Source: an optimization exercise on an open RTL-to-GDS flow (aim: small area and a short achievable clock period). Production flows keep margins and buffers that such runs may drop. Where RTL was checked, it was by simulation tests only, not by an equivalence proof against the original. Not every run is shown, and edits may drop behaviour that the tests do not exercise. For runs 8 and 9, only the layout was checked, not whether the RTL still works.

Run 1, pin placement:
Pins as bars across the die edge, other pins in gray.
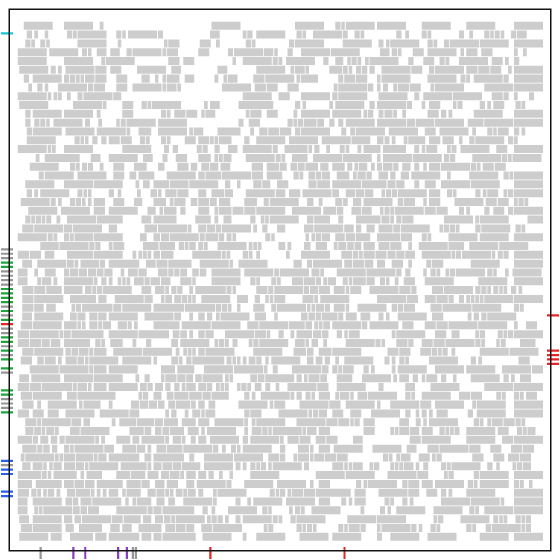
Run 1, routing congestion map:
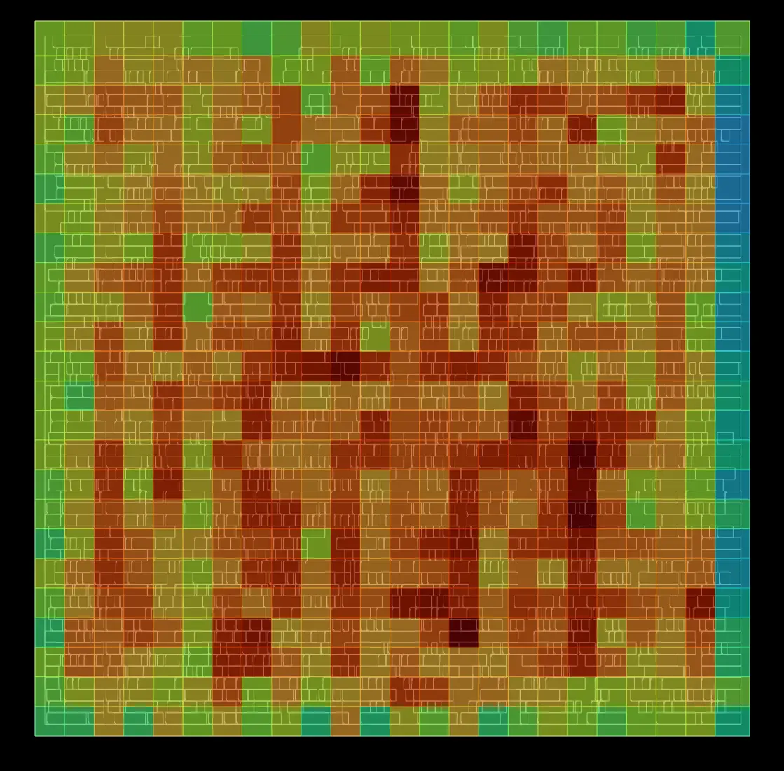
Run 1, selected gate families:
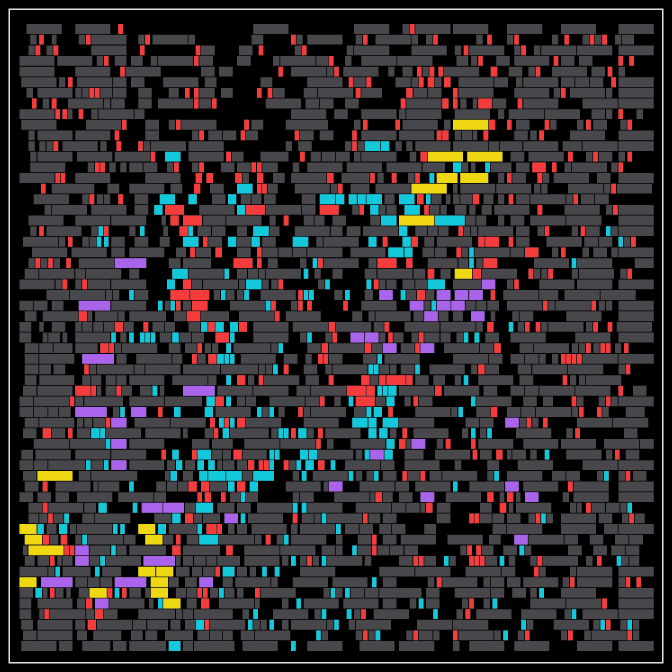
==> flow/design.v <==
module cpu_system(input logic clk, reset,
input logic nextInstr, inputInstr, prevData, nextData,
input logic [15:0] inputInstruction,
output logic [15:0] nextInstruction,
output logic [4:0] pc,
output logic [3:0] dispAddr,
output logic [7:0] dispData);
    logic [15:0] ir;
    logic [3:0]  wa;         
    logic        rwe, mwe;   
    logic [4:0]  pcr;
    logic [3:0]  dr;
    logic [7:0]  dd;         
    logic [15:0] ni;         
    logic [7:0]  opa, opb;   
    logic [7:0]  R [16];
    logic [7:0]  M [16];
    function automatic logic [15:0] rom(input logic [4:0] a);
        case (a)
            5'd0: rom = 16'b001_0_0000_0000_0000;
            5'd1: rom = 16'b001_0_0000_0001_0001;
            5'd2: rom = 16'b001_1_0010_00000000;
            5'd3: rom = 16'b001_1_1111_00000000;
            5'd4: rom = 16'b001_1_0100_00000001;
            5'd5: rom = 16'b101_01001_0010_0001;
            5'd6: rom = 16'b010_0_1111_1111_0000;
            5'd7: rom = 16'b010_0_0010_0010_0100;
            5'd8: rom = 16'b101_00101_0000_0000;
            5'd9: rom = 16'b000_0_0000_1111_1111;
            default: rom = 16'b111_0000000000000;
        endcase
    endfunction
    logic [127:0] Rf, Mf;
    always_comb
        for (int k = 0; k < 16; k++) begin
            Rf[k*8 +: 8] = R[k];
            Mf[k*8 +: 8] = M[k];
        end
    wire [2:0] op     = ir[15:13];
    wire       imm    = ir[12];
    wire       is_add = (op == 3'b010);
    wire       is_br  = (op == 3'b101);
    wire       is_stop= (op == 3'b111);
    wire [7:0] ml;
    read_port rp_ml(ir[3:0], Mf, ml);
    wire [7:0] sum   = opa + opb;
    wire       taken = is_br & (opa == opb);
    wire [7:0] r_wd  = is_add ? sum : (imm ? ir[7:0] : ml);
    wire [7:0] m_wd  = imm ? ir[7:0] : opb;
    logic [15:0] wsel;
    always_comb
        for (int k = 0; k < 16; k++) wsel[k] = (wa == k);
    wire [15:0] ir_n = is_stop    ? ir :
                       nextInstr  ? ni :
                       inputInstr ? inputInstruction : 16'h6000;
    wire [2:0]  op_n  = ir_n[15:13];
    wire        add_n = (op_n == 3'b010);
    wire [3:0]  wa_n  = (add_n | ir_n[12]) ? ir_n[11:8] : ir_n[7:4];
    wire        rwe_n = add_n | (op_n == 3'b001);
    wire        mwe_n = (op_n == 3'b000);
    wire [4:0]  pc_n = taken ? ir[12:8] : (nextInstr && !is_stop) ? pcr + 5'd1 : pcr;
    wire [3:0]  dr_n = prevData ? dr - 4'd1 : nextData ? dr + 4'd1 : dr;
    wire [3:0]  a_n = nextInstr ? ni[7:4] : inputInstruction[7:4];
    wire [3:0]  b_n = nextInstr ? ni[3:0] : inputInstruction[3:0];
    wire [7:0]  ra, rb, md;
    read_port rp_a(a_n, Rf, ra);
    read_port rp_b(b_n, Rf, rb);
    wire [7:0]  opa_n = (rwe && wa == a_n) ? r_wd : ra;
    wire [7:0]  opb_n = (rwe && wa == b_n) ? r_wd : rb;
    logic [15:0] sd, sd_n;
    always_comb
        for (int k = 0; k < 16; k++) begin
            sd[k] = (dr == k);
        end
    always_comb
        for (int k = 0; k < 16; k++)
            sd_n[k] = prevData ? sd[(k+1)%16] : nextData ? sd[(k+15)%16] : sd[k];
    read_sel rp_d(sd_n, Mf, md);
    wire        dhit = mwe & |(sd_n & wsel);
    wire [7:0]  dd_n = dhit ? m_wd : md;
    always_ff @(posedge clk, posedge reset)
        if (reset) begin
            ir  <= 16'h6000;
            wa  <= 4'd0;
            rwe <= 1'b0;
            mwe <= 1'b0;
            opa <= 8'd0;
            opb <= 8'd0;
            pcr <= 5'd0;
            ni  <= rom(5'd0);
            dr  <= 4'd0;
            dd  <= 8'd0;
        end else begin
            ir  <= ir_n;
            wa  <= wa_n;
            rwe <= rwe_n;
            mwe <= mwe_n;
            opa <= opa_n;
            opb <= opb_n;
            pcr <= pc_n;
            ni  <= rom(pc_n);
            dr  <= dr_n;
            dd  <= dd_n;
        end
    always_ff @(posedge clk, posedge reset)
        if (reset) begin
            for (int k = 0; k < 16; k++) R[k] <= 8'd0;
        end else
            for (int k = 0; k < 16; k++)
                if (rwe && wsel[k]) R[k] <= r_wd;
    always_ff @(posedge clk, posedge reset)
        if (reset) begin
            for (int k = 0; k < 16; k++) M[k] <= 8'd0;
        end else
            for (int k = 0; k < 16; k++)
                if (mwe && wsel[k]) M[k] <= m_wd;
    assign nextInstruction = ni;
    assign pc       = pcr;
    assign dispAddr = dr;
    assign dispData = dd;
endmodule
module read_port(input logic [3:0] a, input logic [127:0] arr, output logic [7:0] q);
    logic [15:0] sel;
    decode16 dec(a, sel);
    read_sel rs(sel, arr, q);
endmodule
module read_sel(input logic [15:0] sel, input logic [127:0] arr, output logic [7:0] q);
    for (genvar b = 0; b < 8; b++) begin : g_bit
        logic [15:0] col;
        for (genvar k = 0; k < 16; k++) begin : g_word
            assign col[k] = arr[k*8 + b];
        end
        and_or16 ao(sel, col, q[b]);
    end
endmodule
module decode16(input logic [3:0] a, output logic [15:0] sel);
    logic [3:0] lo_n, hi_n;
    decode4n dlo(a[1:0], lo_n);
    decode4n dhi(a[3:2], hi_n);
    for (genvar k = 0; k < 16; k++) begin : g_sel
        nor2 u(lo_n[k%4], hi_n[k/4], sel[k]);
    end
endmodule
module decode4n(input logic [1:0] a, output logic [3:0] y_n);
    always_comb
        for (int k = 0; k < 4; k++) y_n[k] = (a != k);
endmodule
module nor2(input logic a, b, output logic y);
    assign y = ~(a | b);
endmodule
module and_or16(input logic [15:0] s, input logic [15:0] d, output logic q);
    logic [5:0] t;
    aoi222 u0(s[0], d[0], s[1], d[1], s[2], d[2], t[0]);
    aoi222 u1(s[3], d[3], s[4], d[4], s[5], d[5], t[1]);
    aoi222 u2(s[6], d[6], s[7], d[7], s[8], d[8], t[2]);
    aoi222 u3(s[9], d[9], s[10], d[10], s[11], d[11], t[3]);
    aoi222 u4(s[12], d[12], s[13], d[13], s[14], d[14], t[4]);
    nand2  u5(s[15], d[15], t[5]);
    nand6  u6(t, q);
endmodule
module aoi222(input logic a0, a1, b0, b1, c0, c1, output logic y);
    assign y = ~(a0 & a1 | b0 & b1 | c0 & c1);
endmodule
module nand2(input logic a, b, output logic y);
    assign y = ~(a & b);
endmodule
module nand6(input logic [5:0] a, output logic y);
    assign y = ~&a;
endmodule
==> flow/run.sh <==
#!/bin/bash
# synth_recipe.tcl (not shown) runs the flow's synth.tcl, then flattens the netlist and writes it again
# the make line also repeats each setting of config.mk as NAME=value (left out here)
make -C /OpenROAD-flow-scripts/flow DESIGN_CONFIG=/design/flow/config.mk WORK_HOME=/design/flow/orfs CLKGATE_MAP_FILE= SYNTH_SCRIPT=/design/flow/synth_recipe.tcl finish
==> flow/config.mk <==
export PLATFORM = sky130hd
export DESIGN_NAME = cpu_system
export DESIGN_NICKNAME = cpu_system
export VERILOG_FILES = /design/flow/design.v
export SDC_FILE = /design/flow/constraint.sdc
export NUM_CORES = 4
export LEC_CHECK = 0
export CAP_MARGIN = 20
export CORE_MARGIN = 2
export CORE_UTILIZATION = 60
export SETUP_SLACK_MARGIN = 4.2
export SLEW_MARGIN = 20
export SYNTH_HIERARCHICAL = 1
export SYNTH_MINIMUM_KEEP_SIZE = 0
export TNS_END_PERCENT = 5
==> flow/constraint.sdc <==
create_clock -name core_clock -period 6.5 [get_ports {clk}]
set_input_delay 1.3000 -clock core_clock [delete_from_list [all_inputs] [get_ports {clk}]]
set_output_delay 1.3000 -clock core_clock [all_outputs]
set_load 0.01 [all_outputs]
==> qor.yml, run 1 <==
final_layout:
  most_common_cell_after_layout_fill_and_taps_aside: "dfrtp_1"
  final_cell_count_no_fill: 2155
  biggestCellCategory: "multi-input combinational cells"
  layout.nonclk_buf_frac: 0.0747
  insertedDiodeCount: 0
  syn_to_layout_area_delta_pct: 23.2
  fill_cells: 1811
  multi_input_area_share: 0.417
  finalInstanceArea_sq_mm: 0.0196
  seqAreaFraction: 0.417
  multi_input_area_sq_mm: 0.00815
  layout.comb_gates.multi_input: 1245
  regArea_sq_mm: 0.00815
  nNonClkInverters: 35
  non_clock_buffer_count: 150
  top_regs: "M (128), R (128), ir (16)"
  n_sequential_cell: 325
setup_path:
  critical_path_class: "input pin to flop"
  path_buf_inv: 3
  worst_ep_arrival_time_ns: 3.32
  crit_path_max_fanout: 8
  crit_end: "opa[7]$_DFF_PP0_"
  cpMaxStageDelayCell: "a222oi_1"
  cpPeakStageDelay_ns: 0.51
  worst_setup_path_startpoint: "nextInstr"
  cp_data_required_time_ns: 6.89
  regToRegStartpoint: "ir[2]$_DFFE_PP0N_"
  worstSetupStartpointType: "input pin"
  critPathMostFrequentCell: "buf_12"
  crit-reg2reg-capture: "R[12][7]$_DFFE_PP0P_"
  timing.critical_path.max_delay_family: "simple AND/OR/NAND/NOR gates"
  r2r.worst_path.cells: 11
  timing.reg2reg.setup_slack_ns: 3.65
drt:
  total_iterations_of_the_first_detailed_routing_run: 14
  wl_per_cell_microns: 25.3
  drt-vias-per-instance: 6.97
  drt-initial-drc-count: 3284
  dr_wl_met2_microns: 23100
  detail-route-antenna-nets: 0
  wl_met3_microns: 7810
  drt_drc_violations_left: 0
place:
  placement.setup.worst_slack_ns: 2.03
  number_of_i_o_port_buffers: 54
  place_area_sq_mm: 0.0167
  numPlacedInstances: 2013
  gp_routability_congestion: 0.982
clock_network:
  number_of_resized_instances_in_the_post_cts_repair_step: 207
  numClockSinks: 325
  clk-insertion-delay-late_ns: 0.54
  cts_made_buffers: 36
  post_cts_buffers: 45
  cts_tree: "built"
  path_clk_slew_ns: 0.06
  post_cts_hold_buffer_count: 0
  htree_num_levels: 2
  clock_tree.buffer_depth: 3
logic_synthesis:
  yosys.area_share.simple: 0.181
  synthesis.area_sq_mm: 0.0159
  syn-num-nets: 1723
  synth_compound_gate_area_share: 0.223
  synth_warnings: 10
  ys_ff_latch: 325
  synthDominantAreaCellType: "dfrtp_1"
  yosys.cell_count.top_type: "dfrtp_1"
  synth_cell_type_count: 61
  synthesis.instances: 1680
  async_flop_share: 1.00
  synth_edf_count: 0
  synthMuxAreaShare: 0.0271
  synth_adder_area_share: 0.0170
  combinational_family_with_the_most_area_after_synthesis: "compound AO/OA/AOI/OAI gates"
  synth.cells.most_frequent: "dfrtp_1 (322), nand2_1 (284), o21ai_0 (206), nor2_1 (188), a222oi_1 (160)"
min_path:
  min-delay-path-class: "flop to flop"
  hold_path.startpoint: "R[4][3]$_DFFE_PP0P_"
  min_path_cells: 2
  min_delay_worst_endpoint: "R[4][3]$_DFFE_PP0P_"
sta:
  final.period_utilization: 0.449
  timing.final.ws_setup_ns: 3.58
  rsz0062_at_grt: "true"
  hold_viol_final: 0
  hold_ws_ns: 0.509
  skew_ns: 0.0251
  slew_viol_final: 0
  setup-violations-final: 0
status:
  outcome: "timing/DRC/antenna clean"
global_route:
  gr-usage-met2: 0.557
  first_pass_grt_wire_length_microns: 83900
  grt_remaining_overflow: 0
  grt_start_max_net_pins: 172
die:
  initial_core_util: 0.610
  die_w_microns: 167
  design.die.area_sq_mm: 0.0278
  die_height_microns: 167
  floorplan.rows: 59
  core_region_area_sq_mm: 0.0261
Back to the opening pictures, 'pin placement':
- red: dispData (pins 8; direction output; edge 5 east, 2 south, 1 west)
- green: nextInstruction (pins 16; direction output; edge west)
- purple: dispAddr (pins 4; direction output; edge south)
- blue: pc (pins 5; direction output; edge west)
- cyan: clk (pins 1; direction input; edge west)

Back to the opening pictures, 'routing congestion map':
global-route layer with the greatest usage: met1
met3 Resource Use GR: 0.108
Overall Global Routing Usage: 0.386

Back to the opening pictures, 'selected gate families':
- yellow: adder and majority cells (cells 21; where widely spread)
- red: NAND gates (cells 368; where widely spread)
- cyan: NOR gates (cells 219)
- purple: multiplexers (cells 41)

Run 1, routed metal per tile:
33 x 33 tiles, from white (low) to dark blue (high), scaled to the fullest tile. Values are wire area over tile area, all layers added.
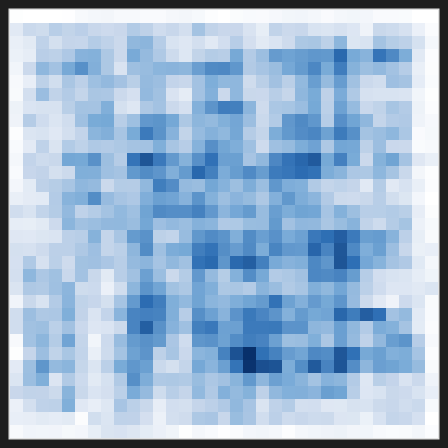

==> inputs of run 2 (changes only) <==
==> flow/flow/run.sh (new file) <==
#!/bin/bash
# The standard layout, with two ORFS settings changed:
# - the port buffers are buf_4 cells instead of the buffer buffer_ports picks
#   by default (a slow delay cell on this platform);
# - timing repair may swap a cell for one with a different footprint.
set -euo pipefail
bash standard.sh \
  "BUFFER_PORTS_ARGS=-buffer_cell sky130_fd_sc_hd__buf_4" \
  MATCH_CELL_FOOTPRINT=0 \
  finish > standard.log 2>&1
==> flow/standard.sh (new file) <==
#!/bin/bash
# synth_recipe.tcl (not shown) runs the flow's synth.tcl, then flattens the netlist and writes it again
# the make line also repeats each setting of config.mk as NAME=value (left out here)
make -C /OpenROAD-flow-scripts/flow DESIGN_CONFIG=/design/flow/config.mk WORK_HOME=/design/flow/orfs CLKGATE_MAP_FILE= SYNTH_SCRIPT=/design/flow/synth_recipe.tcl "${@:-finish}"
removed: flow/run.sh
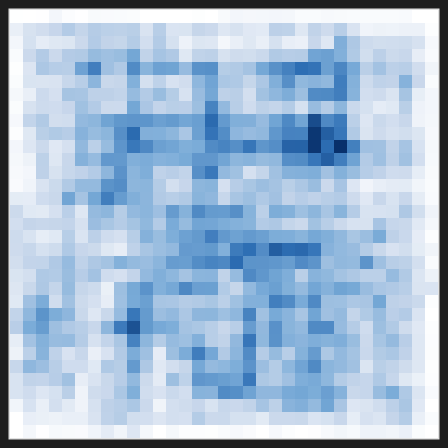
Run 2: routed metal per tile
33 x 33 tiles, from white (low) to dark blue (high), scaled to the fullest tile. Values are wire area over tile area, all layers added.
- mean over tiles: 0.34
- nearly empty tiles: 3.3%
- tiles over half the peak: 17%

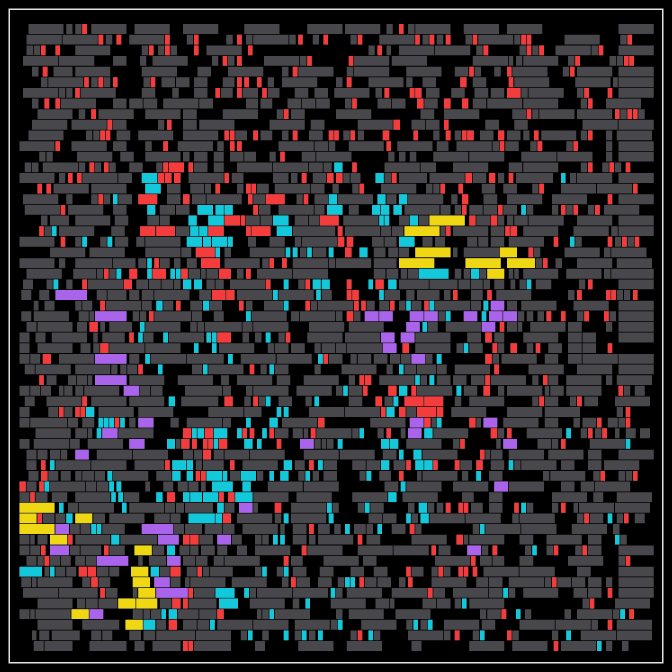
Run 2: selected gate families
- red: NAND gates (cells 368; where widely spread)
- cyan: NOR gates (cells 219)
- purple: multiplexers (cells 41)
- yellow: adder and majority cells (cells 21)
share of the final layout cell area in multi-input gates: 0.421
non-filler instance count after layout: 2143
most common cell after layout, fill and taps aside: dfrtp_1

==> run 2 against run 1 <==
Against the previous run: still clean; fmax grew 3.8%; first-iteration DRC count shrank 4.0%; via count shrank 0.89%.
==> qor.yml, run 2 <==
min_path:
  min-delay-path-class: "flop to flop"
  min_delay_worst_endpoint: "M[7][2]$_DFFE_PP0P_"
  min_path_cells: 2  # unchanged
global_route:
  met3_resource_use_gr: 0.0946  # -0.0133
  busiest_layer: "met1"
  first_pass_grt_wire_length_microns: 81500  # -2.9%
  grt_start_max_net_pins: 170  # -1.2%
  gr-usage-met2: 0.539  # -0.0178
  gr-usage-all-layers: 0.378  # -0.00791
drt:
  dr_wl_met2_microns: 22500  # -2.7%
  wl_per_cell_microns: 25.0  # -1.2%
  drt-vias-per-instance: 6.95  # -0.33%
  detail-route-antenna-nets: 0  # unchanged
  drt_drc_violations_left: 0  # unchanged
  drt-initial-drc-count: 3154  # -4.0%
sta:
  skew_ns: 0.0155  # -0.00954 ns
  final.period_utilization: 0.433  # -0.0166
  hold_viol_final: 0  # unchanged
  timing.final.ws_setup_ns: 3.69  # +0.108 ns
clock_network:
  post_cts_hold_buffer_count: 0  # unchanged
  post_cts_buffers: 40  # -11%
  path_clk_slew_ns: 0.06  # about the same
  htree_num_levels: 2  # unchanged
logic_synthesis:
  synthMuxAreaShare: 0.0271  # unchanged
  synth_adder_area_share: 0.0170  # unchanged
  async_flop_share: 1.00  # unchanged
  synthDominantAreaCellType: "dfrtp_1"
  synthesis.area_sq_mm: 0.0159  # unchanged
  synth_warnings: 10  # unchanged
  yosys.area_share.simple: 0.181  # unchanged
  synth_edf_count: 0  # unchanged
setup_path:
  worst_ep_arrival_time_ns: 3.20  # -0.12 ns
  cp_data_required_time_ns: 6.89  # about the same
  critical_path_class: "input pin to flop"
  cpPeakStageDelay_ns: 0.51  # about the same
  path_buf_inv: 2  # -1
  crit_end: "opb[5]$_DFF_PP0_"
  timing.critical_path.max_delay_family: "simple AND/OR/NAND/NOR gates"
  cpMaxStageDelayCell: "a222oi_1"
final_layout:
  insertedDiodeCount: 0  # unchanged
  top_regs: "M (128), R (128), ir (16)"
  layout.nonclk_buf_frac: 0.0656  # -0.00905
  regArea_sq_mm: 0.00815  # about the same
  nNonClkInverters: 35  # unchanged
  fill_cells: 1869  # +3.2%
  layout.comb_gates.multi_input: 1245  # unchanged
status:
  outcome: "timing/DRC/antenna clean"
place:
  number_of_i_o_port_buffers: 54  # unchanged
  placement.setup.worst_slack_ns: 2.62  # +0.593 ns
  gp_routability_congestion: 0.970  # -1.3%
  place_area_sq_mm: 0.0166  # -0.78%
  numPlacedInstances: 2013  # unchanged
die:
  core_region_area_sq_mm: 0.0261  # unchanged
  initial_core_util: 0.610  # unchanged
  die_height_microns: 167  # unchanged
  design.die.area_sq_mm: 0.0278  # unchanged
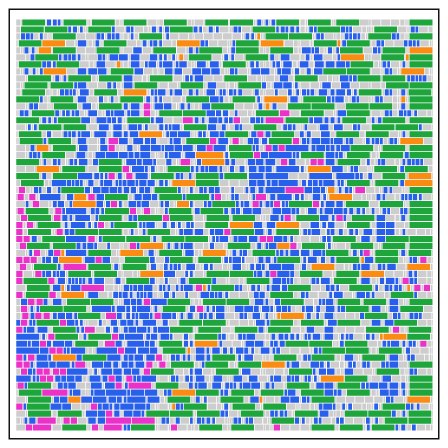
Run 2: cells colored by class
Fill, decap, tap and diode cells in gray.
- magenta: other buffers and delay cells (cells 140)
- orange: clock drivers and dummy loads (cells 63)
- blue: combinational and other logic (cells 1280)
- green: flops (cells 325)

Run 2, routing congestion map:
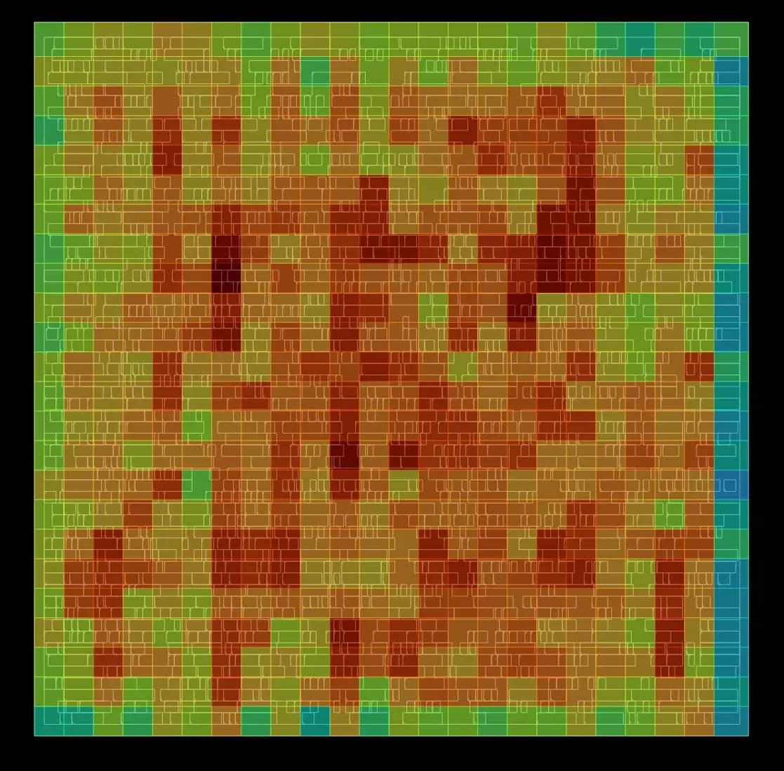

==> inputs of run 3 (changes only) <==
--- a/flow/design.v
+++ b/flow/design.v
@@ -82,8 +82,5 @@
         if (reset) begin
-            ir  <= 16'h6000;
-            wa  <= 4'd0;
+            ir[15:13] <= 3'b011;
             rwe <= 1'b0;
             mwe <= 1'b0;
-            opa <= 8'd0;
-            opb <= 8'd0;
             pcr <= 5'd0;
@@ -93,8 +90,5 @@
         end else begin
-            ir  <= ir_n;
-            wa  <= wa_n;
+            ir[15:13] <= ir_n[15:13];
             rwe <= rwe_n;
             mwe <= mwe_n;
-            opa <= opa_n;
-            opb <= opb_n;
             pcr <= pc_n;
@@ -104,2 +98,8 @@
         end
+    always_ff @(posedge clk) begin
+        ir[12:0] <= ir_n[12:0];
+        wa  <= wa_n;
+        opa <= opa_n;
+        opb <= opb_n;
+    end
     always_ff @(posedge clk, posedge reset)
--- a/flow/config.mk
+++ b/flow/config.mk
@@ -10,2 +10,4 @@
 export CORE_UTILIZATION = 60
+export CTS_CLUSTER_DIAMETER = 100
+export CTS_CLUSTER_SIZE = 30
 export SETUP_SLACK_MARGIN = 4.2
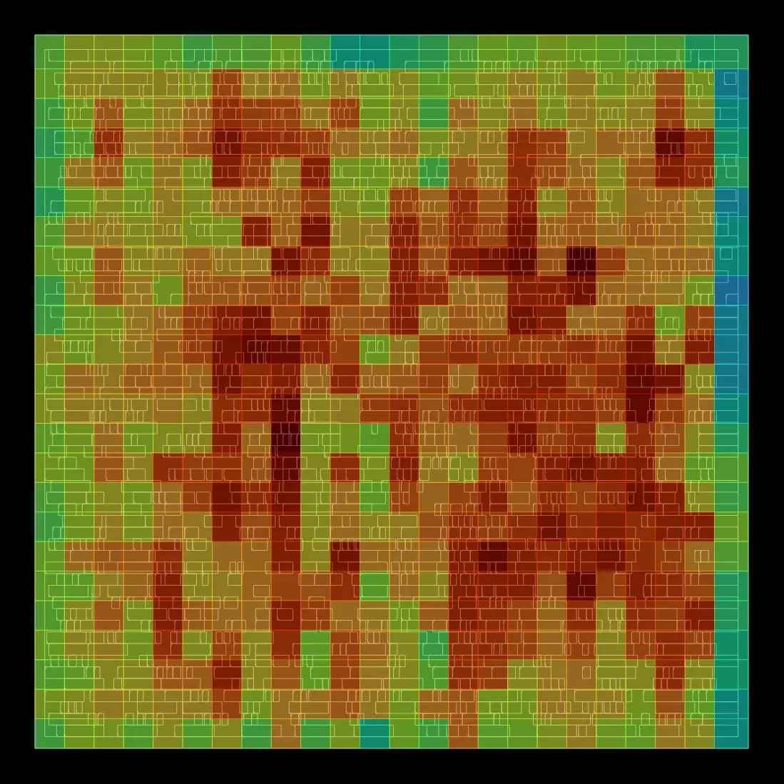
Run 3: routing congestion map
met3 Resource Use GR: 0.0528
Overall Global Routing Usage: 0.356
met2 Resource Use GR: 0.564
met1 track demand over resource: 0.483
global-route layer with the greatest usage: met2

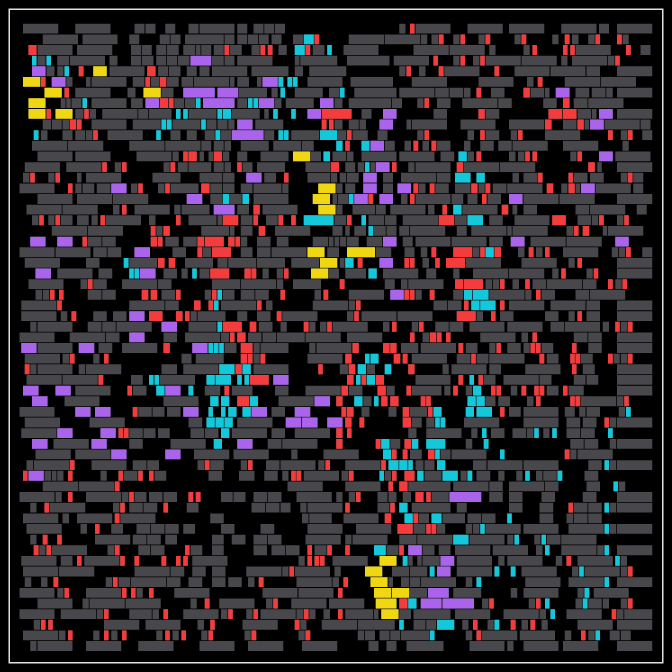
Run 3: selected gate families
- yellow: adder and majority cells (cells 22)
- purple: multiplexers (cells 77)
- cyan: NOR gates (cells 156)
- red: NAND gates (cells 376; where widely spread)

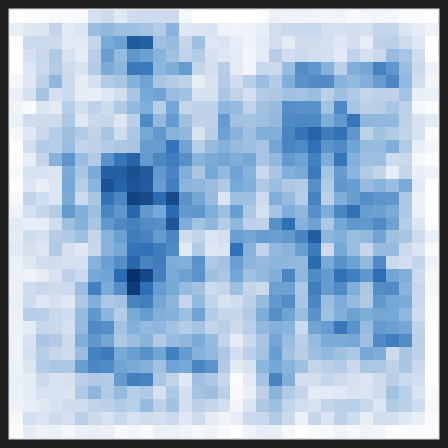
Run 3: routed metal per tile
33 x 33 tiles, from white (low) to dark blue (high), scaled to the fullest tile. Values are wire area over tile area, all layers added.
- mean over tiles: 0.32
- nearly empty tiles: 2.7%
- densest ninth of the die: center

==> run 3 against run 2 <==
Against the previous run: still clean on timing, DRC and antenna; count of clock-buffer cells in the layout decreased by 37; fmax down 2.9%; hold slack better by 0.014 ns; setup slack got worse by 0.083 ns; via count shrank 5.9%; wire length decreased by 4.3%; global-route usage is 2.2 points lower; non-clock buffer count fell by 31; clock skew grew 0.0044 ns.
==> qor.yml, run 3 <==
sta:
  worst_pin_slew_ns: 1.07
  rsz0062_at_grt: "true"
  fmax_ghz: 0.345
  timing.final.ws_setup_ns: 3.60  # -0.0828 ns
  final.period_utilization: 0.446  # +0.0127
  setup-violations-final: 0
  slew_viol_final: 0
  post-route-min-period_ns: 2.90
  hold_viol_final: 0  # unchanged
  setup-tns-final_ns: 0
  hold_ws_ns: 0.521
  slew_headroom: 0.281
  skew_ns: 0.0199  # +0.00436 ns
drt:
  wl_per_cell_microns: 25.5  # +1.8%
  detail-route-antenna-nets: 0  # unchanged
  dr_total_vias: 14000
  drt-vias-per-instance: 6.96  # +0.15%
  drt-initial-drc-count: 2667  # -15%
  routed.top_layer: "met4"
  drt_drc_violations_left: 0  # unchanged
  wirelength_met1_microns: 20300
  finalWirelength_microns: 51300
  total_iterations_of_the_first_detailed_routing_run: 11
  dr_wl_met2_microns: 23400  # +4.3%
  wl_met3_microns: 4450
die:
  design.die.area_sq_mm: 0.0278  # -0.11%
  initial_core_util: 0.611  # +0.00106
  die_height_microns: 167  # about the same
  core_region_area_sq_mm: 0.0260  # -0.28%
  ioPinCount: 55
  die_w_microns: 167
  floorplan.rows: 59
  tap-cell-count: 335
final_layout:
  syn_to_layout_area_delta_pct: 13.2
  layout.nonclk_buf_frac: 0.0575  # -0.00815
  multi_input_area_share: 0.441  # +0.0191
  top_regs: "M (128), R (128), ir (16)"
  multi_input_area_sq_mm: 0.00791
  non_clock_buffer_count: 109
  insertedDiodeCount: 0  # unchanged
  clockBufferCount: 19
  n_sequential_cell: 325
  seqAreaFraction: 0.446
  fill_cells: 2013  # +7.7%
  nNonClkInverters: 30  # -14%
  most_common_cell_after_layout_fill_and_taps_aside: "nand2_1"
  finish.net_count: 1715
  layout.comb_gates.multi_input: 1191  # -4.3%
  postLayoutCoreUtil: 0.691
  regArea_sq_mm: 0.00802  # -1.6%
  mostFrequentLayoutCells: "nand2_1 (288), dfrtp_1 (286), o21ai_0 (196)"
  biggestCellCategory: "registers"
  area_share_clock_buf_inv: 0.0257
  final_cell_count_no_fill: 2013  # -6.1%
  finalInstanceArea_sq_mm: 0.0180
  layout-drive-gt1-share: 0.181
setup_path:
  critPathMostFrequentCell: "nor2_2"
  crit-reg2reg-capture: "R[14][0]$_DFFE_PP0P_"
  end_kind: "flop"
  cpMaxStageDelayCell: "edfxtp_1"
  critical_path_class: "flop to flop"
  r2r.worst_path.cells: 10
  worstSetupStartpointType: "flop"
  path_buf_inv: 1  # -1
  cpPeakStageDelay_ns: 0.54  # +0.03 ns
  regToRegStartpoint: "ir[0]$_DFFE_PN_"
  worst_setup_path_startpoint: "ir[0]$_DFFE_PN_"
  cp.depth: 10
  timing.reg2reg.setup_slack_ns: 3.60
  crit_path_cell_chain: "nand2b_4 -> nor2_2 -> a222oi_1 -> and4_4 -> nand3_2 -> mux2i_1 -> nor2_2 -> a21oi_4 -> buf_4 -> o21ai_0"
  cp_data_required_time_ns: 6.88  # about the same
  crit_path_max_fanout: 8
  crit_end: "R[14][0]$_DFFE_PP0P_"
  worst_ep_arrival_time_ns: 3.27  # +0.07 ns
  timing.critical_path.max_delay_family: "simple AND/OR/NAND/NOR gates"
clock_network:
  numClockSinks: 325
  clk-insertion-delay-late_ns: 0.52
  htree_num_levels: 1  # -1
  cts_root_buf: "clkbuf_16"
  cts_made_buffers: 15
  path_clk_slew_ns: 0.11  # +0.05 ns
  number_of_resized_instances_in_the_post_cts_repair_step: 126
  cts_tree: "built"
  post_cts_hold_buffer_count: 0  # unchanged
  post_cts_buffers: 18  # -55%
  clock_tree.buffer_depth: 3
logic_synthesis:
  synth-xor-area-share: 0.0110
  synth.cells.most_frequent: "nand2_1 (294), dfrtp_1 (289), o21ai_0 (216), a222oi_1 (160), nor2_1 (128)"
  synth_edf_count: 4  # +4
  synthTopCellsByArea: "dfrtp_1 (46%), a222oi_1 (10%), nand2_1 (7.0%)"
  yosys.area_share.simple: 0.169  # -0.0119
  syn-num-nets: 1669
  synth_top_flop_cell: "dfrtp_1"
  synth_top_cell_area_share: 0.456
  ys_ff_latch: 325
  synthMuxAreaShare: 0.0549  # +0.0278
  avgSynthCellArea_sq_um: 9.76
  seq_area_frac_synth: 0.505
  synth_compound_gate_area_share: 0.213
  synth_warnings: 10  # unchanged
  synth_cell_type_count: 67
  yosys.cell_count.top_type: "nand2_1"
  combinational_family_with_the_most_area_after_synthesis: "compound AO/OA/AOI/OAI gates"
  synthesis.area_sq_mm: 0.0159  # -0.11%
  async_flop_share: 0.898  # -0.102
  synthesis.instances: 1626
  synthDominantAreaCellType: "dfrtp_1"
  synth_adder_area_share: 0.0177  # +0.000650
global_route:
  first_pass_grt_wire_length_microns: 77700  # -4.6%
  grt_antenna_before_repair: 0
  grt_start_max_net_pins: 149  # -12%
  first_global_vias: 13300
  grt_remaining_overflow: 0
place:
  gp_routability_congestion: 0.976  # +0.67%
  number_of_i_o_port_buffers: 54  # unchanged
  numPlacedInstances: 1953  # -3.0%
  placement.setup.worst_slack_ns: 2.70  # +0.0804 ns
  detailed_place_hpwl_microns: 34400
  place_area_sq_mm: 0.0165  # -0.35%
min_path:
  min_delay_worst_endpoint: "M[7][6]$_DFFE_PP0P_"
  min_path_cells: 2  # unchanged
  min-delay-path-class: "flop to flop"
  hold_path.startpoint: "M[7][6]$_DFFE_PP0P_"
flow_run:
  maxCapViolCount: 0
status:
  outcome: "timing/DRC/antenna clean"
Run 3, cells colored by class:
Fill, decap, tap and diode cells in gray.
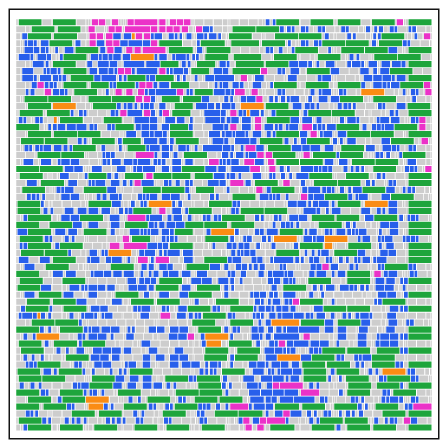

==> inputs of run 4 (changes only) <==
==> flow/flow/run.sh (replaced) <==
#!/bin/bash
# The standard layout, with two ORFS settings changed:
# - the port buffers are buf_2 cells instead of the buffer buffer_ports picks
#   by default (a slow delay cell on this platform);
# - timing repair may swap a cell for one with a different footprint.
set -euo pipefail
bash standard.sh \
  "BUFFER_PORTS_ARGS=-buffer_cell sky130_fd_sc_hd__buf_2" \
  MATCH_CELL_FOOTPRINT=0 \
  finish > standard.log 2>&1
--- a/flow/config.mk
+++ b/flow/config.mk
@@ -11,3 +11,3 @@
 export CTS_CLUSTER_DIAMETER = 100
-export CTS_CLUSTER_SIZE = 30
+export CTS_CLUSTER_SIZE = 20
 export SETUP_SLACK_MARGIN = 4.2
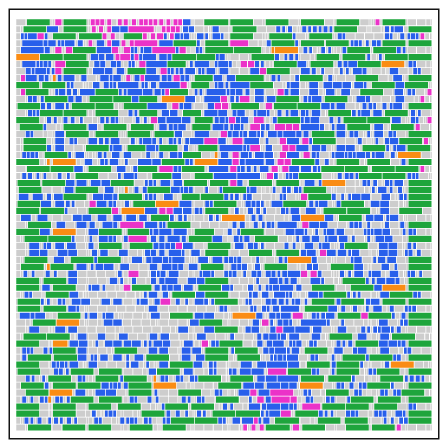
Run 4: cells colored by class
Fill, decap, tap and diode cells in gray.
- blue: combinational and other logic (cells 1222)
- orange: clock drivers and dummy loads (cells 30)
- magenta: other buffers and delay cells (cells 136)
- green: flops (cells 325)

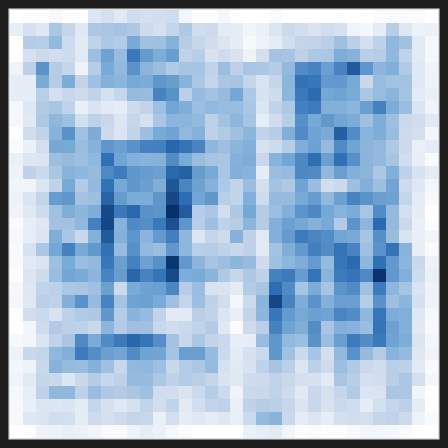
Run 4: routed metal per tile
33 x 33 tiles, from white (low) to dark blue (high), scaled to the fullest tile. Values are wire area over tile area, all layers added.
- fullest tile: 0.96
- tiles over half the peak: 22%
- nearly empty tiles: 3.6%
- mean over tiles: 0.33
Overall Global Routing Usage: 0.363
Routed wire per std cell: 25.8 microns
drt total wl: 53000 microns

==> run 4 against run 3 <==
Against the previous run: final area grew 2.6%; largest cell class is now multi-input combinational cells; still clean; critical path depth is the same; fmax grew 3.0%; non-clock buffer count grew 27; clock skew grew 0.010 ns; critical path type is now input pin to flop; core utilization grew 1.8 points.
==> qor.yml, run 4 <==
final_layout:
  insertedDiodeCount: 1  # +1
  final_cell_count_no_fill: 2049  # +1.8%
  multi_input_area_sq_mm: 0.00817  # +3.3%
  layout.nonclk_buf_frac: 0.0601  # +0.00256
  most_common_cell_after_layout_fill_and_taps_aside: "dfrtp_1"
  finish.net_count: 1748  # +1.9%
  nNonClkInverters: 30  # unchanged
  layout.comb_gates.multi_input: 1192  # +0.084%
  syn_to_layout_area_delta_pct: 16.1
  mostFrequentLayoutCells: "dfrtp_1 (286), nand2_1 (283), o21ai_0 (197)"
  clockBufferCount: 29  # +10
  fill_cells: 1960  # -2.6%
  seqAreaFraction: 0.436  # -0.0104
  biggestCellCategory: "multi-input combinational cells"
  top_regs: "M (128), R (128), ir (16)"
  n_sequential_cell: 325  # unchanged
  regArea_sq_mm: 0.00803  # +0.19%
  multi_input_area_share: 0.444  # +0.00313
  non_clock_buffer_count: 136  # +25%
  finalInstanceArea_sq_mm: 0.0184  # +2.6%
  area_share_clock_buf_inv: 0.0310  # +0.00533
  layout-drive-gt1-share: 0.219  # +0.0383
sta:
  slew_headroom: 0.305  # +0.0238
  hold_ws_ns: 0.512  # -0.00903 ns
  rsz0062_at_grt: "true"
  slew_viol_final: 0  # unchanged
  hold_viol_final: 0  # unchanged
  post-route-min-period_ns: 2.81  # -0.0836 ns
  setup-tns-final_ns: 0  # unchanged
  fmax_ghz: 0.356  # +3.0%
  timing.final.ws_setup_ns: 3.69  # +0.0836 ns
  worst_pin_slew_ns: 1.04  # -0.0356 ns
  final.period_utilization: 0.433  # -0.0129
  skew_ns: 0.0303  # +0.0104 ns
  setup-violations-final: 0  # unchanged
setup_path:
  worstSetupStartpointType: "input pin"
  critical_path_class: "input pin to flop"
  worst_ep_arrival_time_ns: 3.21  # -0.06 ns
  cpPeakStageDelay_ns: 0.47  # -0.07 ns
  crit_end: "opa[1]$_DFF_P_"
  worst_setup_path_startpoint: "nextInstr"
  crit_path_max_fanout: 6  # -2
  timing.reg2reg.setup_slack_ns: 3.71  # +0.11 ns
  cp.depth: 10  # unchanged
  path_buf_inv: 2  # +1
  crit_path_cell_chain: "buf_16 -> mux2i_4 -> inv_2 -> nand2b_4 -> nor2_4 -> a222oi_1 -> and4_1 -> nand3_1 -> nand2_1 -> o21ai_0"
  r2r.worst_path.cells: 11  # +1
  cpMaxStageDelayCell: "a222oi_1"
  cp_data_required_time_ns: 6.90  # +0.02 ns
  regToRegStartpoint: "ir[0]$_DFFE_PN_"
  end_kind: "flop"
  crit-reg2reg-capture: "R[15][6]$_DFFE_PP0P_"
  timing.critical_path.max_delay_family: "simple AND/OR/NAND/NOR gates"
logic_synthesis:
  synth_cell_type_count: 67  # unchanged
  synthMuxAreaShare: 0.0549  # unchanged
  synth_top_flop_cell: "dfrtp_1"
  synth.cells.most_frequent: "nand2_1 (294), dfrtp_1 (289), o21ai_0 (216), a222oi_1 (160), nor2_1 (128)"
  synthesis.instances: 1626  # unchanged
  synth_top_cell_area_share: 0.456  # unchanged
  syn-num-nets: 1669  # unchanged
  combinational_family_with_the_most_area_after_synthesis: "compound AO/OA/AOI/OAI gates"
  synth-xor-area-share: 0.0110  # unchanged
  synth_compound_gate_area_share: 0.213  # unchanged
  ys_ff_latch: 325  # unchanged
  yosys.cell_count.top_type: "nand2_1"
  synthesis.area_sq_mm: 0.0159  # unchanged
  async_flop_share: 0.898  # unchanged
  synthTopCellsByArea: "dfrtp_1 (46%), a222oi_1 (10%), nand2_1 (7.0%)"
  synthDominantAreaCellType: "dfrtp_1"
  synth_adder_area_share: 0.0177  # unchanged
  seq_area_frac_synth: 0.505  # unchanged
  synth_edf_count: 4  # unchanged
  synth_warnings: 10  # unchanged
  avgSynthCellArea_sq_um: 9.76  # unchanged
  yosys.area_share.simple: 0.169  # unchanged
min_path:
  min-delay-path-class: "flop to flop"
  min_delay_worst_endpoint: "R[7][6]$_DFFE_PP0P_"
  min_path_cells: 2  # unchanged
  hold_path.startpoint: "R[7][6]$_DFFE_PP0P_"
drt:
  total_iterations_of_the_first_detailed_routing_run: 12  # +1
  drt-initial-drc-count: 2613  # -2.0%
  wirelength_met1_microns: 20500  # +0.57%
  drt-vias-per-instance: 6.94  # -0.34%
  dr_wl_met2_microns: 24200  # +3.0%
  detail-route-antenna-nets: 0  # unchanged
  drt_drc_violations_left: 0  # unchanged
  wl_met3_microns: 4550  # +2.1%
  dr_total_vias: 14200  # +1.4%
  routed.top_layer: "met4"
status:
  outcome: "timing/DRC/antenna clean"
clock_network:
  cts_root_buf: "clkbuf_16"
  clk-insertion-delay-late_ns: 0.53  # about the same
  post_cts_buffers: 16  # -2
  numClockSinks: 325  # unchanged
  clock_tree.buffer_depth: 3  # unchanged
  path_clk_slew_ns: 0.09  # -0.02 ns
  number_of_resized_instances_in_the_post_cts_repair_step: 131  # +4.0%
  post_cts_hold_buffer_count: 0  # unchanged
  cts_tree: "built"
  cts_made_buffers: 20  # +5
  htree_num_levels: 1  # unchanged
die:
  tap-cell-count: 335  # unchanged
  die_w_microns: 167  # unchanged
  initial_core_util: 0.611  # unchanged
  die_height_microns: 167  # unchanged
  core_region_area_sq_mm: 0.0260  # unchanged
  ioPinCount: 55  # unchanged
  floorplan.rows: 59  # unchanged
  design.die.area_sq_mm: 0.0278  # unchanged
global_route:
  grt_remaining_overflow: 0  # unchanged
  first_pass_grt_wire_length_microns: 79100  # +1.7%
  busiest_layer: "met2"
  grt_start_max_net_pins: 150  # +0.67%
  grt_antenna_before_repair: 1  # +1
  first_global_vias: 13300  # +0.060%
place:
  numPlacedInstances: 1954  # +0.051%
  detailed_place_hpwl_microns: 35300  # +2.6%
  place_area_sq_mm: 0.0164  # -0.85%
  number_of_i_o_port_buffers: 54  # unchanged
  gp_routability_congestion: 0.978  # +0.16%
  placement.setup.worst_slack_ns: 2.46  # -0.237 ns
flow_run:
  maxCapViolCount: 0  # unchanged
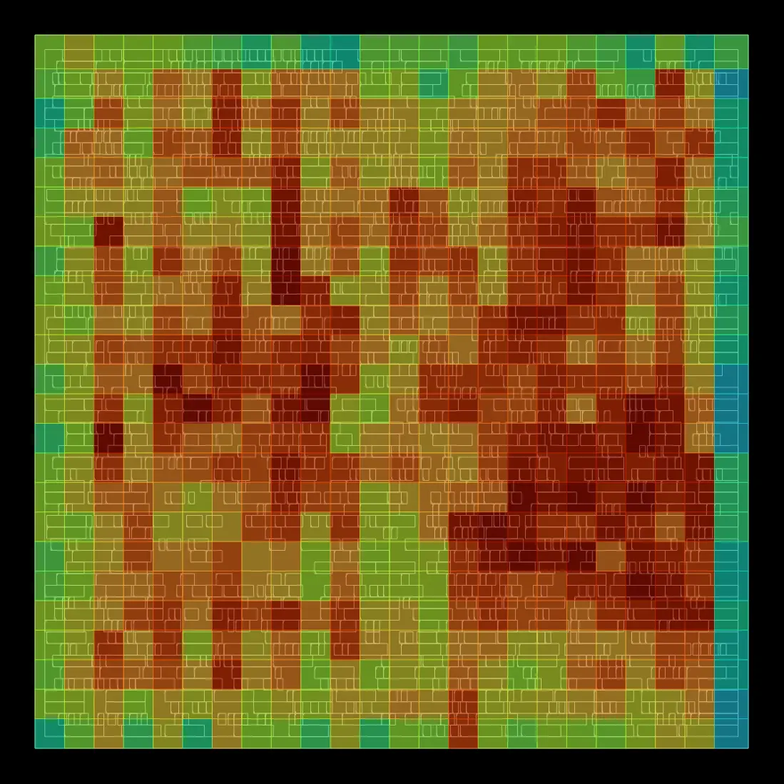
Run 4: routing congestion map
met1 track demand over resource: 0.487
met2 Resource Use GR: 0.580
final cell utilization of the core: 0.709
met3 Resource Use GR: 0.0468

Run 4, pin placement:
Pins as bars across the die edge, other pins in gray.
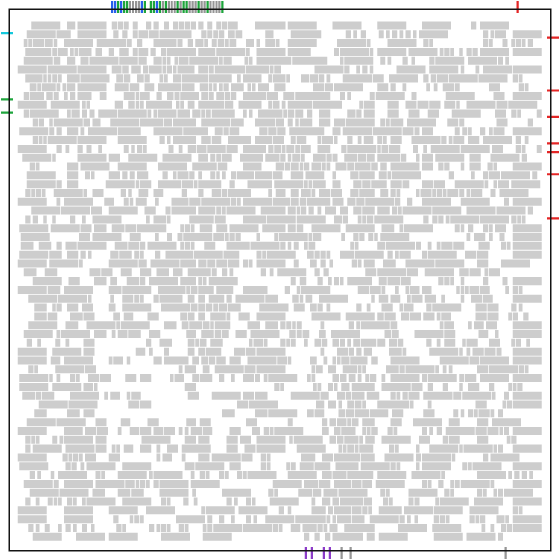

==> inputs of run 5 (changes only) <==
--- a/flow/config.mk
+++ b/flow/config.mk
@@ -12,3 +12,3 @@
 export CTS_CLUSTER_SIZE = 20
-export SETUP_SLACK_MARGIN = 4.2
+export SETUP_SLACK_MARGIN = 3.7
 export SLEW_MARGIN = 20
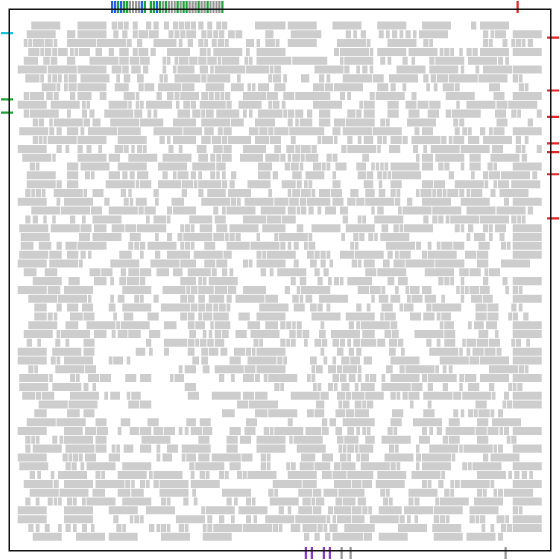
Run 5: pin placement
Pins as bars across the die edge, other pins in gray.
- green: nextInstruction (pins 16; direction output; edge 14 north, 2 west)
- cyan: clk (pins 1; direction input; edge west)
- purple: dispAddr (pins 4; direction output; edge south)
- red: dispData (pins 8; direction output; edge 7 east, 1 north)
- blue: pc (pins 5; direction output; edge north)

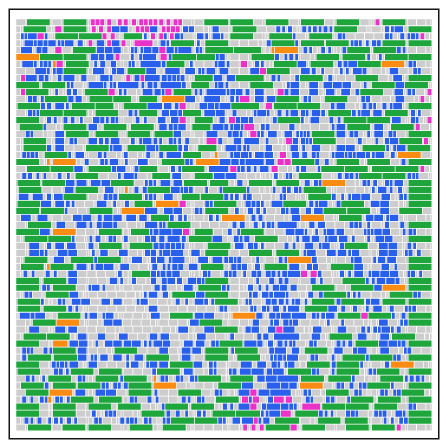
Run 5: cells colored by class
Fill, decap, tap and diode cells in gray.
- magenta: other buffers and delay cells (cells 92)
- orange: clock drivers and dummy loads (cells 30)
- blue: combinational and other logic (cells 1221)
- green: flops (cells 325)
cell row count: 59
final design area excluding fillers: 0.0175 sq mm
final cell utilization of the core: 0.674
sequential fraction of total cell area: 0.458

==> run 5 against run 4 <==
Against the previous run: still clean on timing, DRC and antenna; area after synthesis is the same; synthesized cell count unchanged; clock skew shrank 0.0061 ns; count of clock-buffer cells in the layout did not move; via count down 2.9%; largest cell class is now registers.
==> qor.yml, run 5 <==
status:
  outcome: "timing/DRC/antenna clean"
logic_synthesis:
  synthesis.instances: 1626  # unchanged
  synth_top_flop_cell: "dfrtp_1"
  synthMuxAreaShare: 0.0549  # unchanged
  synth_compound_gate_area_share: 0.213  # unchanged
  synth-xor-area-share: 0.0110  # unchanged
  synth_top_cell_area_share: 0.456  # unchanged
  ys_ff_latch: 325  # unchanged
  seq_area_frac_synth: 0.505  # unchanged
  synth_cell_type_count: 67  # unchanged
  combinational_family_with_the_most_area_after_synthesis: "compound AO/OA/AOI/OAI gates"
clock_network:
  cts_made_buffers: 20  # unchanged
  post_cts_buffers: 2  # -14
  cts_root_buf: "clkbuf_16"
  path_clk_slew_ns: 0.09  # about the same
  post_cts_hold_buffer_count: 0  # unchanged
  htree_num_levels: 1  # unchanged
  numClockSinks: 325  # unchanged
drt:
  dr_wl_met2_microns: 23300  # -3.5%
  finalWirelength_microns: 50000  # -5.5%
  drt-initial-drc-count: 2305  # -12%
  wirelength_met1_microns: 19500  # -4.9%
  drt-vias-per-instance: 6.89  # -0.72%
final_layout:
  layout-drive-gt1-share: 0.161  # -0.0576
  fill_cells: 2115  # +7.9%
  syn_to_layout_area_delta_pct: 10.3
  area_share_clock_buf_inv: 0.0327  # +0.00162
  top_regs: "M (128), R (128), ir (16)"
  finish.net_count: 1703  # -2.6%
  layout.comb_gates.multi_input: 1191  # -0.084%
  most_common_cell_after_layout_fill_and_taps_aside: "nand2_1"
min_path:
  min_path_cells: 2  # unchanged
place:
  gp_routability_congestion: 0.978  # unchanged
  placement.setup.worst_slack_ns: 2.46  # unchanged
  detailed_place_hpwl_microns: 35300  # unchanged
sta:
  post-route-min-period_ns: 2.91  # +0.0967 ns
  final.period_utilization: 0.448  # +0.0149
  setup-violations-final: 0  # unchanged
  hold_viol_final: 0  # unchanged
  worst_pin_slew_ns: 1.08  # +0.0437 ns
  slew_headroom: 0.276  # -0.0292
setup_path:
  regToRegStartpoint: "ir[2]$_DFFE_PN_"
  end_kind: "flop"
  worst_ep_arrival_time_ns: 3.35  # +0.14 ns
  timing.critical_path.max_delay_family: "simple AND/OR/NAND/NOR gates"
  cpPeakStageDelay_ns: 0.50  # +0.03 ns
  path_buf_inv: 2  # unchanged
  worstSetupStartpointType: "input pin"
  cpMaxStageDelayCell: "nor2_1"
  crit_path_max_fanout: 25  # +19
  crit-reg2reg-capture: "R[9][5]$_DFFE_PP0P_"
die:
  die_w_microns: 167  # unchanged
  tap-cell-count: 335  # unchanged
  design.die.area_sq_mm: 0.0278  # unchanged
  ioPinCount: 55  # unchanged
  core_region_area_sq_mm: 0.0260  # unchanged
global_route:
  busiest_layer: "met2"
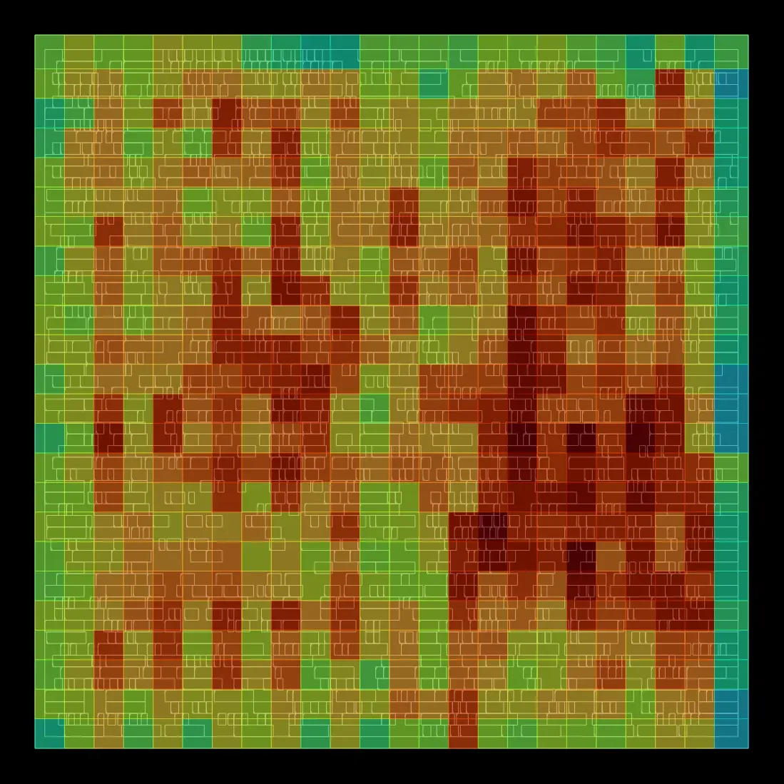
Run 5: routing congestion map
met2 Resource Use GR: 0.577
met3 Resource Use GR: 0.0454
Overall Global Routing Usage: 0.356
Routed wire per std cell: 25.0 microns
met1 track demand over resource: 0.475

Run 5, selected gate families:
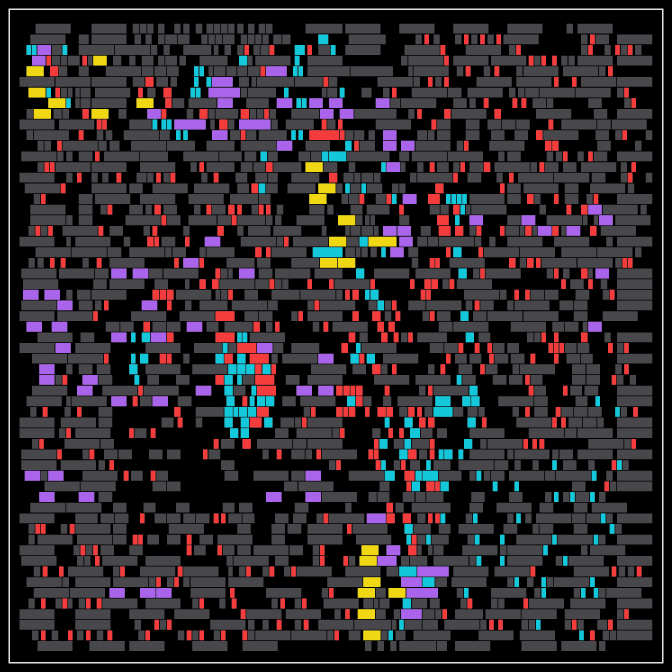

==> inputs of run 6 (changes only) <==
--- a/flow/config.mk
+++ b/flow/config.mk
@@ -12,3 +12,3 @@
 export CTS_CLUSTER_SIZE = 20
-export SETUP_SLACK_MARGIN = 3.7
+export SETUP_SLACK_MARGIN = 3.8
 export SLEW_MARGIN = 20
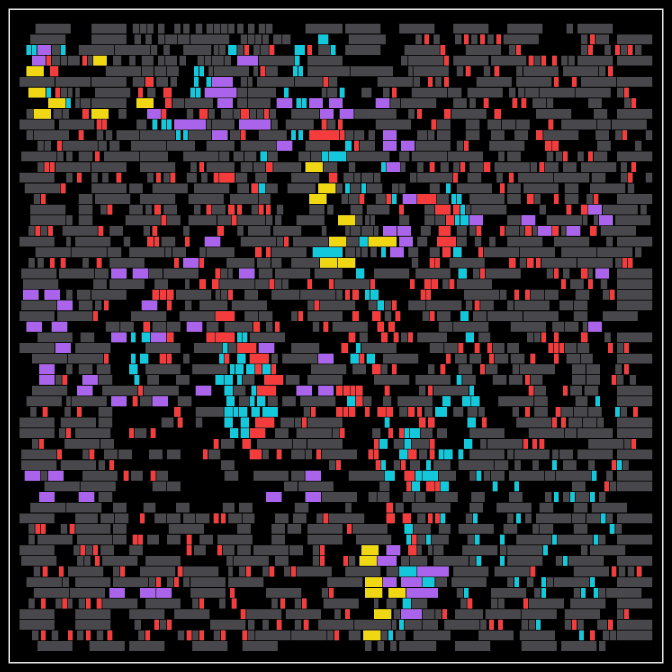
Run 6: selected gate families
- red: NAND gates (cells 376; where widely spread)
- cyan: NOR gates (cells 156)
- yellow: adder and majority cells (cells 22)
- purple: multiplexers (cells 77; where widely spread)

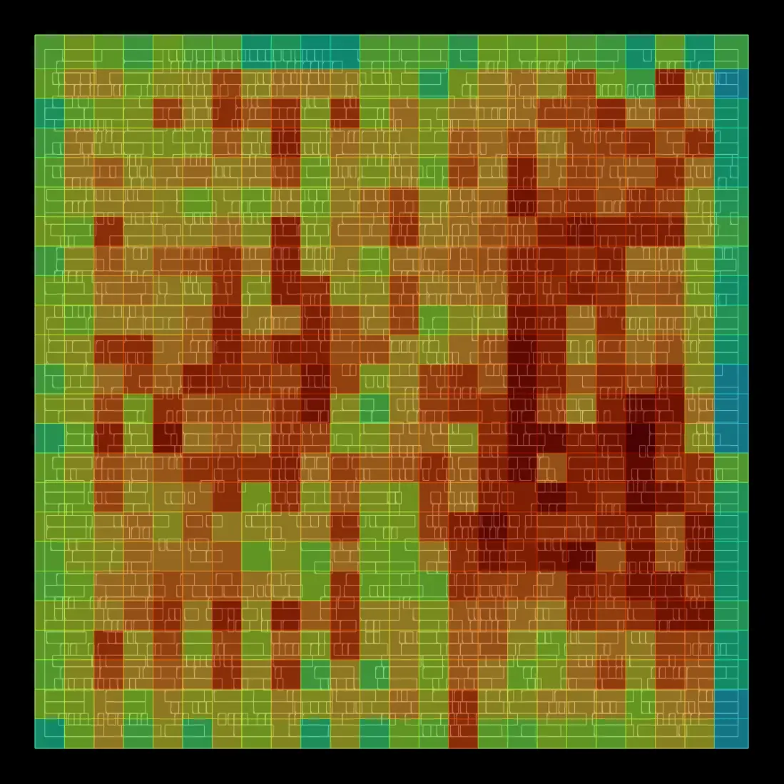
Run 6: routing congestion map
final cell utilization of the core: 0.674
Routed wire per std cell: 25.1 microns
Overall Global Routing Usage: 0.358
met1 track demand over resource: 0.478

==> run 6 against run 5 <==
Against the previous run: still clean; setup slack better by 0.067 ns; first-iteration DRC count up 7.3%; fmax up 2.4%; sequential share of layout area about the same; hold slack worse by 0.00058 ns; count of clock-buffer cells in the layout unchanged; final area up 0.11%; sequential cell count unchanged; register-to-register slack about the same; core utilization up 0.072 points; global-route usage up 0.19 points; non-clock buffer count down 3; critical path type unchanged; largest cell class unchanged.
==> qor.yml, run 6 <==
setup_path:
  cpMaxStageDelayCell: "nor2_1"
  worst_setup_path_startpoint: "nextInstr"
  worstSetupStartpointType: "input pin"
  crit-reg2reg-capture: "R[13][0]$_DFFE_PP0P_"
  crit_path_max_fanout: 12  # -52%
  worst_ep_arrival_time_ns: 3.29  # -0.06 ns
  cpPeakStageDelay_ns: 0.46  # -0.04 ns
  cp_data_required_time_ns: 6.94
  cp.depth: 10
  crit_end: "opa[3]$_DFF_P_"
  end_kind: "flop"
  critical_path_class: "input pin to flop"
  timing.critical_path.max_delay_family: "simple AND/OR/NAND/NOR gates"
  r2r.worst_path.cells: 10
  path_buf_inv: 2  # unchanged
  regToRegStartpoint: "ir[3]$_DFFE_PN_"
  timing.reg2reg.setup_slack_ns: 3.68
logic_synthesis:
  avgSynthCellArea_sq_um: 9.76
  async_flop_share: 0.898
  syn-num-nets: 1669
  ys_ff_latch: 325  # unchanged
  synth_compound_gate_area_share: 0.213  # unchanged
  synth_warnings: 10
  synth_top_flop_cell: "dfrtp_1"
  synth.cells.most_frequent: "nand2_1 (294), dfrtp_1 (289), o21ai_0 (216), a222oi_1 (160), nor2_1 (128)"
  synth_cell_type_count: 67  # unchanged
  synth_edf_count: 4
  synthTopCellsByArea: "dfrtp_1 (46%), a222oi_1 (10%), nand2_1 (7.0%)"
  yosys.area_share.simple: 0.169
  synth_top_cell_area_share: 0.456  # unchanged
  synth_adder_area_share: 0.0177
  combinational_family_with_the_most_area_after_synthesis: "compound AO/OA/AOI/OAI gates"
  seq_area_frac_synth: 0.505  # unchanged
  synthesis.area_sq_mm: 0.0159
  synthMuxAreaShare: 0.0549  # unchanged
  yosys.cell_count.top_type: "nand2_1"
  synthesis.instances: 1626  # unchanged
  synth-xor-area-share: 0.0110  # unchanged
clock_network:
  cts_tree: "built"
  cts_made_buffers: 20  # unchanged
  clock_tree.buffer_depth: 3
  number_of_resized_instances_in_the_post_cts_repair_step: 94
  numClockSinks: 325  # unchanged
  post_cts_hold_buffer_count: 0  # unchanged
  clk-insertion-delay-late_ns: 0.53
  cts_root_buf: "clkbuf_16"
  post_cts_buffers: 4  # +2
  htree_num_levels: 1  # unchanged
  path_clk_slew_ns: 0.09  # about the same
drt:
  wirelength_met1_microns: 19800  # +1.6%
  drt-initial-drc-count: 2473  # +7.3%
  finalWirelength_microns: 50100  # +0.22%
  dr_wl_met2_microns: 23200  # -0.33%
  routed.top_layer: "met4"
  dr_total_vias: 13800
  drt-vias-per-instance: 6.89  # +0.12%
  total_iterations_of_the_first_detailed_routing_run: 12
  drt_drc_violations_left: 0
  detail-route-antenna-nets: 0
  wl_met3_microns: 3980
final_layout:
  clockBufferCount: 29
  multi_input_area_share: 0.445
  area_share_clock_buf_inv: 0.0326  # -0.0000351
  biggestCellCategory: "registers"
  layout.nonclk_buf_frac: 0.0348
  layout.comb_gates.multi_input: 1191  # unchanged
  syn_to_layout_area_delta_pct: 10.4
  top_regs: "M (128), R (128), ir (16)"
  n_sequential_cell: 325
  nNonClkInverters: 30
  layout-drive-gt1-share: 0.159  # -0.00271
  fill_cells: 2099  # -0.76%
  final_cell_count_no_fill: 2000
  mostFrequentLayoutCells: "dfrtp_1 (286), nand2_1 (286), o21ai_0 (211)"
  multi_input_area_sq_mm: 0.00779
  insertedDiodeCount: 0
  non_clock_buffer_count: 89
  finish.net_count: 1700  # -0.18%
  regArea_sq_mm: 0.00802
die:
  die_height_microns: 167
  floorplan.rows: 59  # unchanged
  die_w_microns: 167  # unchanged
  design.die.area_sq_mm: 0.0278  # unchanged
  tap-cell-count: 335  # unchanged
  ioPinCount: 55  # unchanged
global_route:
  gr-usage-met2: 0.579  # +0.00144
  grt_remaining_overflow: 0
  first_pass_grt_wire_length_microns: 77900
  busiest_layer: "met2"
  met3_resource_use_gr: 0.0478  # +0.00238
  grt_start_max_net_pins: 150
place:
  numPlacedInstances: 1954
  gp_routability_congestion: 0.978  # unchanged
  detailed_place_hpwl_microns: 35300  # unchanged
  place_area_sq_mm: 0.0164
  number_of_i_o_port_buffers: 54
  placement.setup.worst_slack_ns: 2.46  # unchanged
sta:
  post-route-min-period_ns: 2.84  # -0.0671 ns
  fmax_ghz: 0.352
  hold_viol_final: 0  # unchanged
  rsz0062_at_grt: "true"
  worst_pin_slew_ns: 1.03  # -0.0479 ns
  timing.final.ws_setup_ns: 3.66
  setup-tns-final_ns: 0
  setup-violations-final: 0  # unchanged
  skew_ns: 0.0286
  final.period_utilization: 0.437  # -0.0103
  hold_ws_ns: 0.513
  slew_viol_final: 0
  slew_headroom: 0.308  # +0.0321
min_path:
  min_path_cells: 2  # unchanged
  min_delay_worst_endpoint: "R[4][2]$_DFFE_PP0P_"
  min-delay-path-class: "flop to flop"
  hold_path.startpoint: "R[4][2]$_DFFE_PP0P_"
status:
  outcome: "timing/DRC/antenna clean"
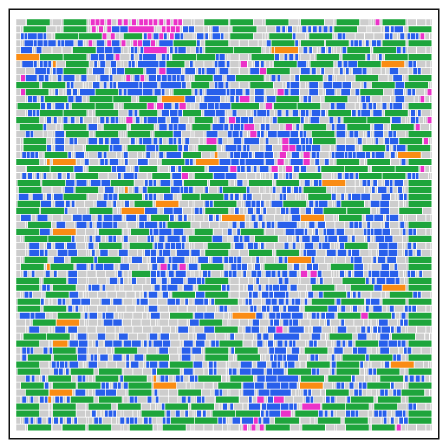
Run 6: cells colored by class
Fill, decap, tap and diode cells in gray.
- orange: clock drivers and dummy loads (cells 30)
- blue: combinational and other logic (cells 1221)
- green: flops (cells 325)
- magenta: other buffers and delay cells (cells 89)
sequential fraction of total cell area: 0.457
CORE AREA: 0.0260 sq mm
final design area excluding fillers: 0.0175 sq mm

Run 6, pin placement:
Pins as bars across the die edge, other pins in gray.
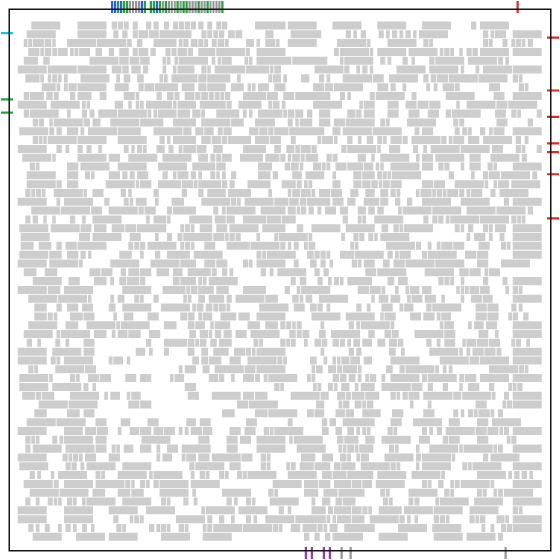

==> inputs of run 7 (changes only) <==
--- a/flow/config.mk
+++ b/flow/config.mk
@@ -11,3 +11,3 @@
 export CTS_CLUSTER_DIAMETER = 100
-export CTS_CLUSTER_SIZE = 20
+export CTS_CLUSTER_SIZE = 25
 export SETUP_SLACK_MARGIN = 3.8
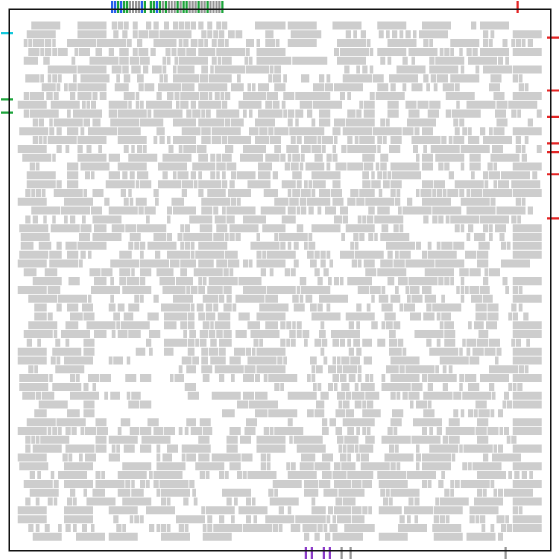
Run 7: pin placement
Pins as bars across the die edge, other pins in gray.
- purple: dispAddr (pins 4; direction output; edge south)
- cyan: clk (pins 1; direction input; edge west)
- green: nextInstruction (pins 16; direction output; edge 14 north, 2 west)
- blue: pc (pins 5; direction output; edge north)
- red: dispData (pins 8; direction output; edge 7 east, 1 north)
number of I/O port buffers: 54
Horiz. Die Dim: 167 microns
overall die height: 167 microns

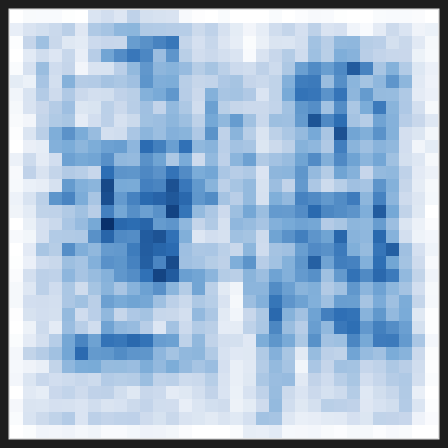
Run 7: routed metal per tile
33 x 33 tiles, from white (low) to dark blue (high), scaled to the fullest tile. Values are wire area over tile area, all layers added.
- mean over tiles: 0.32
- fullest tile: 0.93
- nearly empty tiles: 3.6%
total via count in the routed design: 14000
Routed wire per std cell: 25.6 microns
Overall Global Routing Usage: 0.358
drt total wl: 51200 microns

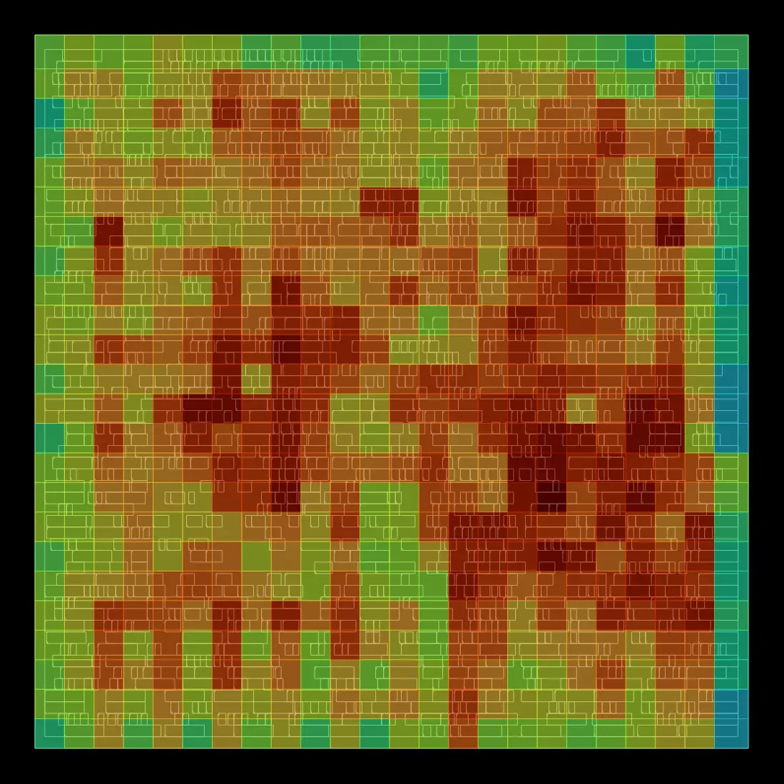
Run 7: routing congestion map
met2 Resource Use GR: 0.575
met1 track demand over resource: 0.484
met3 Resource Use GR: 0.0413
final cell utilization of the core: 0.676

==> run 7 against run 6 <==
Against the previous run: wire length increased by 2.2%; final cell count shrank 0.10%; setup slack got worse by 0.044 ns; sequential cell count unchanged; critical endpoint is now opa[7]$_DFF_P_; highest routed layer unchanged.
==> qor.yml, run 7 <==
setup_path:
  path_buf_inv: 1  # -1
  worst_ep_arrival_time_ns: 3.30  # about the same
  cp_data_required_time_ns: 6.92  # -0.02 ns
  timing.critical_path.max_delay_family: "compound AO/OA/AOI/OAI gates"
  crit-reg2reg-capture: "R[11][1]$_DFFE_PP0P_"
  cpPeakStageDelay_ns: 0.47  # about the same
  timing.reg2reg.setup_slack_ns: 3.67  # about the same
  end_kind: "flop"
  critical_path_class: "input pin to flop"
  cp.depth: 8  # -2
  worstSetupStartpointType: "input pin"
  cpMaxStageDelayCell: "a222oi_1"
  r2r.worst_path.cells: 10  # unchanged
  crit_path_cell_chain: "clkbuf_16 -> o21ai_4 -> nand2b_4 -> nor2_4 -> a222oi_1 -> and4_1 -> nand3_2 -> mux2_2"
  crit_path_max_fanout: 8  # -4
  regToRegStartpoint: "ir[2]$_DFFE_PN_"
  worst_setup_path_startpoint: "nextInstr"
  crit_end: "opa[7]$_DFF_P_"
clock_network:
  cts_tree: "built"
  number_of_resized_instances_in_the_post_cts_repair_step: 100  # +6.4%
  post_cts_buffers: 4  # unchanged
  numClockSinks: 325  # unchanged
  cts_made_buffers: 16  # -20%
  clk-insertion-delay-late_ns: 0.53  # about the same
  htree_num_levels: 1  # unchanged
  path_clk_slew_ns: 0.11  # +0.02 ns
  post_cts_hold_buffer_count: 0  # unchanged
  clock_tree.buffer_depth: 3  # unchanged
  cts_root_buf: "clkbuf_16"
logic_synthesis:
  synth_top_cell_area_share: 0.456  # unchanged
  syn-num-nets: 1669  # unchanged
  synthTopCellsByArea: "dfrtp_1 (46%), a222oi_1 (10%), nand2_1 (7.0%)"
  synthesis.instances: 1626  # unchanged
  synth_cell_type_count: 67  # unchanged
  synth_edf_count: 4  # unchanged
  synthDominantAreaCellType: "dfrtp_1"
  ys_ff_latch: 325  # unchanged
  async_flop_share: 0.898  # unchanged
  yosys.area_share.simple: 0.169  # unchanged
  synth_top_flop_cell: "dfrtp_1"
  combinational_family_with_the_most_area_after_synthesis: "compound AO/OA/AOI/OAI gates"
  seq_area_frac_synth: 0.505  # unchanged
  synthMuxAreaShare: 0.0549  # unchanged
  yosys.cell_count.top_type: "nand2_1"
  synth_compound_gate_area_share: 0.213  # unchanged
  synthesis.area_sq_mm: 0.0159  # unchanged
  synth.cells.most_frequent: "nand2_1 (294), dfrtp_1 (289), o21ai_0 (216), a222oi_1 (160), nor2_1 (128)"
  synth_warnings: 10  # unchanged
  synth-xor-area-share: 0.0110  # unchanged
  avgSynthCellArea_sq_um: 9.76  # unchanged
  synth_adder_area_share: 0.0177  # unchanged
global_route:
  first_global_vias: 13100
  busiest_layer: "met2"
  grt_remaining_overflow: 0  # unchanged
  grt_start_max_net_pins: 150  # unchanged
  first_pass_grt_wire_length_microns: 77900  # about the same
  grt_antenna_before_repair: 0
place:
  placement.setup.worst_slack_ns: 2.46  # unchanged
  gp_routability_congestion: 0.978  # unchanged
  numPlacedInstances: 1954  # unchanged
  detailed_place_hpwl_microns: 35300  # unchanged
  place_area_sq_mm: 0.0164  # unchanged
final_layout:
  multi_input_area_share: 0.449  # +0.00441
  seqAreaFraction: 0.456  # -0.00140
  regArea_sq_mm: 0.00802  # unchanged
  insertedDiodeCount: 0  # unchanged
  clockBufferCount: 23  # -21%
  final_cell_count_no_fill: 1998  # -0.10%
  multi_input_area_sq_mm: 0.00789  # +1.3%
  nNonClkInverters: 30  # unchanged
  finish.net_count: 1701  # +0.059%
  layout.nonclk_buf_frac: 0.0390  # +0.00424
  area_share_clock_buf_inv: 0.0255  # -0.00715
  layout.comb_gates.multi_input: 1193  # +0.17%
  top_regs: "M (128), R (128), ir (16)"
  n_sequential_cell: 325  # unchanged
  most_common_cell_after_layout_fill_and_taps_aside: "dfrtp_1"
  syn_to_layout_area_delta_pct: 10.8
  finalInstanceArea_sq_mm: 0.0176  # +0.31%
  mostFrequentLayoutCells: "dfrtp_1 (286), nand2_1 (285), o21ai_0 (210)"
  non_clock_buffer_count: 92  # +3.4%
  fill_cells: 2090  # -0.43%
  biggestCellCategory: "registers"
  layout-drive-gt1-share: 0.167  # +0.00801
sta:
  worst_pin_slew_ns: 1.04  # +0.00231 ns
  timing.final.ws_setup_ns: 3.61  # -0.0444 ns
  fmax_ghz: 0.346  # -1.5%
  hold_ws_ns: 0.517  # +0.00441 ns
  slew_headroom: 0.306  # -0.00154
  setup-violations-final: 0  # unchanged
  setup-tns-final_ns: 0  # unchanged
  rsz0062_at_grt: "true"
  post-route-min-period_ns: 2.89  # +0.0444 ns
  skew_ns: 0.0254  # -0.00324 ns
  slew_viol_final: 0  # unchanged
  final.period_utilization: 0.444  # +0.00683
  hold_viol_final: 0  # unchanged
die:
  initial_core_util: 0.611
  floorplan.rows: 59  # unchanged
  core_region_area_sq_mm: 0.0260  # unchanged
  tap-cell-count: 335  # unchanged
  ioPinCount: 55  # unchanged
  design.die.area_sq_mm: 0.0278  # unchanged
flow_run:
  maxCapViolCount: 0
min_path:
  min-delay-path-class: "flop to flop"
  min_delay_worst_endpoint: "M[4][2]$_DFFE_PP0P_"
  hold_path.startpoint: "M[4][2]$_DFFE_PP0P_"
  min_path_cells: 2  # unchanged
drt:
  drt-initial-drc-count: 2617  # +5.8%
  wl_met3_microns: 4420  # +11%
  detail-route-antenna-nets: 0  # unchanged
  wirelength_met1_microns: 19800  # about the same
  drt_drc_violations_left: 0  # unchanged
  routed.top_layer: "met4"
  total_iterations_of_the_first_detailed_routing_run: 10  # -2
  drt-vias-per-instance: 6.99  # +1.4%
  dr_wl_met2_microns: 23700  # +1.8%
status:
  outcome: "timing/DRC/antenna clean"
Run 7, cells colored by class:
Fill, decap, tap and diode cells in gray.
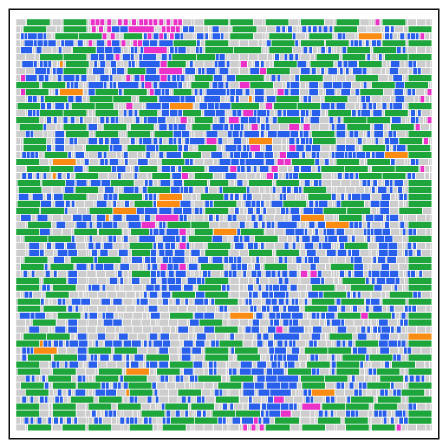

==> run 8: a larger rewrite; changed files in full <==
removed: flow/flow/run.sh
removed: flow/standard.sh
==> flow/design.v <==
module cpu_system(input logic clk, reset,
input logic nextInstr, inputInstr, prevData, nextData,
input logic [15:0] inputInstruction,
output logic [15:0] nextInstruction,
output logic [4:0] pc,
output logic [3:0] dispAddr,
output logic [7:0] dispData);
    logic [15:0] ir;
    logic [4:0]  pcr;
    logic [3:0]  dr;
    logic [7:0]  dd;         
    logic [15:0] ni;         
    logic [7:0]  opa, opb;   
    logic [7:0]  R [16];
    logic [7:0]  M [16];
    function automatic logic [15:0] rom(input logic [4:0] a);
        case (a)
            5'd0: rom = 16'b001_0_0000_0000_0000;
            5'd1: rom = 16'b001_0_0000_0001_0001;
            5'd2: rom = 16'b001_1_0010_00000000;
            5'd3: rom = 16'b001_1_1111_00000000;
            5'd4: rom = 16'b001_1_0100_00000001;
            5'd5: rom = 16'b101_01001_0010_0001;
            5'd6: rom = 16'b010_0_1111_1111_0000;
            5'd7: rom = 16'b010_0_0010_0010_0100;
            5'd8: rom = 16'b101_00101_0000_0000;
            5'd9: rom = 16'b000_0_0000_1111_1111;
            default: rom = 16'b111_0000000000000;
        endcase
    endfunction
    logic [127:0] Rf, Mf, Mn;
    always_comb
        for (int k = 0; k < 16; k++) begin
            Rf[k*8 +: 8] = R[k];
            Mf[k*8 +: 8] = M[k];
        end
    wire [2:0] op     = ir[15:13];
    wire       imm    = ir[12];
    wire       is_st  = (op == 3'b000);
    wire       is_ld  = (op == 3'b001);
    wire       is_add = (op == 3'b010);
    wire       is_br  = (op == 3'b101);
    wire       is_stop= (op == 3'b111);
    wire [7:0] ml;
    read_port rp_ml(ir[3:0], Mf, ml);
    wire [7:0] sum   = opa + opb;
    wire       taken = is_br & (opa == opb);
    wire       r_we = is_add | is_ld;
    wire [3:0] r_wa = (is_add | imm) ? ir[11:8] : ir[7:4];
    wire [7:0] r_wd = is_add ? sum : (imm ? ir[7:0] : ml);
    wire       m_we = is_st;
    wire [3:0] m_wa = imm ? ir[11:8] : ir[7:4];
    wire [7:0] m_wd = imm ? ir[7:0] : opb;
    wire [15:0] rom_pc = rom(pcr);
    wire [15:0] ir_n = is_stop    ? ir :
                       nextInstr  ? rom_pc :
                       inputInstr ? inputInstruction : 16'h6000;
    wire [4:0]  pc_n = taken ? ir[12:8] : (nextInstr && !is_stop) ? pcr + 5'd1 : pcr;
    wire [3:0]  dr_n = prevData ? dr - 4'd1 : nextData ? dr + 4'd1 : dr;
    wire [7:0]  ra, rb, dd_n;
    read_port rp_a(ir_n[7:4], Rf, ra);
    read_port rp_b(ir_n[3:0], Rf, rb);
    wire [7:0]  opa_n = (r_we && r_wa == ir_n[7:4]) ? r_wd : ra;
    wire [7:0]  opb_n = (r_we && r_wa == ir_n[3:0]) ? r_wd : rb;
    logic [15:0] sd, sd_n;
    always_comb
        for (int k = 0; k < 16; k++) begin
            sd[k] = (dr == k);
            Mn[k*8 +: 8] = (m_we && m_wa == k) ? m_wd : M[k];
        end
    always_comb
        for (int k = 0; k < 16; k++)
            sd_n[k] = prevData ? sd[(k+1)%16] : nextData ? sd[(k+15)%16] : sd[k];
    read_sel rp_d(sd_n, Mn, dd_n);
    always_ff @(posedge clk, posedge reset)
        if (reset) begin
            ir  <= 16'h6000;
            opa <= 8'd0;
            opb <= 8'd0;
            pcr <= 5'd0;
            ni  <= rom(5'd0);
            dr  <= 4'd0;
            dd  <= 8'd0;
        end else begin
            ir  <= ir_n;
            opa <= opa_n;
            opb <= opb_n;
            pcr <= pc_n;
            ni  <= rom(pc_n);
            dr  <= dr_n;
            dd  <= dd_n;
        end
    always_ff @(posedge clk, posedge reset)
        if (reset) begin
            for (int k = 0; k < 16; k++) R[k] <= 8'd0;
        end else if (r_we)
            R[r_wa] <= r_wd;
    always_ff @(posedge clk, posedge reset)
        if (reset) begin
            for (int k = 0; k < 16; k++) M[k] <= 8'd0;
        end else
            for (int k = 0; k < 16; k++) M[k] <= Mn[k*8 +: 8];
    assign nextInstruction = ni;
    assign pc       = pcr;
    assign dispAddr = dr;
    assign dispData = dd;
endmodule
module read_port(input logic [3:0] a, input logic [127:0] arr, output logic [7:0] q);
    logic [15:0] sel;
    decode16 dec(a, sel);
    read_sel rs(sel, arr, q);
endmodule
module read_sel(input logic [15:0] sel, input logic [127:0] arr, output logic [7:0] q);
    for (genvar b = 0; b < 8; b++) begin : g_bit
        logic [15:0] col;
        for (genvar k = 0; k < 16; k++) begin : g_word
            assign col[k] = arr[k*8 + b];
        end
        and_or16 ao(sel, col, q[b]);
    end
endmodule
module decode16(input logic [3:0] a, output logic [15:0] sel);
    always_comb
        for (int k = 0; k < 16; k++) sel[k] = (a == k);
endmodule
module and_or16(input logic [15:0] s, input logic [15:0] d, output logic q);
    assign q = |(s & d);
endmodule
==> flow/run.sh <==
#!/bin/bash
# synth_recipe.tcl (not shown) runs the flow's synth.tcl, then flattens the netlist and writes it again
# the make line also repeats each setting of config.mk as NAME=value (left out here)
make -C /OpenROAD-flow-scripts/flow DESIGN_CONFIG=/design/flow/config.mk WORK_HOME=/design/flow/orfs CLKGATE_MAP_FILE= SYNTH_SCRIPT=/design/flow/synth_recipe.tcl finish
==> flow/config.mk <==
export PLATFORM = sky130hd
export DESIGN_NAME = cpu_system
export DESIGN_NICKNAME = cpu_system
export VERILOG_FILES = /design/flow/design.v
export SDC_FILE = /design/flow/constraint.sdc
export NUM_CORES = 4
export LEC_CHECK = 0
export CAP_MARGIN = 20
export CORE_MARGIN = 2
export CORE_UTILIZATION = 60
export SETUP_SLACK_MARGIN = 4.1
export SLEW_MARGIN = 20
export SYNTH_HIERARCHICAL = 1
export SYNTH_MINIMUM_KEEP_SIZE = 0
export TNS_END_PERCENT = 5
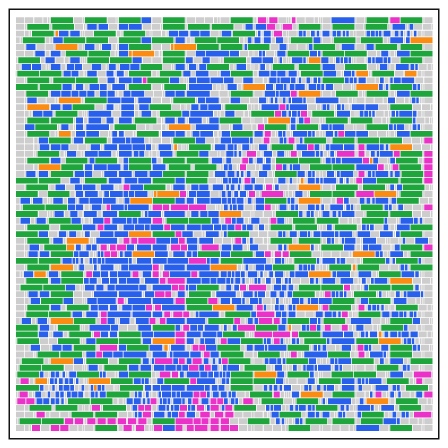
Run 8: cells colored by class
Fill, decap, tap and diode cells in gray.
- magenta: other buffers and delay cells (cells 201)
- blue: combinational and other logic (cells 1110)
- green: flops (cells 319)
- orange: clock drivers and dummy loads (cells 57)

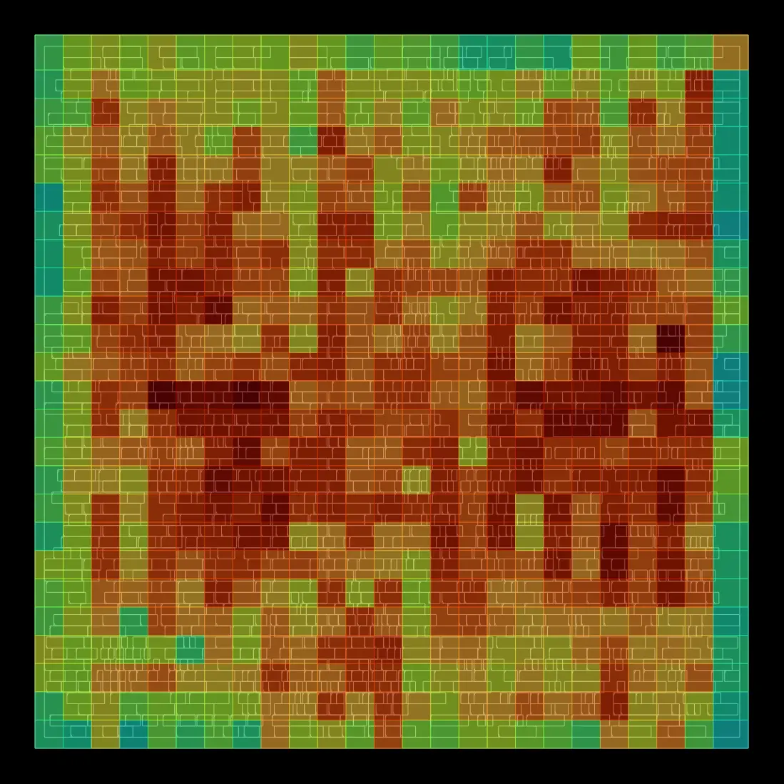
Run 8: routing congestion map
met3 Resource Use GR: 0.0409
Overall Global Routing Usage: 0.352
met2 Resource Use GR: 0.577
final cell utilization of the core: 0.750

==> run 8 against run 7 <==
Against the previous run: still clean on timing, DRC and antenna; critical path depth increased by 3; register-to-register slack worse by 0.24 ns; core utilization rose by 7.4 points; non-clock buffer count is 109 higher; area after synthesis up 9.5%; wire length is 9.6% higher; final cell count up 3.7%; synthesized cell count is 8.4% lower; largest cell class is now multi-input combinational cells.
==> qor.yml, run 8 <==
final_layout:
  biggestCellCategory: "multi-input combinational cells"
  mostFrequentLayoutCells: "dfrtp_1 (307), a22o_1 (129), mux2_2 (123)"
  multi_input_area_sq_mm: 0.00986  # +25%
  final_cell_count_no_fill: 2072  # +3.7%
  nNonClkInverters: 20  # -33%
  layout-drive-gt1-share: 0.362  # +0.196
  non_clock_buffer_count: 201  # +120%
  insertedDiodeCount: 1  # +1
  fill_cells: 1783  # -15%
  clockBufferCount: 54  # +130%
  syn_to_layout_area_delta_pct: 23.6
logic_synthesis:
  async_flop_share: 1.00  # +0.102
  yosys.cell_count.top_type: "dfrtp_1"
  synth_compound_gate_area_share: 0.249  # +0.0353
  yosys.area_share.simple: 0.129  # -0.0397
  synth_edf_count: 0  # -4
  synth_cell_type_count: 64  # -4.5%
  synth-xor-area-share: 0.00958  # -0.00146
  syn-num-nets: 1529  # -8.4%
  synthDominantAreaCellType: "dfrtp_1"
  seq_area_frac_synth: 0.460  # -0.0452
  ys_ff_latch: 319  # -1.8%
  synth_top_cell_area_share: 0.455  # -0.000567
drt:
  routed.top_layer: "met4"
  finalWirelength_microns: 56200  # +9.6%
  dr_total_vias: 14300  # +2.5%
  wl_per_cell_microns: 27.1  # +5.7%
  detail-route-antenna-nets: 0  # unchanged
  drt_drc_violations_left: 0  # unchanged
  wl_met3_microns: 3780  # -15%
  wirelength_met1_microns: 21600  # +9.4%
  total_iterations_of_the_first_detailed_routing_run: 6  # -4
setup_path:
  worst_ep_arrival_time_ns: 3.54  # +0.24 ns
  crit_path_cell_chain: "buf_12 -> and2b_4 -> a22oi_2 -> buf_4 -> a21oi_4 -> buf_4 -> and4b_2 -> a22o_1 -> a221oi_2 -> nand4_1 -> mux2_4"
  crit_path_max_fanout: 8  # unchanged
  timing.reg2reg.setup_slack_ns: 3.43  # -0.24 ns
  timing.critical_path.max_delay_family: "compound AO/OA/AOI/OAI gates"
  end_kind: "flop"
  cp.depth: 11  # +3
  cp_data_required_time_ns: 6.89  # -0.03 ns
  cpMaxStageDelayCell: "and4b_2"
  cpPeakStageDelay_ns: 0.32  # -0.15 ns
  crit_end: "opb[3]$_DFF_PP0_"
sta:
  skew_ns: 0.0162  # -0.00917 ns
  slew_headroom: 0.283  # -0.0232
  slew_viol_final: 0  # unchanged
  timing.final.ws_setup_ns: 3.35  # -0.263 ns
  final.period_utilization: 0.485  # +0.0404
  setup-tns-final_ns: 0  # unchanged
  fmax_ghz: 0.317  # -8.3%
  rsz0062_at_grt: "true"
  worst_pin_slew_ns: 1.07  # +0.0346 ns
status:
  outcome: "timing/DRC/antenna clean"
global_route:
  first_global_vias: 13700  # +4.8%
  busiest_layer: "met2"
  grt_remaining_overflow: 0  # unchanged
place:
  detailed_place_hpwl_microns: 35500  # +0.53%
  number_of_i_o_port_buffers: 54  # unchanged
  placement.setup.worst_slack_ns: 1.68  # -0.783 ns
  gp_routability_congestion: 0.973  # -0.46%
die:
  die_height_microns: 174  # +4.5%
  die_w_microns: 174  # +4.5%
  initial_core_util: 0.607  # -0.00378
  ioPinCount: 55  # unchanged
clock_network:
  cts_root_buf: "clkbuf_16"
  post_cts_buffers: 57  # +53
  clk-insertion-delay-late_ns: 0.51  # -0.02 ns
  cts_made_buffers: 36  # +20
  path_clk_slew_ns: 0.06  # -0.05 ns
  clock_tree.buffer_depth: 3  # unchanged
  htree_num_levels: 2  # +1
  cts_tree: "built"
  post_cts_hold_buffer_count: 0  # unchanged
min_path:
  min_delay_worst_endpoint: "M[2][4]$_DFF_PP0_"
  min_path_cells: 2  # unchanged
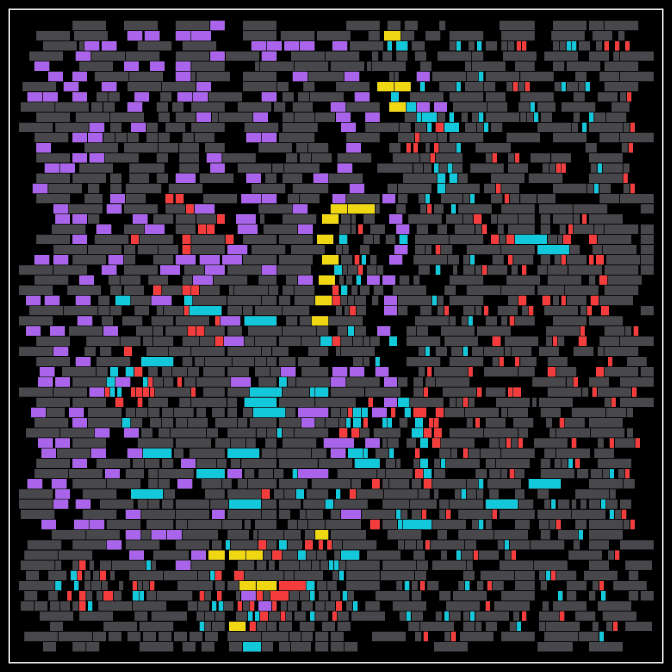
Run 8: selected gate families
- yellow: adder and majority cells (cells 19)
- purple: multiplexers (cells 173)
- red: NAND gates (cells 189; where widely spread)
- cyan: NOR gates (cells 151; where widely spread)

Run 8, pin placement:
Pins as bars across the die edge, other pins in gray.
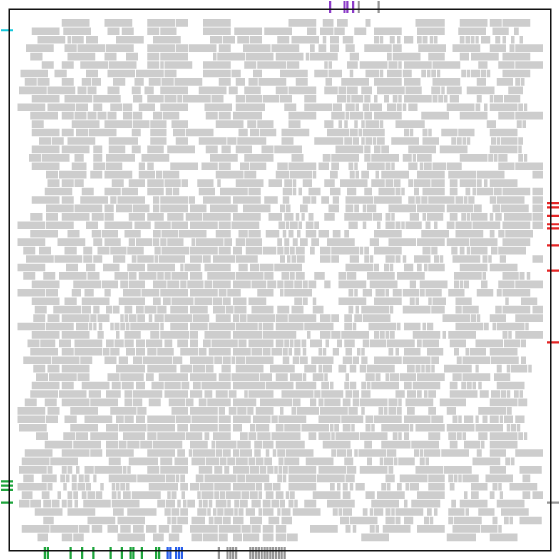

==> run 9: a larger rewrite; changed files in full <==
==> flow/design.v <==
`timescale 1ns / 1ps
module alu(input logic [1:0] aluOP, input logic [7:0] data1, data2, output logic [7:0] sum, output logic equals);      
    always_comb
        case ( aluOP)
            2'b10:  
                begin 
                    equals = ( data1 == data2); 
                    sum = 8'b0; 
                end 
            2'b11:  
                begin 
                    equals = 0; 
                    sum = data1 + data2; 
                end 
            default: begin equals = 0;  sum = 8'b0; end
        endcase
endmodule
`timescale 1ns / 1ps
module register_file(input logic clk, reset, writeEnable,
input logic [3:0] readAddress1, readAddress2, writeAddress, input logic [7:0] writeData, output logic [7:0] readData1, readData2);
    logic [7:0] register [15:0];  
    always_ff @( posedge clk, posedge reset)
        if ( reset) begin
            for ( int i = 0; i < 16; i++) begin
                register[i] <= 8'b0;
            end
        end
        else if ( writeEnable)
            register[writeAddress] <= writeData;
    assign readData1 = register[readAddress1];
    assign readData2 = register[readAddress2];
endmodule
`timescale 1ns / 1ps
module dataMemory(input logic clk, reset, writeEnable, input logic [3:0] readAddress1, readAddress2, 
input logic [7:0] writeData,output logic [7:0] readData1, readData2);
    logic [7:0] memory [15:0];  
    always_ff @( posedge clk, posedge reset)
        if ( reset) begin
            for ( int i = 0; i < 16; i++) begin
                memory[i] <= 8'b0;
            end
        end
        else if ( writeEnable)
            memory[readAddress1] <= writeData;
    assign readData1 = memory[readAddress1];
    assign readData2 = memory[readAddress2];
endmodule
`timescale 1ns / 1ps
module instruction_memory(input logic [4:0] address, output logic [15:0] instruction);
    always_comb
            case ( address)
                5'b00000: instruction = 16'b001_0_0000_0000_0000;
                5'b00001: instruction = 16'b001_0_0000_0001_0001;
                5'b00010: instruction = 16'b001_1_0010_00000000;
                5'b00011: instruction = 16'b001_1_1111_00000000;
                5'b00100: instruction = 16'b001_1_0100_00000001;
                5'b00101: instruction = 16'b101_01001_0010_0001;
                5'b00110: instruction = 16'b010_0_1111_1111_0000;
                5'b00111: instruction = 16'b010_0_0010_0010_0100;
                5'b01000: instruction = 16'b101_00101_0000_0000;
                5'b01001: instruction = 16'b000_0_0000_1111_1111;
            default: instruction = 16'b111_0000000000000;
            endcase
endmodule
`timescale 1ns / 1ps
module controller_module(input logic clk, reset, insMem, inputInstr,
input logic [2:0] opcode,input logic immediateBit, equals,output logic outcnt, 
addr, data, regWriteEnable, memWriteEnable, memToReg, jumpEnable, stopEnable,output logic [1:0] aluOp);
    logic [8:0] controlOutputs; 
    assign {addr, data, regWriteEnable, memWriteEnable, memToReg, stopEnable, aluOp} = controlOutputs;
    always_comb
        case ( opcode)
            4'b010: controlOutputs = 9'b10100011;  
            4'b101: controlOutputs = 9'b00000010;  
            4'b111: controlOutputs = 9'b00000100;  
            default: case ( {opcode, immediateBit})
                4'b000_0: controlOutputs = 9'b00010000;  
                4'b000_1: controlOutputs = 9'b11010000;  
                4'b001_0: controlOutputs = 9'b00101000;  
                4'b001_1: controlOutputs = 9'b11100000;  
                default: controlOutputs = 9'b00000000;  
            endcase
        endcase
    assign outcnt = insMem;
    assign jumpEnable = equals;
endmodule
`timescale 1ns / 1ps
module datapath_module(input logic clk, reset, loadProgramCount,
output logic [4:0] outputCount,input logic [15:0] instruction,input logic address, data, regWriteEnable, 
memWriteEnable, memToReg, jumpEnable, stopEnable,input logic [1:0] aluOp,output logic equals,
output logic [3:0] addressMem,output logic [7:0] writeMemData,input logic [7:0] readMemData);
    logic [4:0] countTmp;
    logic [7:0] regData, readReg1, readReg2;
    logic [7:0] sum;
    logic [3:0] regAddr;
    logic [31:0] rom;
    always_ff @( posedge clk, posedge reset)
        if (reset) outputCount <= 5'b0000;
        else if ( (loadProgramCount && ~stopEnable) || jumpEnable) outputCount <= countTmp;
    assign countTmp = jumpEnable ? instruction[12:8] : (outputCount + 1);
    register_file registerfile( clk, reset, regWriteEnable, instruction[7:4], instruction[3:0], regAddr, regData,
                     readReg1, readReg2);
    assign regAddr = address ? instruction[11:8] : instruction[7:4];
    assign regData = data ? instruction[7:0] : ( memToReg ? readMemData : sum);
    alu ArithmeticLogicUnit( aluOp, readReg1, readReg2, sum, equals);
    assign addressMem = memWriteEnable ? (address ? instruction[11:8] : instruction[7:4]) : instruction[3:0];
    assign writeMemData = data ? instruction[7:0] : readReg2;
endmodule
`timescale 1ns / 1ps
module singleCycleProcessor(input logic clk, reset, nextInstruction, inputInstr,
output logic [4:0] outcnt,input logic [15:0] instrInMem, inputInstruction,
output logic memWriteEnable,output logic [3:0] addressMem,
output logic [7:0] writeMemData,input logic [7:0] readMemData);
    logic [15:0] instruction;         
    logic equals, stopEnable,  data, regWriteEnable,addr, memToReg, jumpEnable, loadcnt;
    logic [1:0] aluOp;
    always_ff @( posedge clk, posedge reset) begin
        if ( reset)
            instruction <= 16'b011_0000000000000;
        else if ( ~stopEnable) begin
            if ( nextInstruction)
                instruction <= instrInMem;
            else if ( inputInstr)
                instruction <= inputInstruction;
            else
                instruction <= 16'b011_0000000000000;
        end
    end
    controller_module controller( clk, reset, nextInstruction, inputInstr, instruction[15:13], instruction[12], equals, loadcnt,
                           addr, data, regWriteEnable, memWriteEnable, memToReg, jumpEnable, stopEnable, aluOp);
    datapath_module datapath( clk, reset, loadcnt, outcnt, instruction,
                       addr, data, regWriteEnable, memWriteEnable, memToReg, jumpEnable, stopEnable, aluOp,
                       equals, addressMem, writeMemData, readMemData);
endmodule
`timescale 1ns / 1ps
module cpu_system(input logic clk, reset,
input logic nextInstr, inputInstr, prevData, nextData,
input logic [15:0] inputInstruction,
output logic [15:0] nextInstruction,
output logic [4:0] pc,
output logic [3:0] dispAddr,
output logic [7:0] dispData);
    logic [4:0] count;
    logic memWrite;
    logic [3:0] addressMem;
    logic [3:0] addressSevSeg;
    logic [7:0] writeMemData, readMemData, readSevSegData;
    always_ff @( posedge clk, posedge reset)
    begin
        if ( reset)
            addressSevSeg <= 4'b0;
        else if ( prevData)
            addressSevSeg <= addressSevSeg - 1;
        else if ( nextData)
            addressSevSeg <= addressSevSeg + 1;
    end
    singleCycleProcessor processor( clk, reset, nextInstr, inputInstr, count, nextInstruction, inputInstruction, memWrite, addressMem, writeMemData, readMemData);
    instruction_memory instMem( count, nextInstruction);
    dataMemory dataMem( clk, reset, memWrite, addressMem, addressSevSeg, writeMemData, readMemData, readSevSegData);
    assign pc = count;
    assign dispAddr = addressSevSeg;
    assign dispData = readSevSegData;
endmodule
==> flow/config.mk <==
export PLATFORM = sky130hd
export DESIGN_NAME = cpu_system
export DESIGN_NICKNAME = cpu_system
export VERILOG_FILES = /design/flow/design.v
export SDC_FILE = /design/flow/constraint.sdc
export NUM_CORES = 4
export LEC_CHECK = 0
export CAP_MARGIN = 20
export CORE_MARGIN = 2
export CORE_UTILIZATION = 40
export SLEW_MARGIN = 20
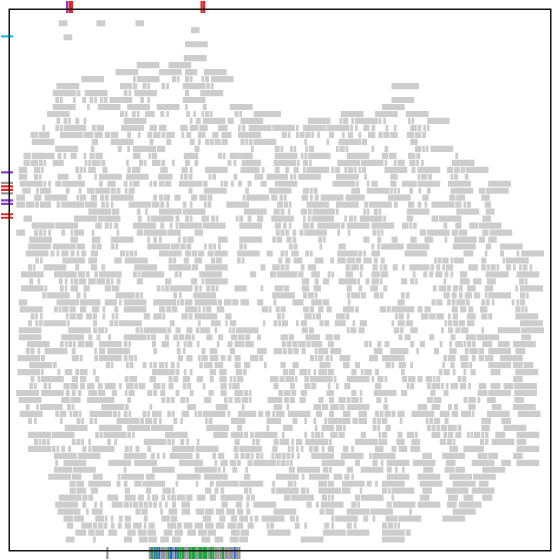
Run 9: pin placement
Pins as bars across the die edge, other pins in gray.
- cyan: clk (pins 1; direction input; edge west)
- purple: dispAddr (pins 4; direction output; edge 3 west, 1 north)
- green: nextInstruction (pins 16; direction output; edge south)
- red: dispData (pins 8; direction output; edge 4 west, 4 north)
- blue: pc (pins 5; direction output; edge south)
- all pins by edge: 40 south, 10 west, 5 north

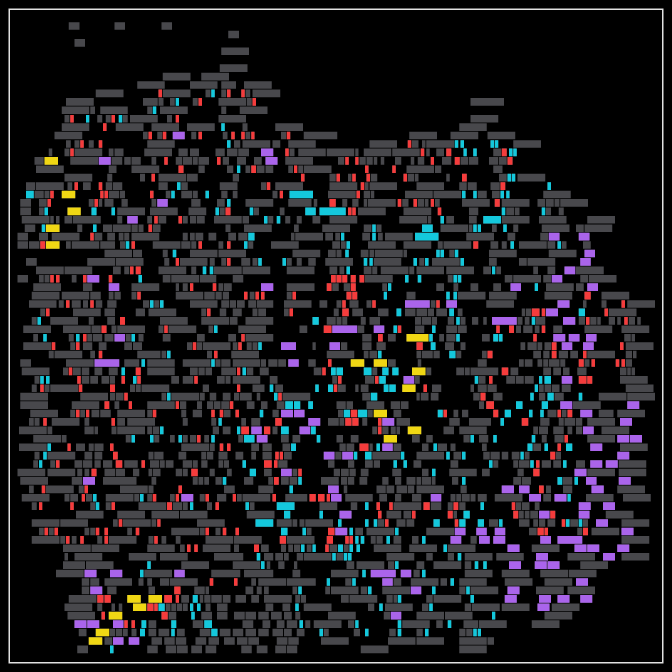
Run 9: selected gate families
- yellow: adder and majority cells (cells 19)
- cyan: NOR gates (cells 276)
- red: NAND gates (cells 285)
- purple: multiplexers (cells 118)

==> run 9 against run 8 <==
Against the previous run: area after synthesis is 1.8% lower; final cell count up 20%; clock skew down 0.0028 ns; non-clock buffer count is 92 lower; highest routed layer unchanged; sequential share of layout area fell by 0.44 points; final area decreased by 11%; register-to-register slack worse by 1.9 ns; die area rose by 46%; first-iteration DRC count increased by 40%.
==> qor.yml, run 9 <==
drt:
  finalWirelength_microns: 66200  # +18%
  wl_per_cell_microns: 26.5  # -2.2%
  total_iterations_of_the_first_detailed_routing_run: 9  # +3
  drt_drc_violations_left: 0  # unchanged
  wl_met3_microns: 6330  # +68%
  wirelength_met1_microns: 27200  # +26%
global_route:
  gr-usage-all-layers: 0.297  # -0.0549
  met3_resource_use_gr: 0.0521  # +0.0112
  gr-usage-met2: 0.449  # -0.129
  grt_remaining_overflow: 0  # unchanged
  busiest_layer: "met2"
  first_global_vias: 15200  # +11%
logic_synthesis:
  yosys.area_share.simple: 0.167  # +0.0375
  synth_edf_count: 0  # unchanged
  synth_cell_type_count: 90  # +41%
  synth-xor-area-share: 0.00359  # -0.00599
  synth_top_cell_area_share: 0.409  # -0.0461
  async_flop_share: 1.00  # unchanged
  synthDominantAreaCellType: "dfrtp_1"
  yosys.cell_count.top_type: "dfrtp_1"
  syn-num-nets: 1993  # +30%
  ys_ff_latch: 281  # -12%
  seq_area_frac_synth: 0.412  # -0.0475
final_layout:
  postLayoutCoreUtil: 0.454  # -0.296
  biggestCellCategory: "multi-input combinational cells"
  clockBufferCount: 45  # -17%
  final_cell_count_no_fill: 2494  # +20%
  fill_cells: 4097  # +130%
  syn_to_layout_area_delta_pct: 11.9
  insertedDiodeCount: 0  # -1
  multi_input_area_sq_mm: 0.00915  # -7.2%
  mostFrequentLayoutCells: "dfrtp_1 (277), nor2_1 (214), nand2_1 (202)"
  nNonClkInverters: 50  # +150%
setup_path:
  end_kind: "output pin"
  crit_path_cell_chain: "inv_1 -> ha_1 -> buf_4 -> a222oi_1 -> and3_1 -> a31oi_1 -> a21oi_1 -> a21oi_1 -> clkdlybuf4s50_1"
  cp_data_required_time_ns: 5.20  # -1.69 ns
  cp.depth: 9  # -2
  crit_end: "dispData[0]"
  worst_ep_arrival_time_ns: 3.87  # +0.33 ns
  cpPeakStageDelay_ns: 0.91  # +0.59 ns
  timing.critical_path.max_delay_family: "buffers and inverters"
  crit_path_max_fanout: 23  # +15
clock_network:
  cts_root_buf: "clkbuf_16"
  htree_num_levels: 1  # -1
  path_clk_slew_ns: 0.06  # about the same
  cts_made_buffers: 31  # -14%
  cts_tree: "built"
  clk-insertion-delay-late_ns: 0.60  # +0.09 ns
  post_cts_buffers: 0  # -100%
  clock_tree.buffer_depth: 3  # unchanged
status:
  outcome: "timing/DRC/antenna clean"
place:
  gp_routability_congestion: 1.02  # +4.5%
  detailed_place_hpwl_microns: 46100  # +30%
  placement.setup.worst_slack_ns: 1.70  # +0.0261 ns
die:
  die_height_microns: 211  # +21%
  die_w_microns: 211  # +21%
  ioPinCount: 55  # unchanged
sta:
  rsz0062_at_grt: "false"
  worst_pin_slew_ns: 1.09  # +0.0190 ns
  setup-tns-final_ns: 0  # unchanged
  timing.final.ws_setup_ns: 1.33  # -2.02 ns
  skew_ns: 0.0134  # -0.00278 ns
  slew_headroom: 0.270  # -0.0127
min_path:
  min_delay_worst_endpoint: "dataMem.memory[2][0]$_DFFE_PP0P_"
  min_path_cells: 2  # unchanged
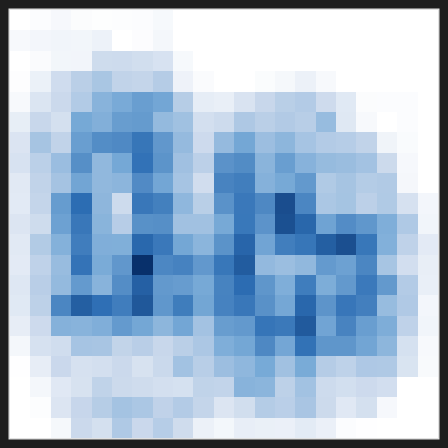
Run 9: routed metal per tile
21 x 21 tiles, from white (low) to dark blue (high), scaled to the fullest tile. Values are wire area over tile area, all layers added.
- densest ninth of the die: center
- nearly empty tiles: 18%
- tiles over half the peak: 27%
- emptiest ninth of the die: north-east
- mean over tiles: 0.25


==> gallery <==
Routed metal per tile.
panel A
33 x 33 tiles, from white (low) to dark blue (high), scaled to the fullest tile. Values are wire area over tile area, all layers added.
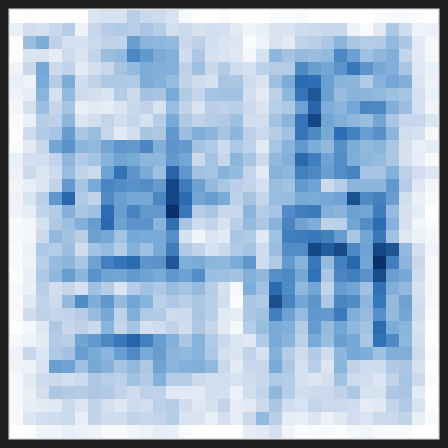
panel B
35 x 35 tiles, from white (low) to dark blue (high), scaled to the fullest tile. Values are wire area over tile area, all layers added.
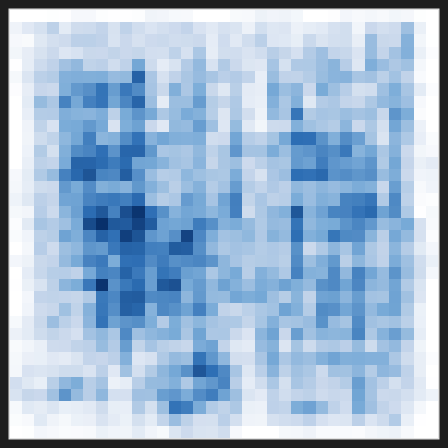
For run 6, see panel A.
For run 8, see panel B.

==> what the ideal ports hide <==
How much do the figures lean on ideal ports? The routed layouts below were timed once more, with nothing changed but the port constraints.
Step 1, drivers: a clkbuf_16 drives clk and a buf_2 each remaining input, both assumed.
Step 2 adds t to the input delays and takes it off the output delays; t is the mean of the earliest and latest rising clock arrival at the registers after step 1. Input paths then give back, and output paths get back, about the clock's delay inside the block.
a / b / c = ideal / step 1 / step 2; a / b = the first two.
run | shift t [ns] | slack for setup (ns) | worst setup path at the end | latest minus earliest clock arrival (ns)
run 1 | 0.577 | 3.579 / 3.579 / 3.002 | input to register | 0.025 / 0.025
run 2 | 0.562 | 3.686 / 3.543 / 2.981 | input to register | 0.016 / 0.016
run 3 | 0.567 | 3.604 / 3.604 / 3.048 | input to register | 0.020 / 0.020
run 4 | 0.571 | 3.687 / 3.616 / 3.045 | input to register | 0.030 / 0.030
run 5 | 0.573 | 3.591 / 3.577 / 3.004 | input to register | 0.025 / 0.025
run 6 | 0.573 | 3.658 / 3.579 / 3.006 | input to register | 0.029 / 0.029
run 7 | 0.570 | 3.613 / 3.503 / 2.933 | input to register | 0.026 / 0.026
run 8 | 0.557 | 3.350 / 3.357 / 2.800 | input to register | 0.016 / 0.016
run 9 | 0.657 | 1.330 / 1.271 / 1.564 | register to register | 0.015 / 0.015
After both steps every run listed still meets setup and hold. For run 2, which loses most, drivers alone change the setup slack by -0.143 ns; drivers and shift together by -0.705 ns.
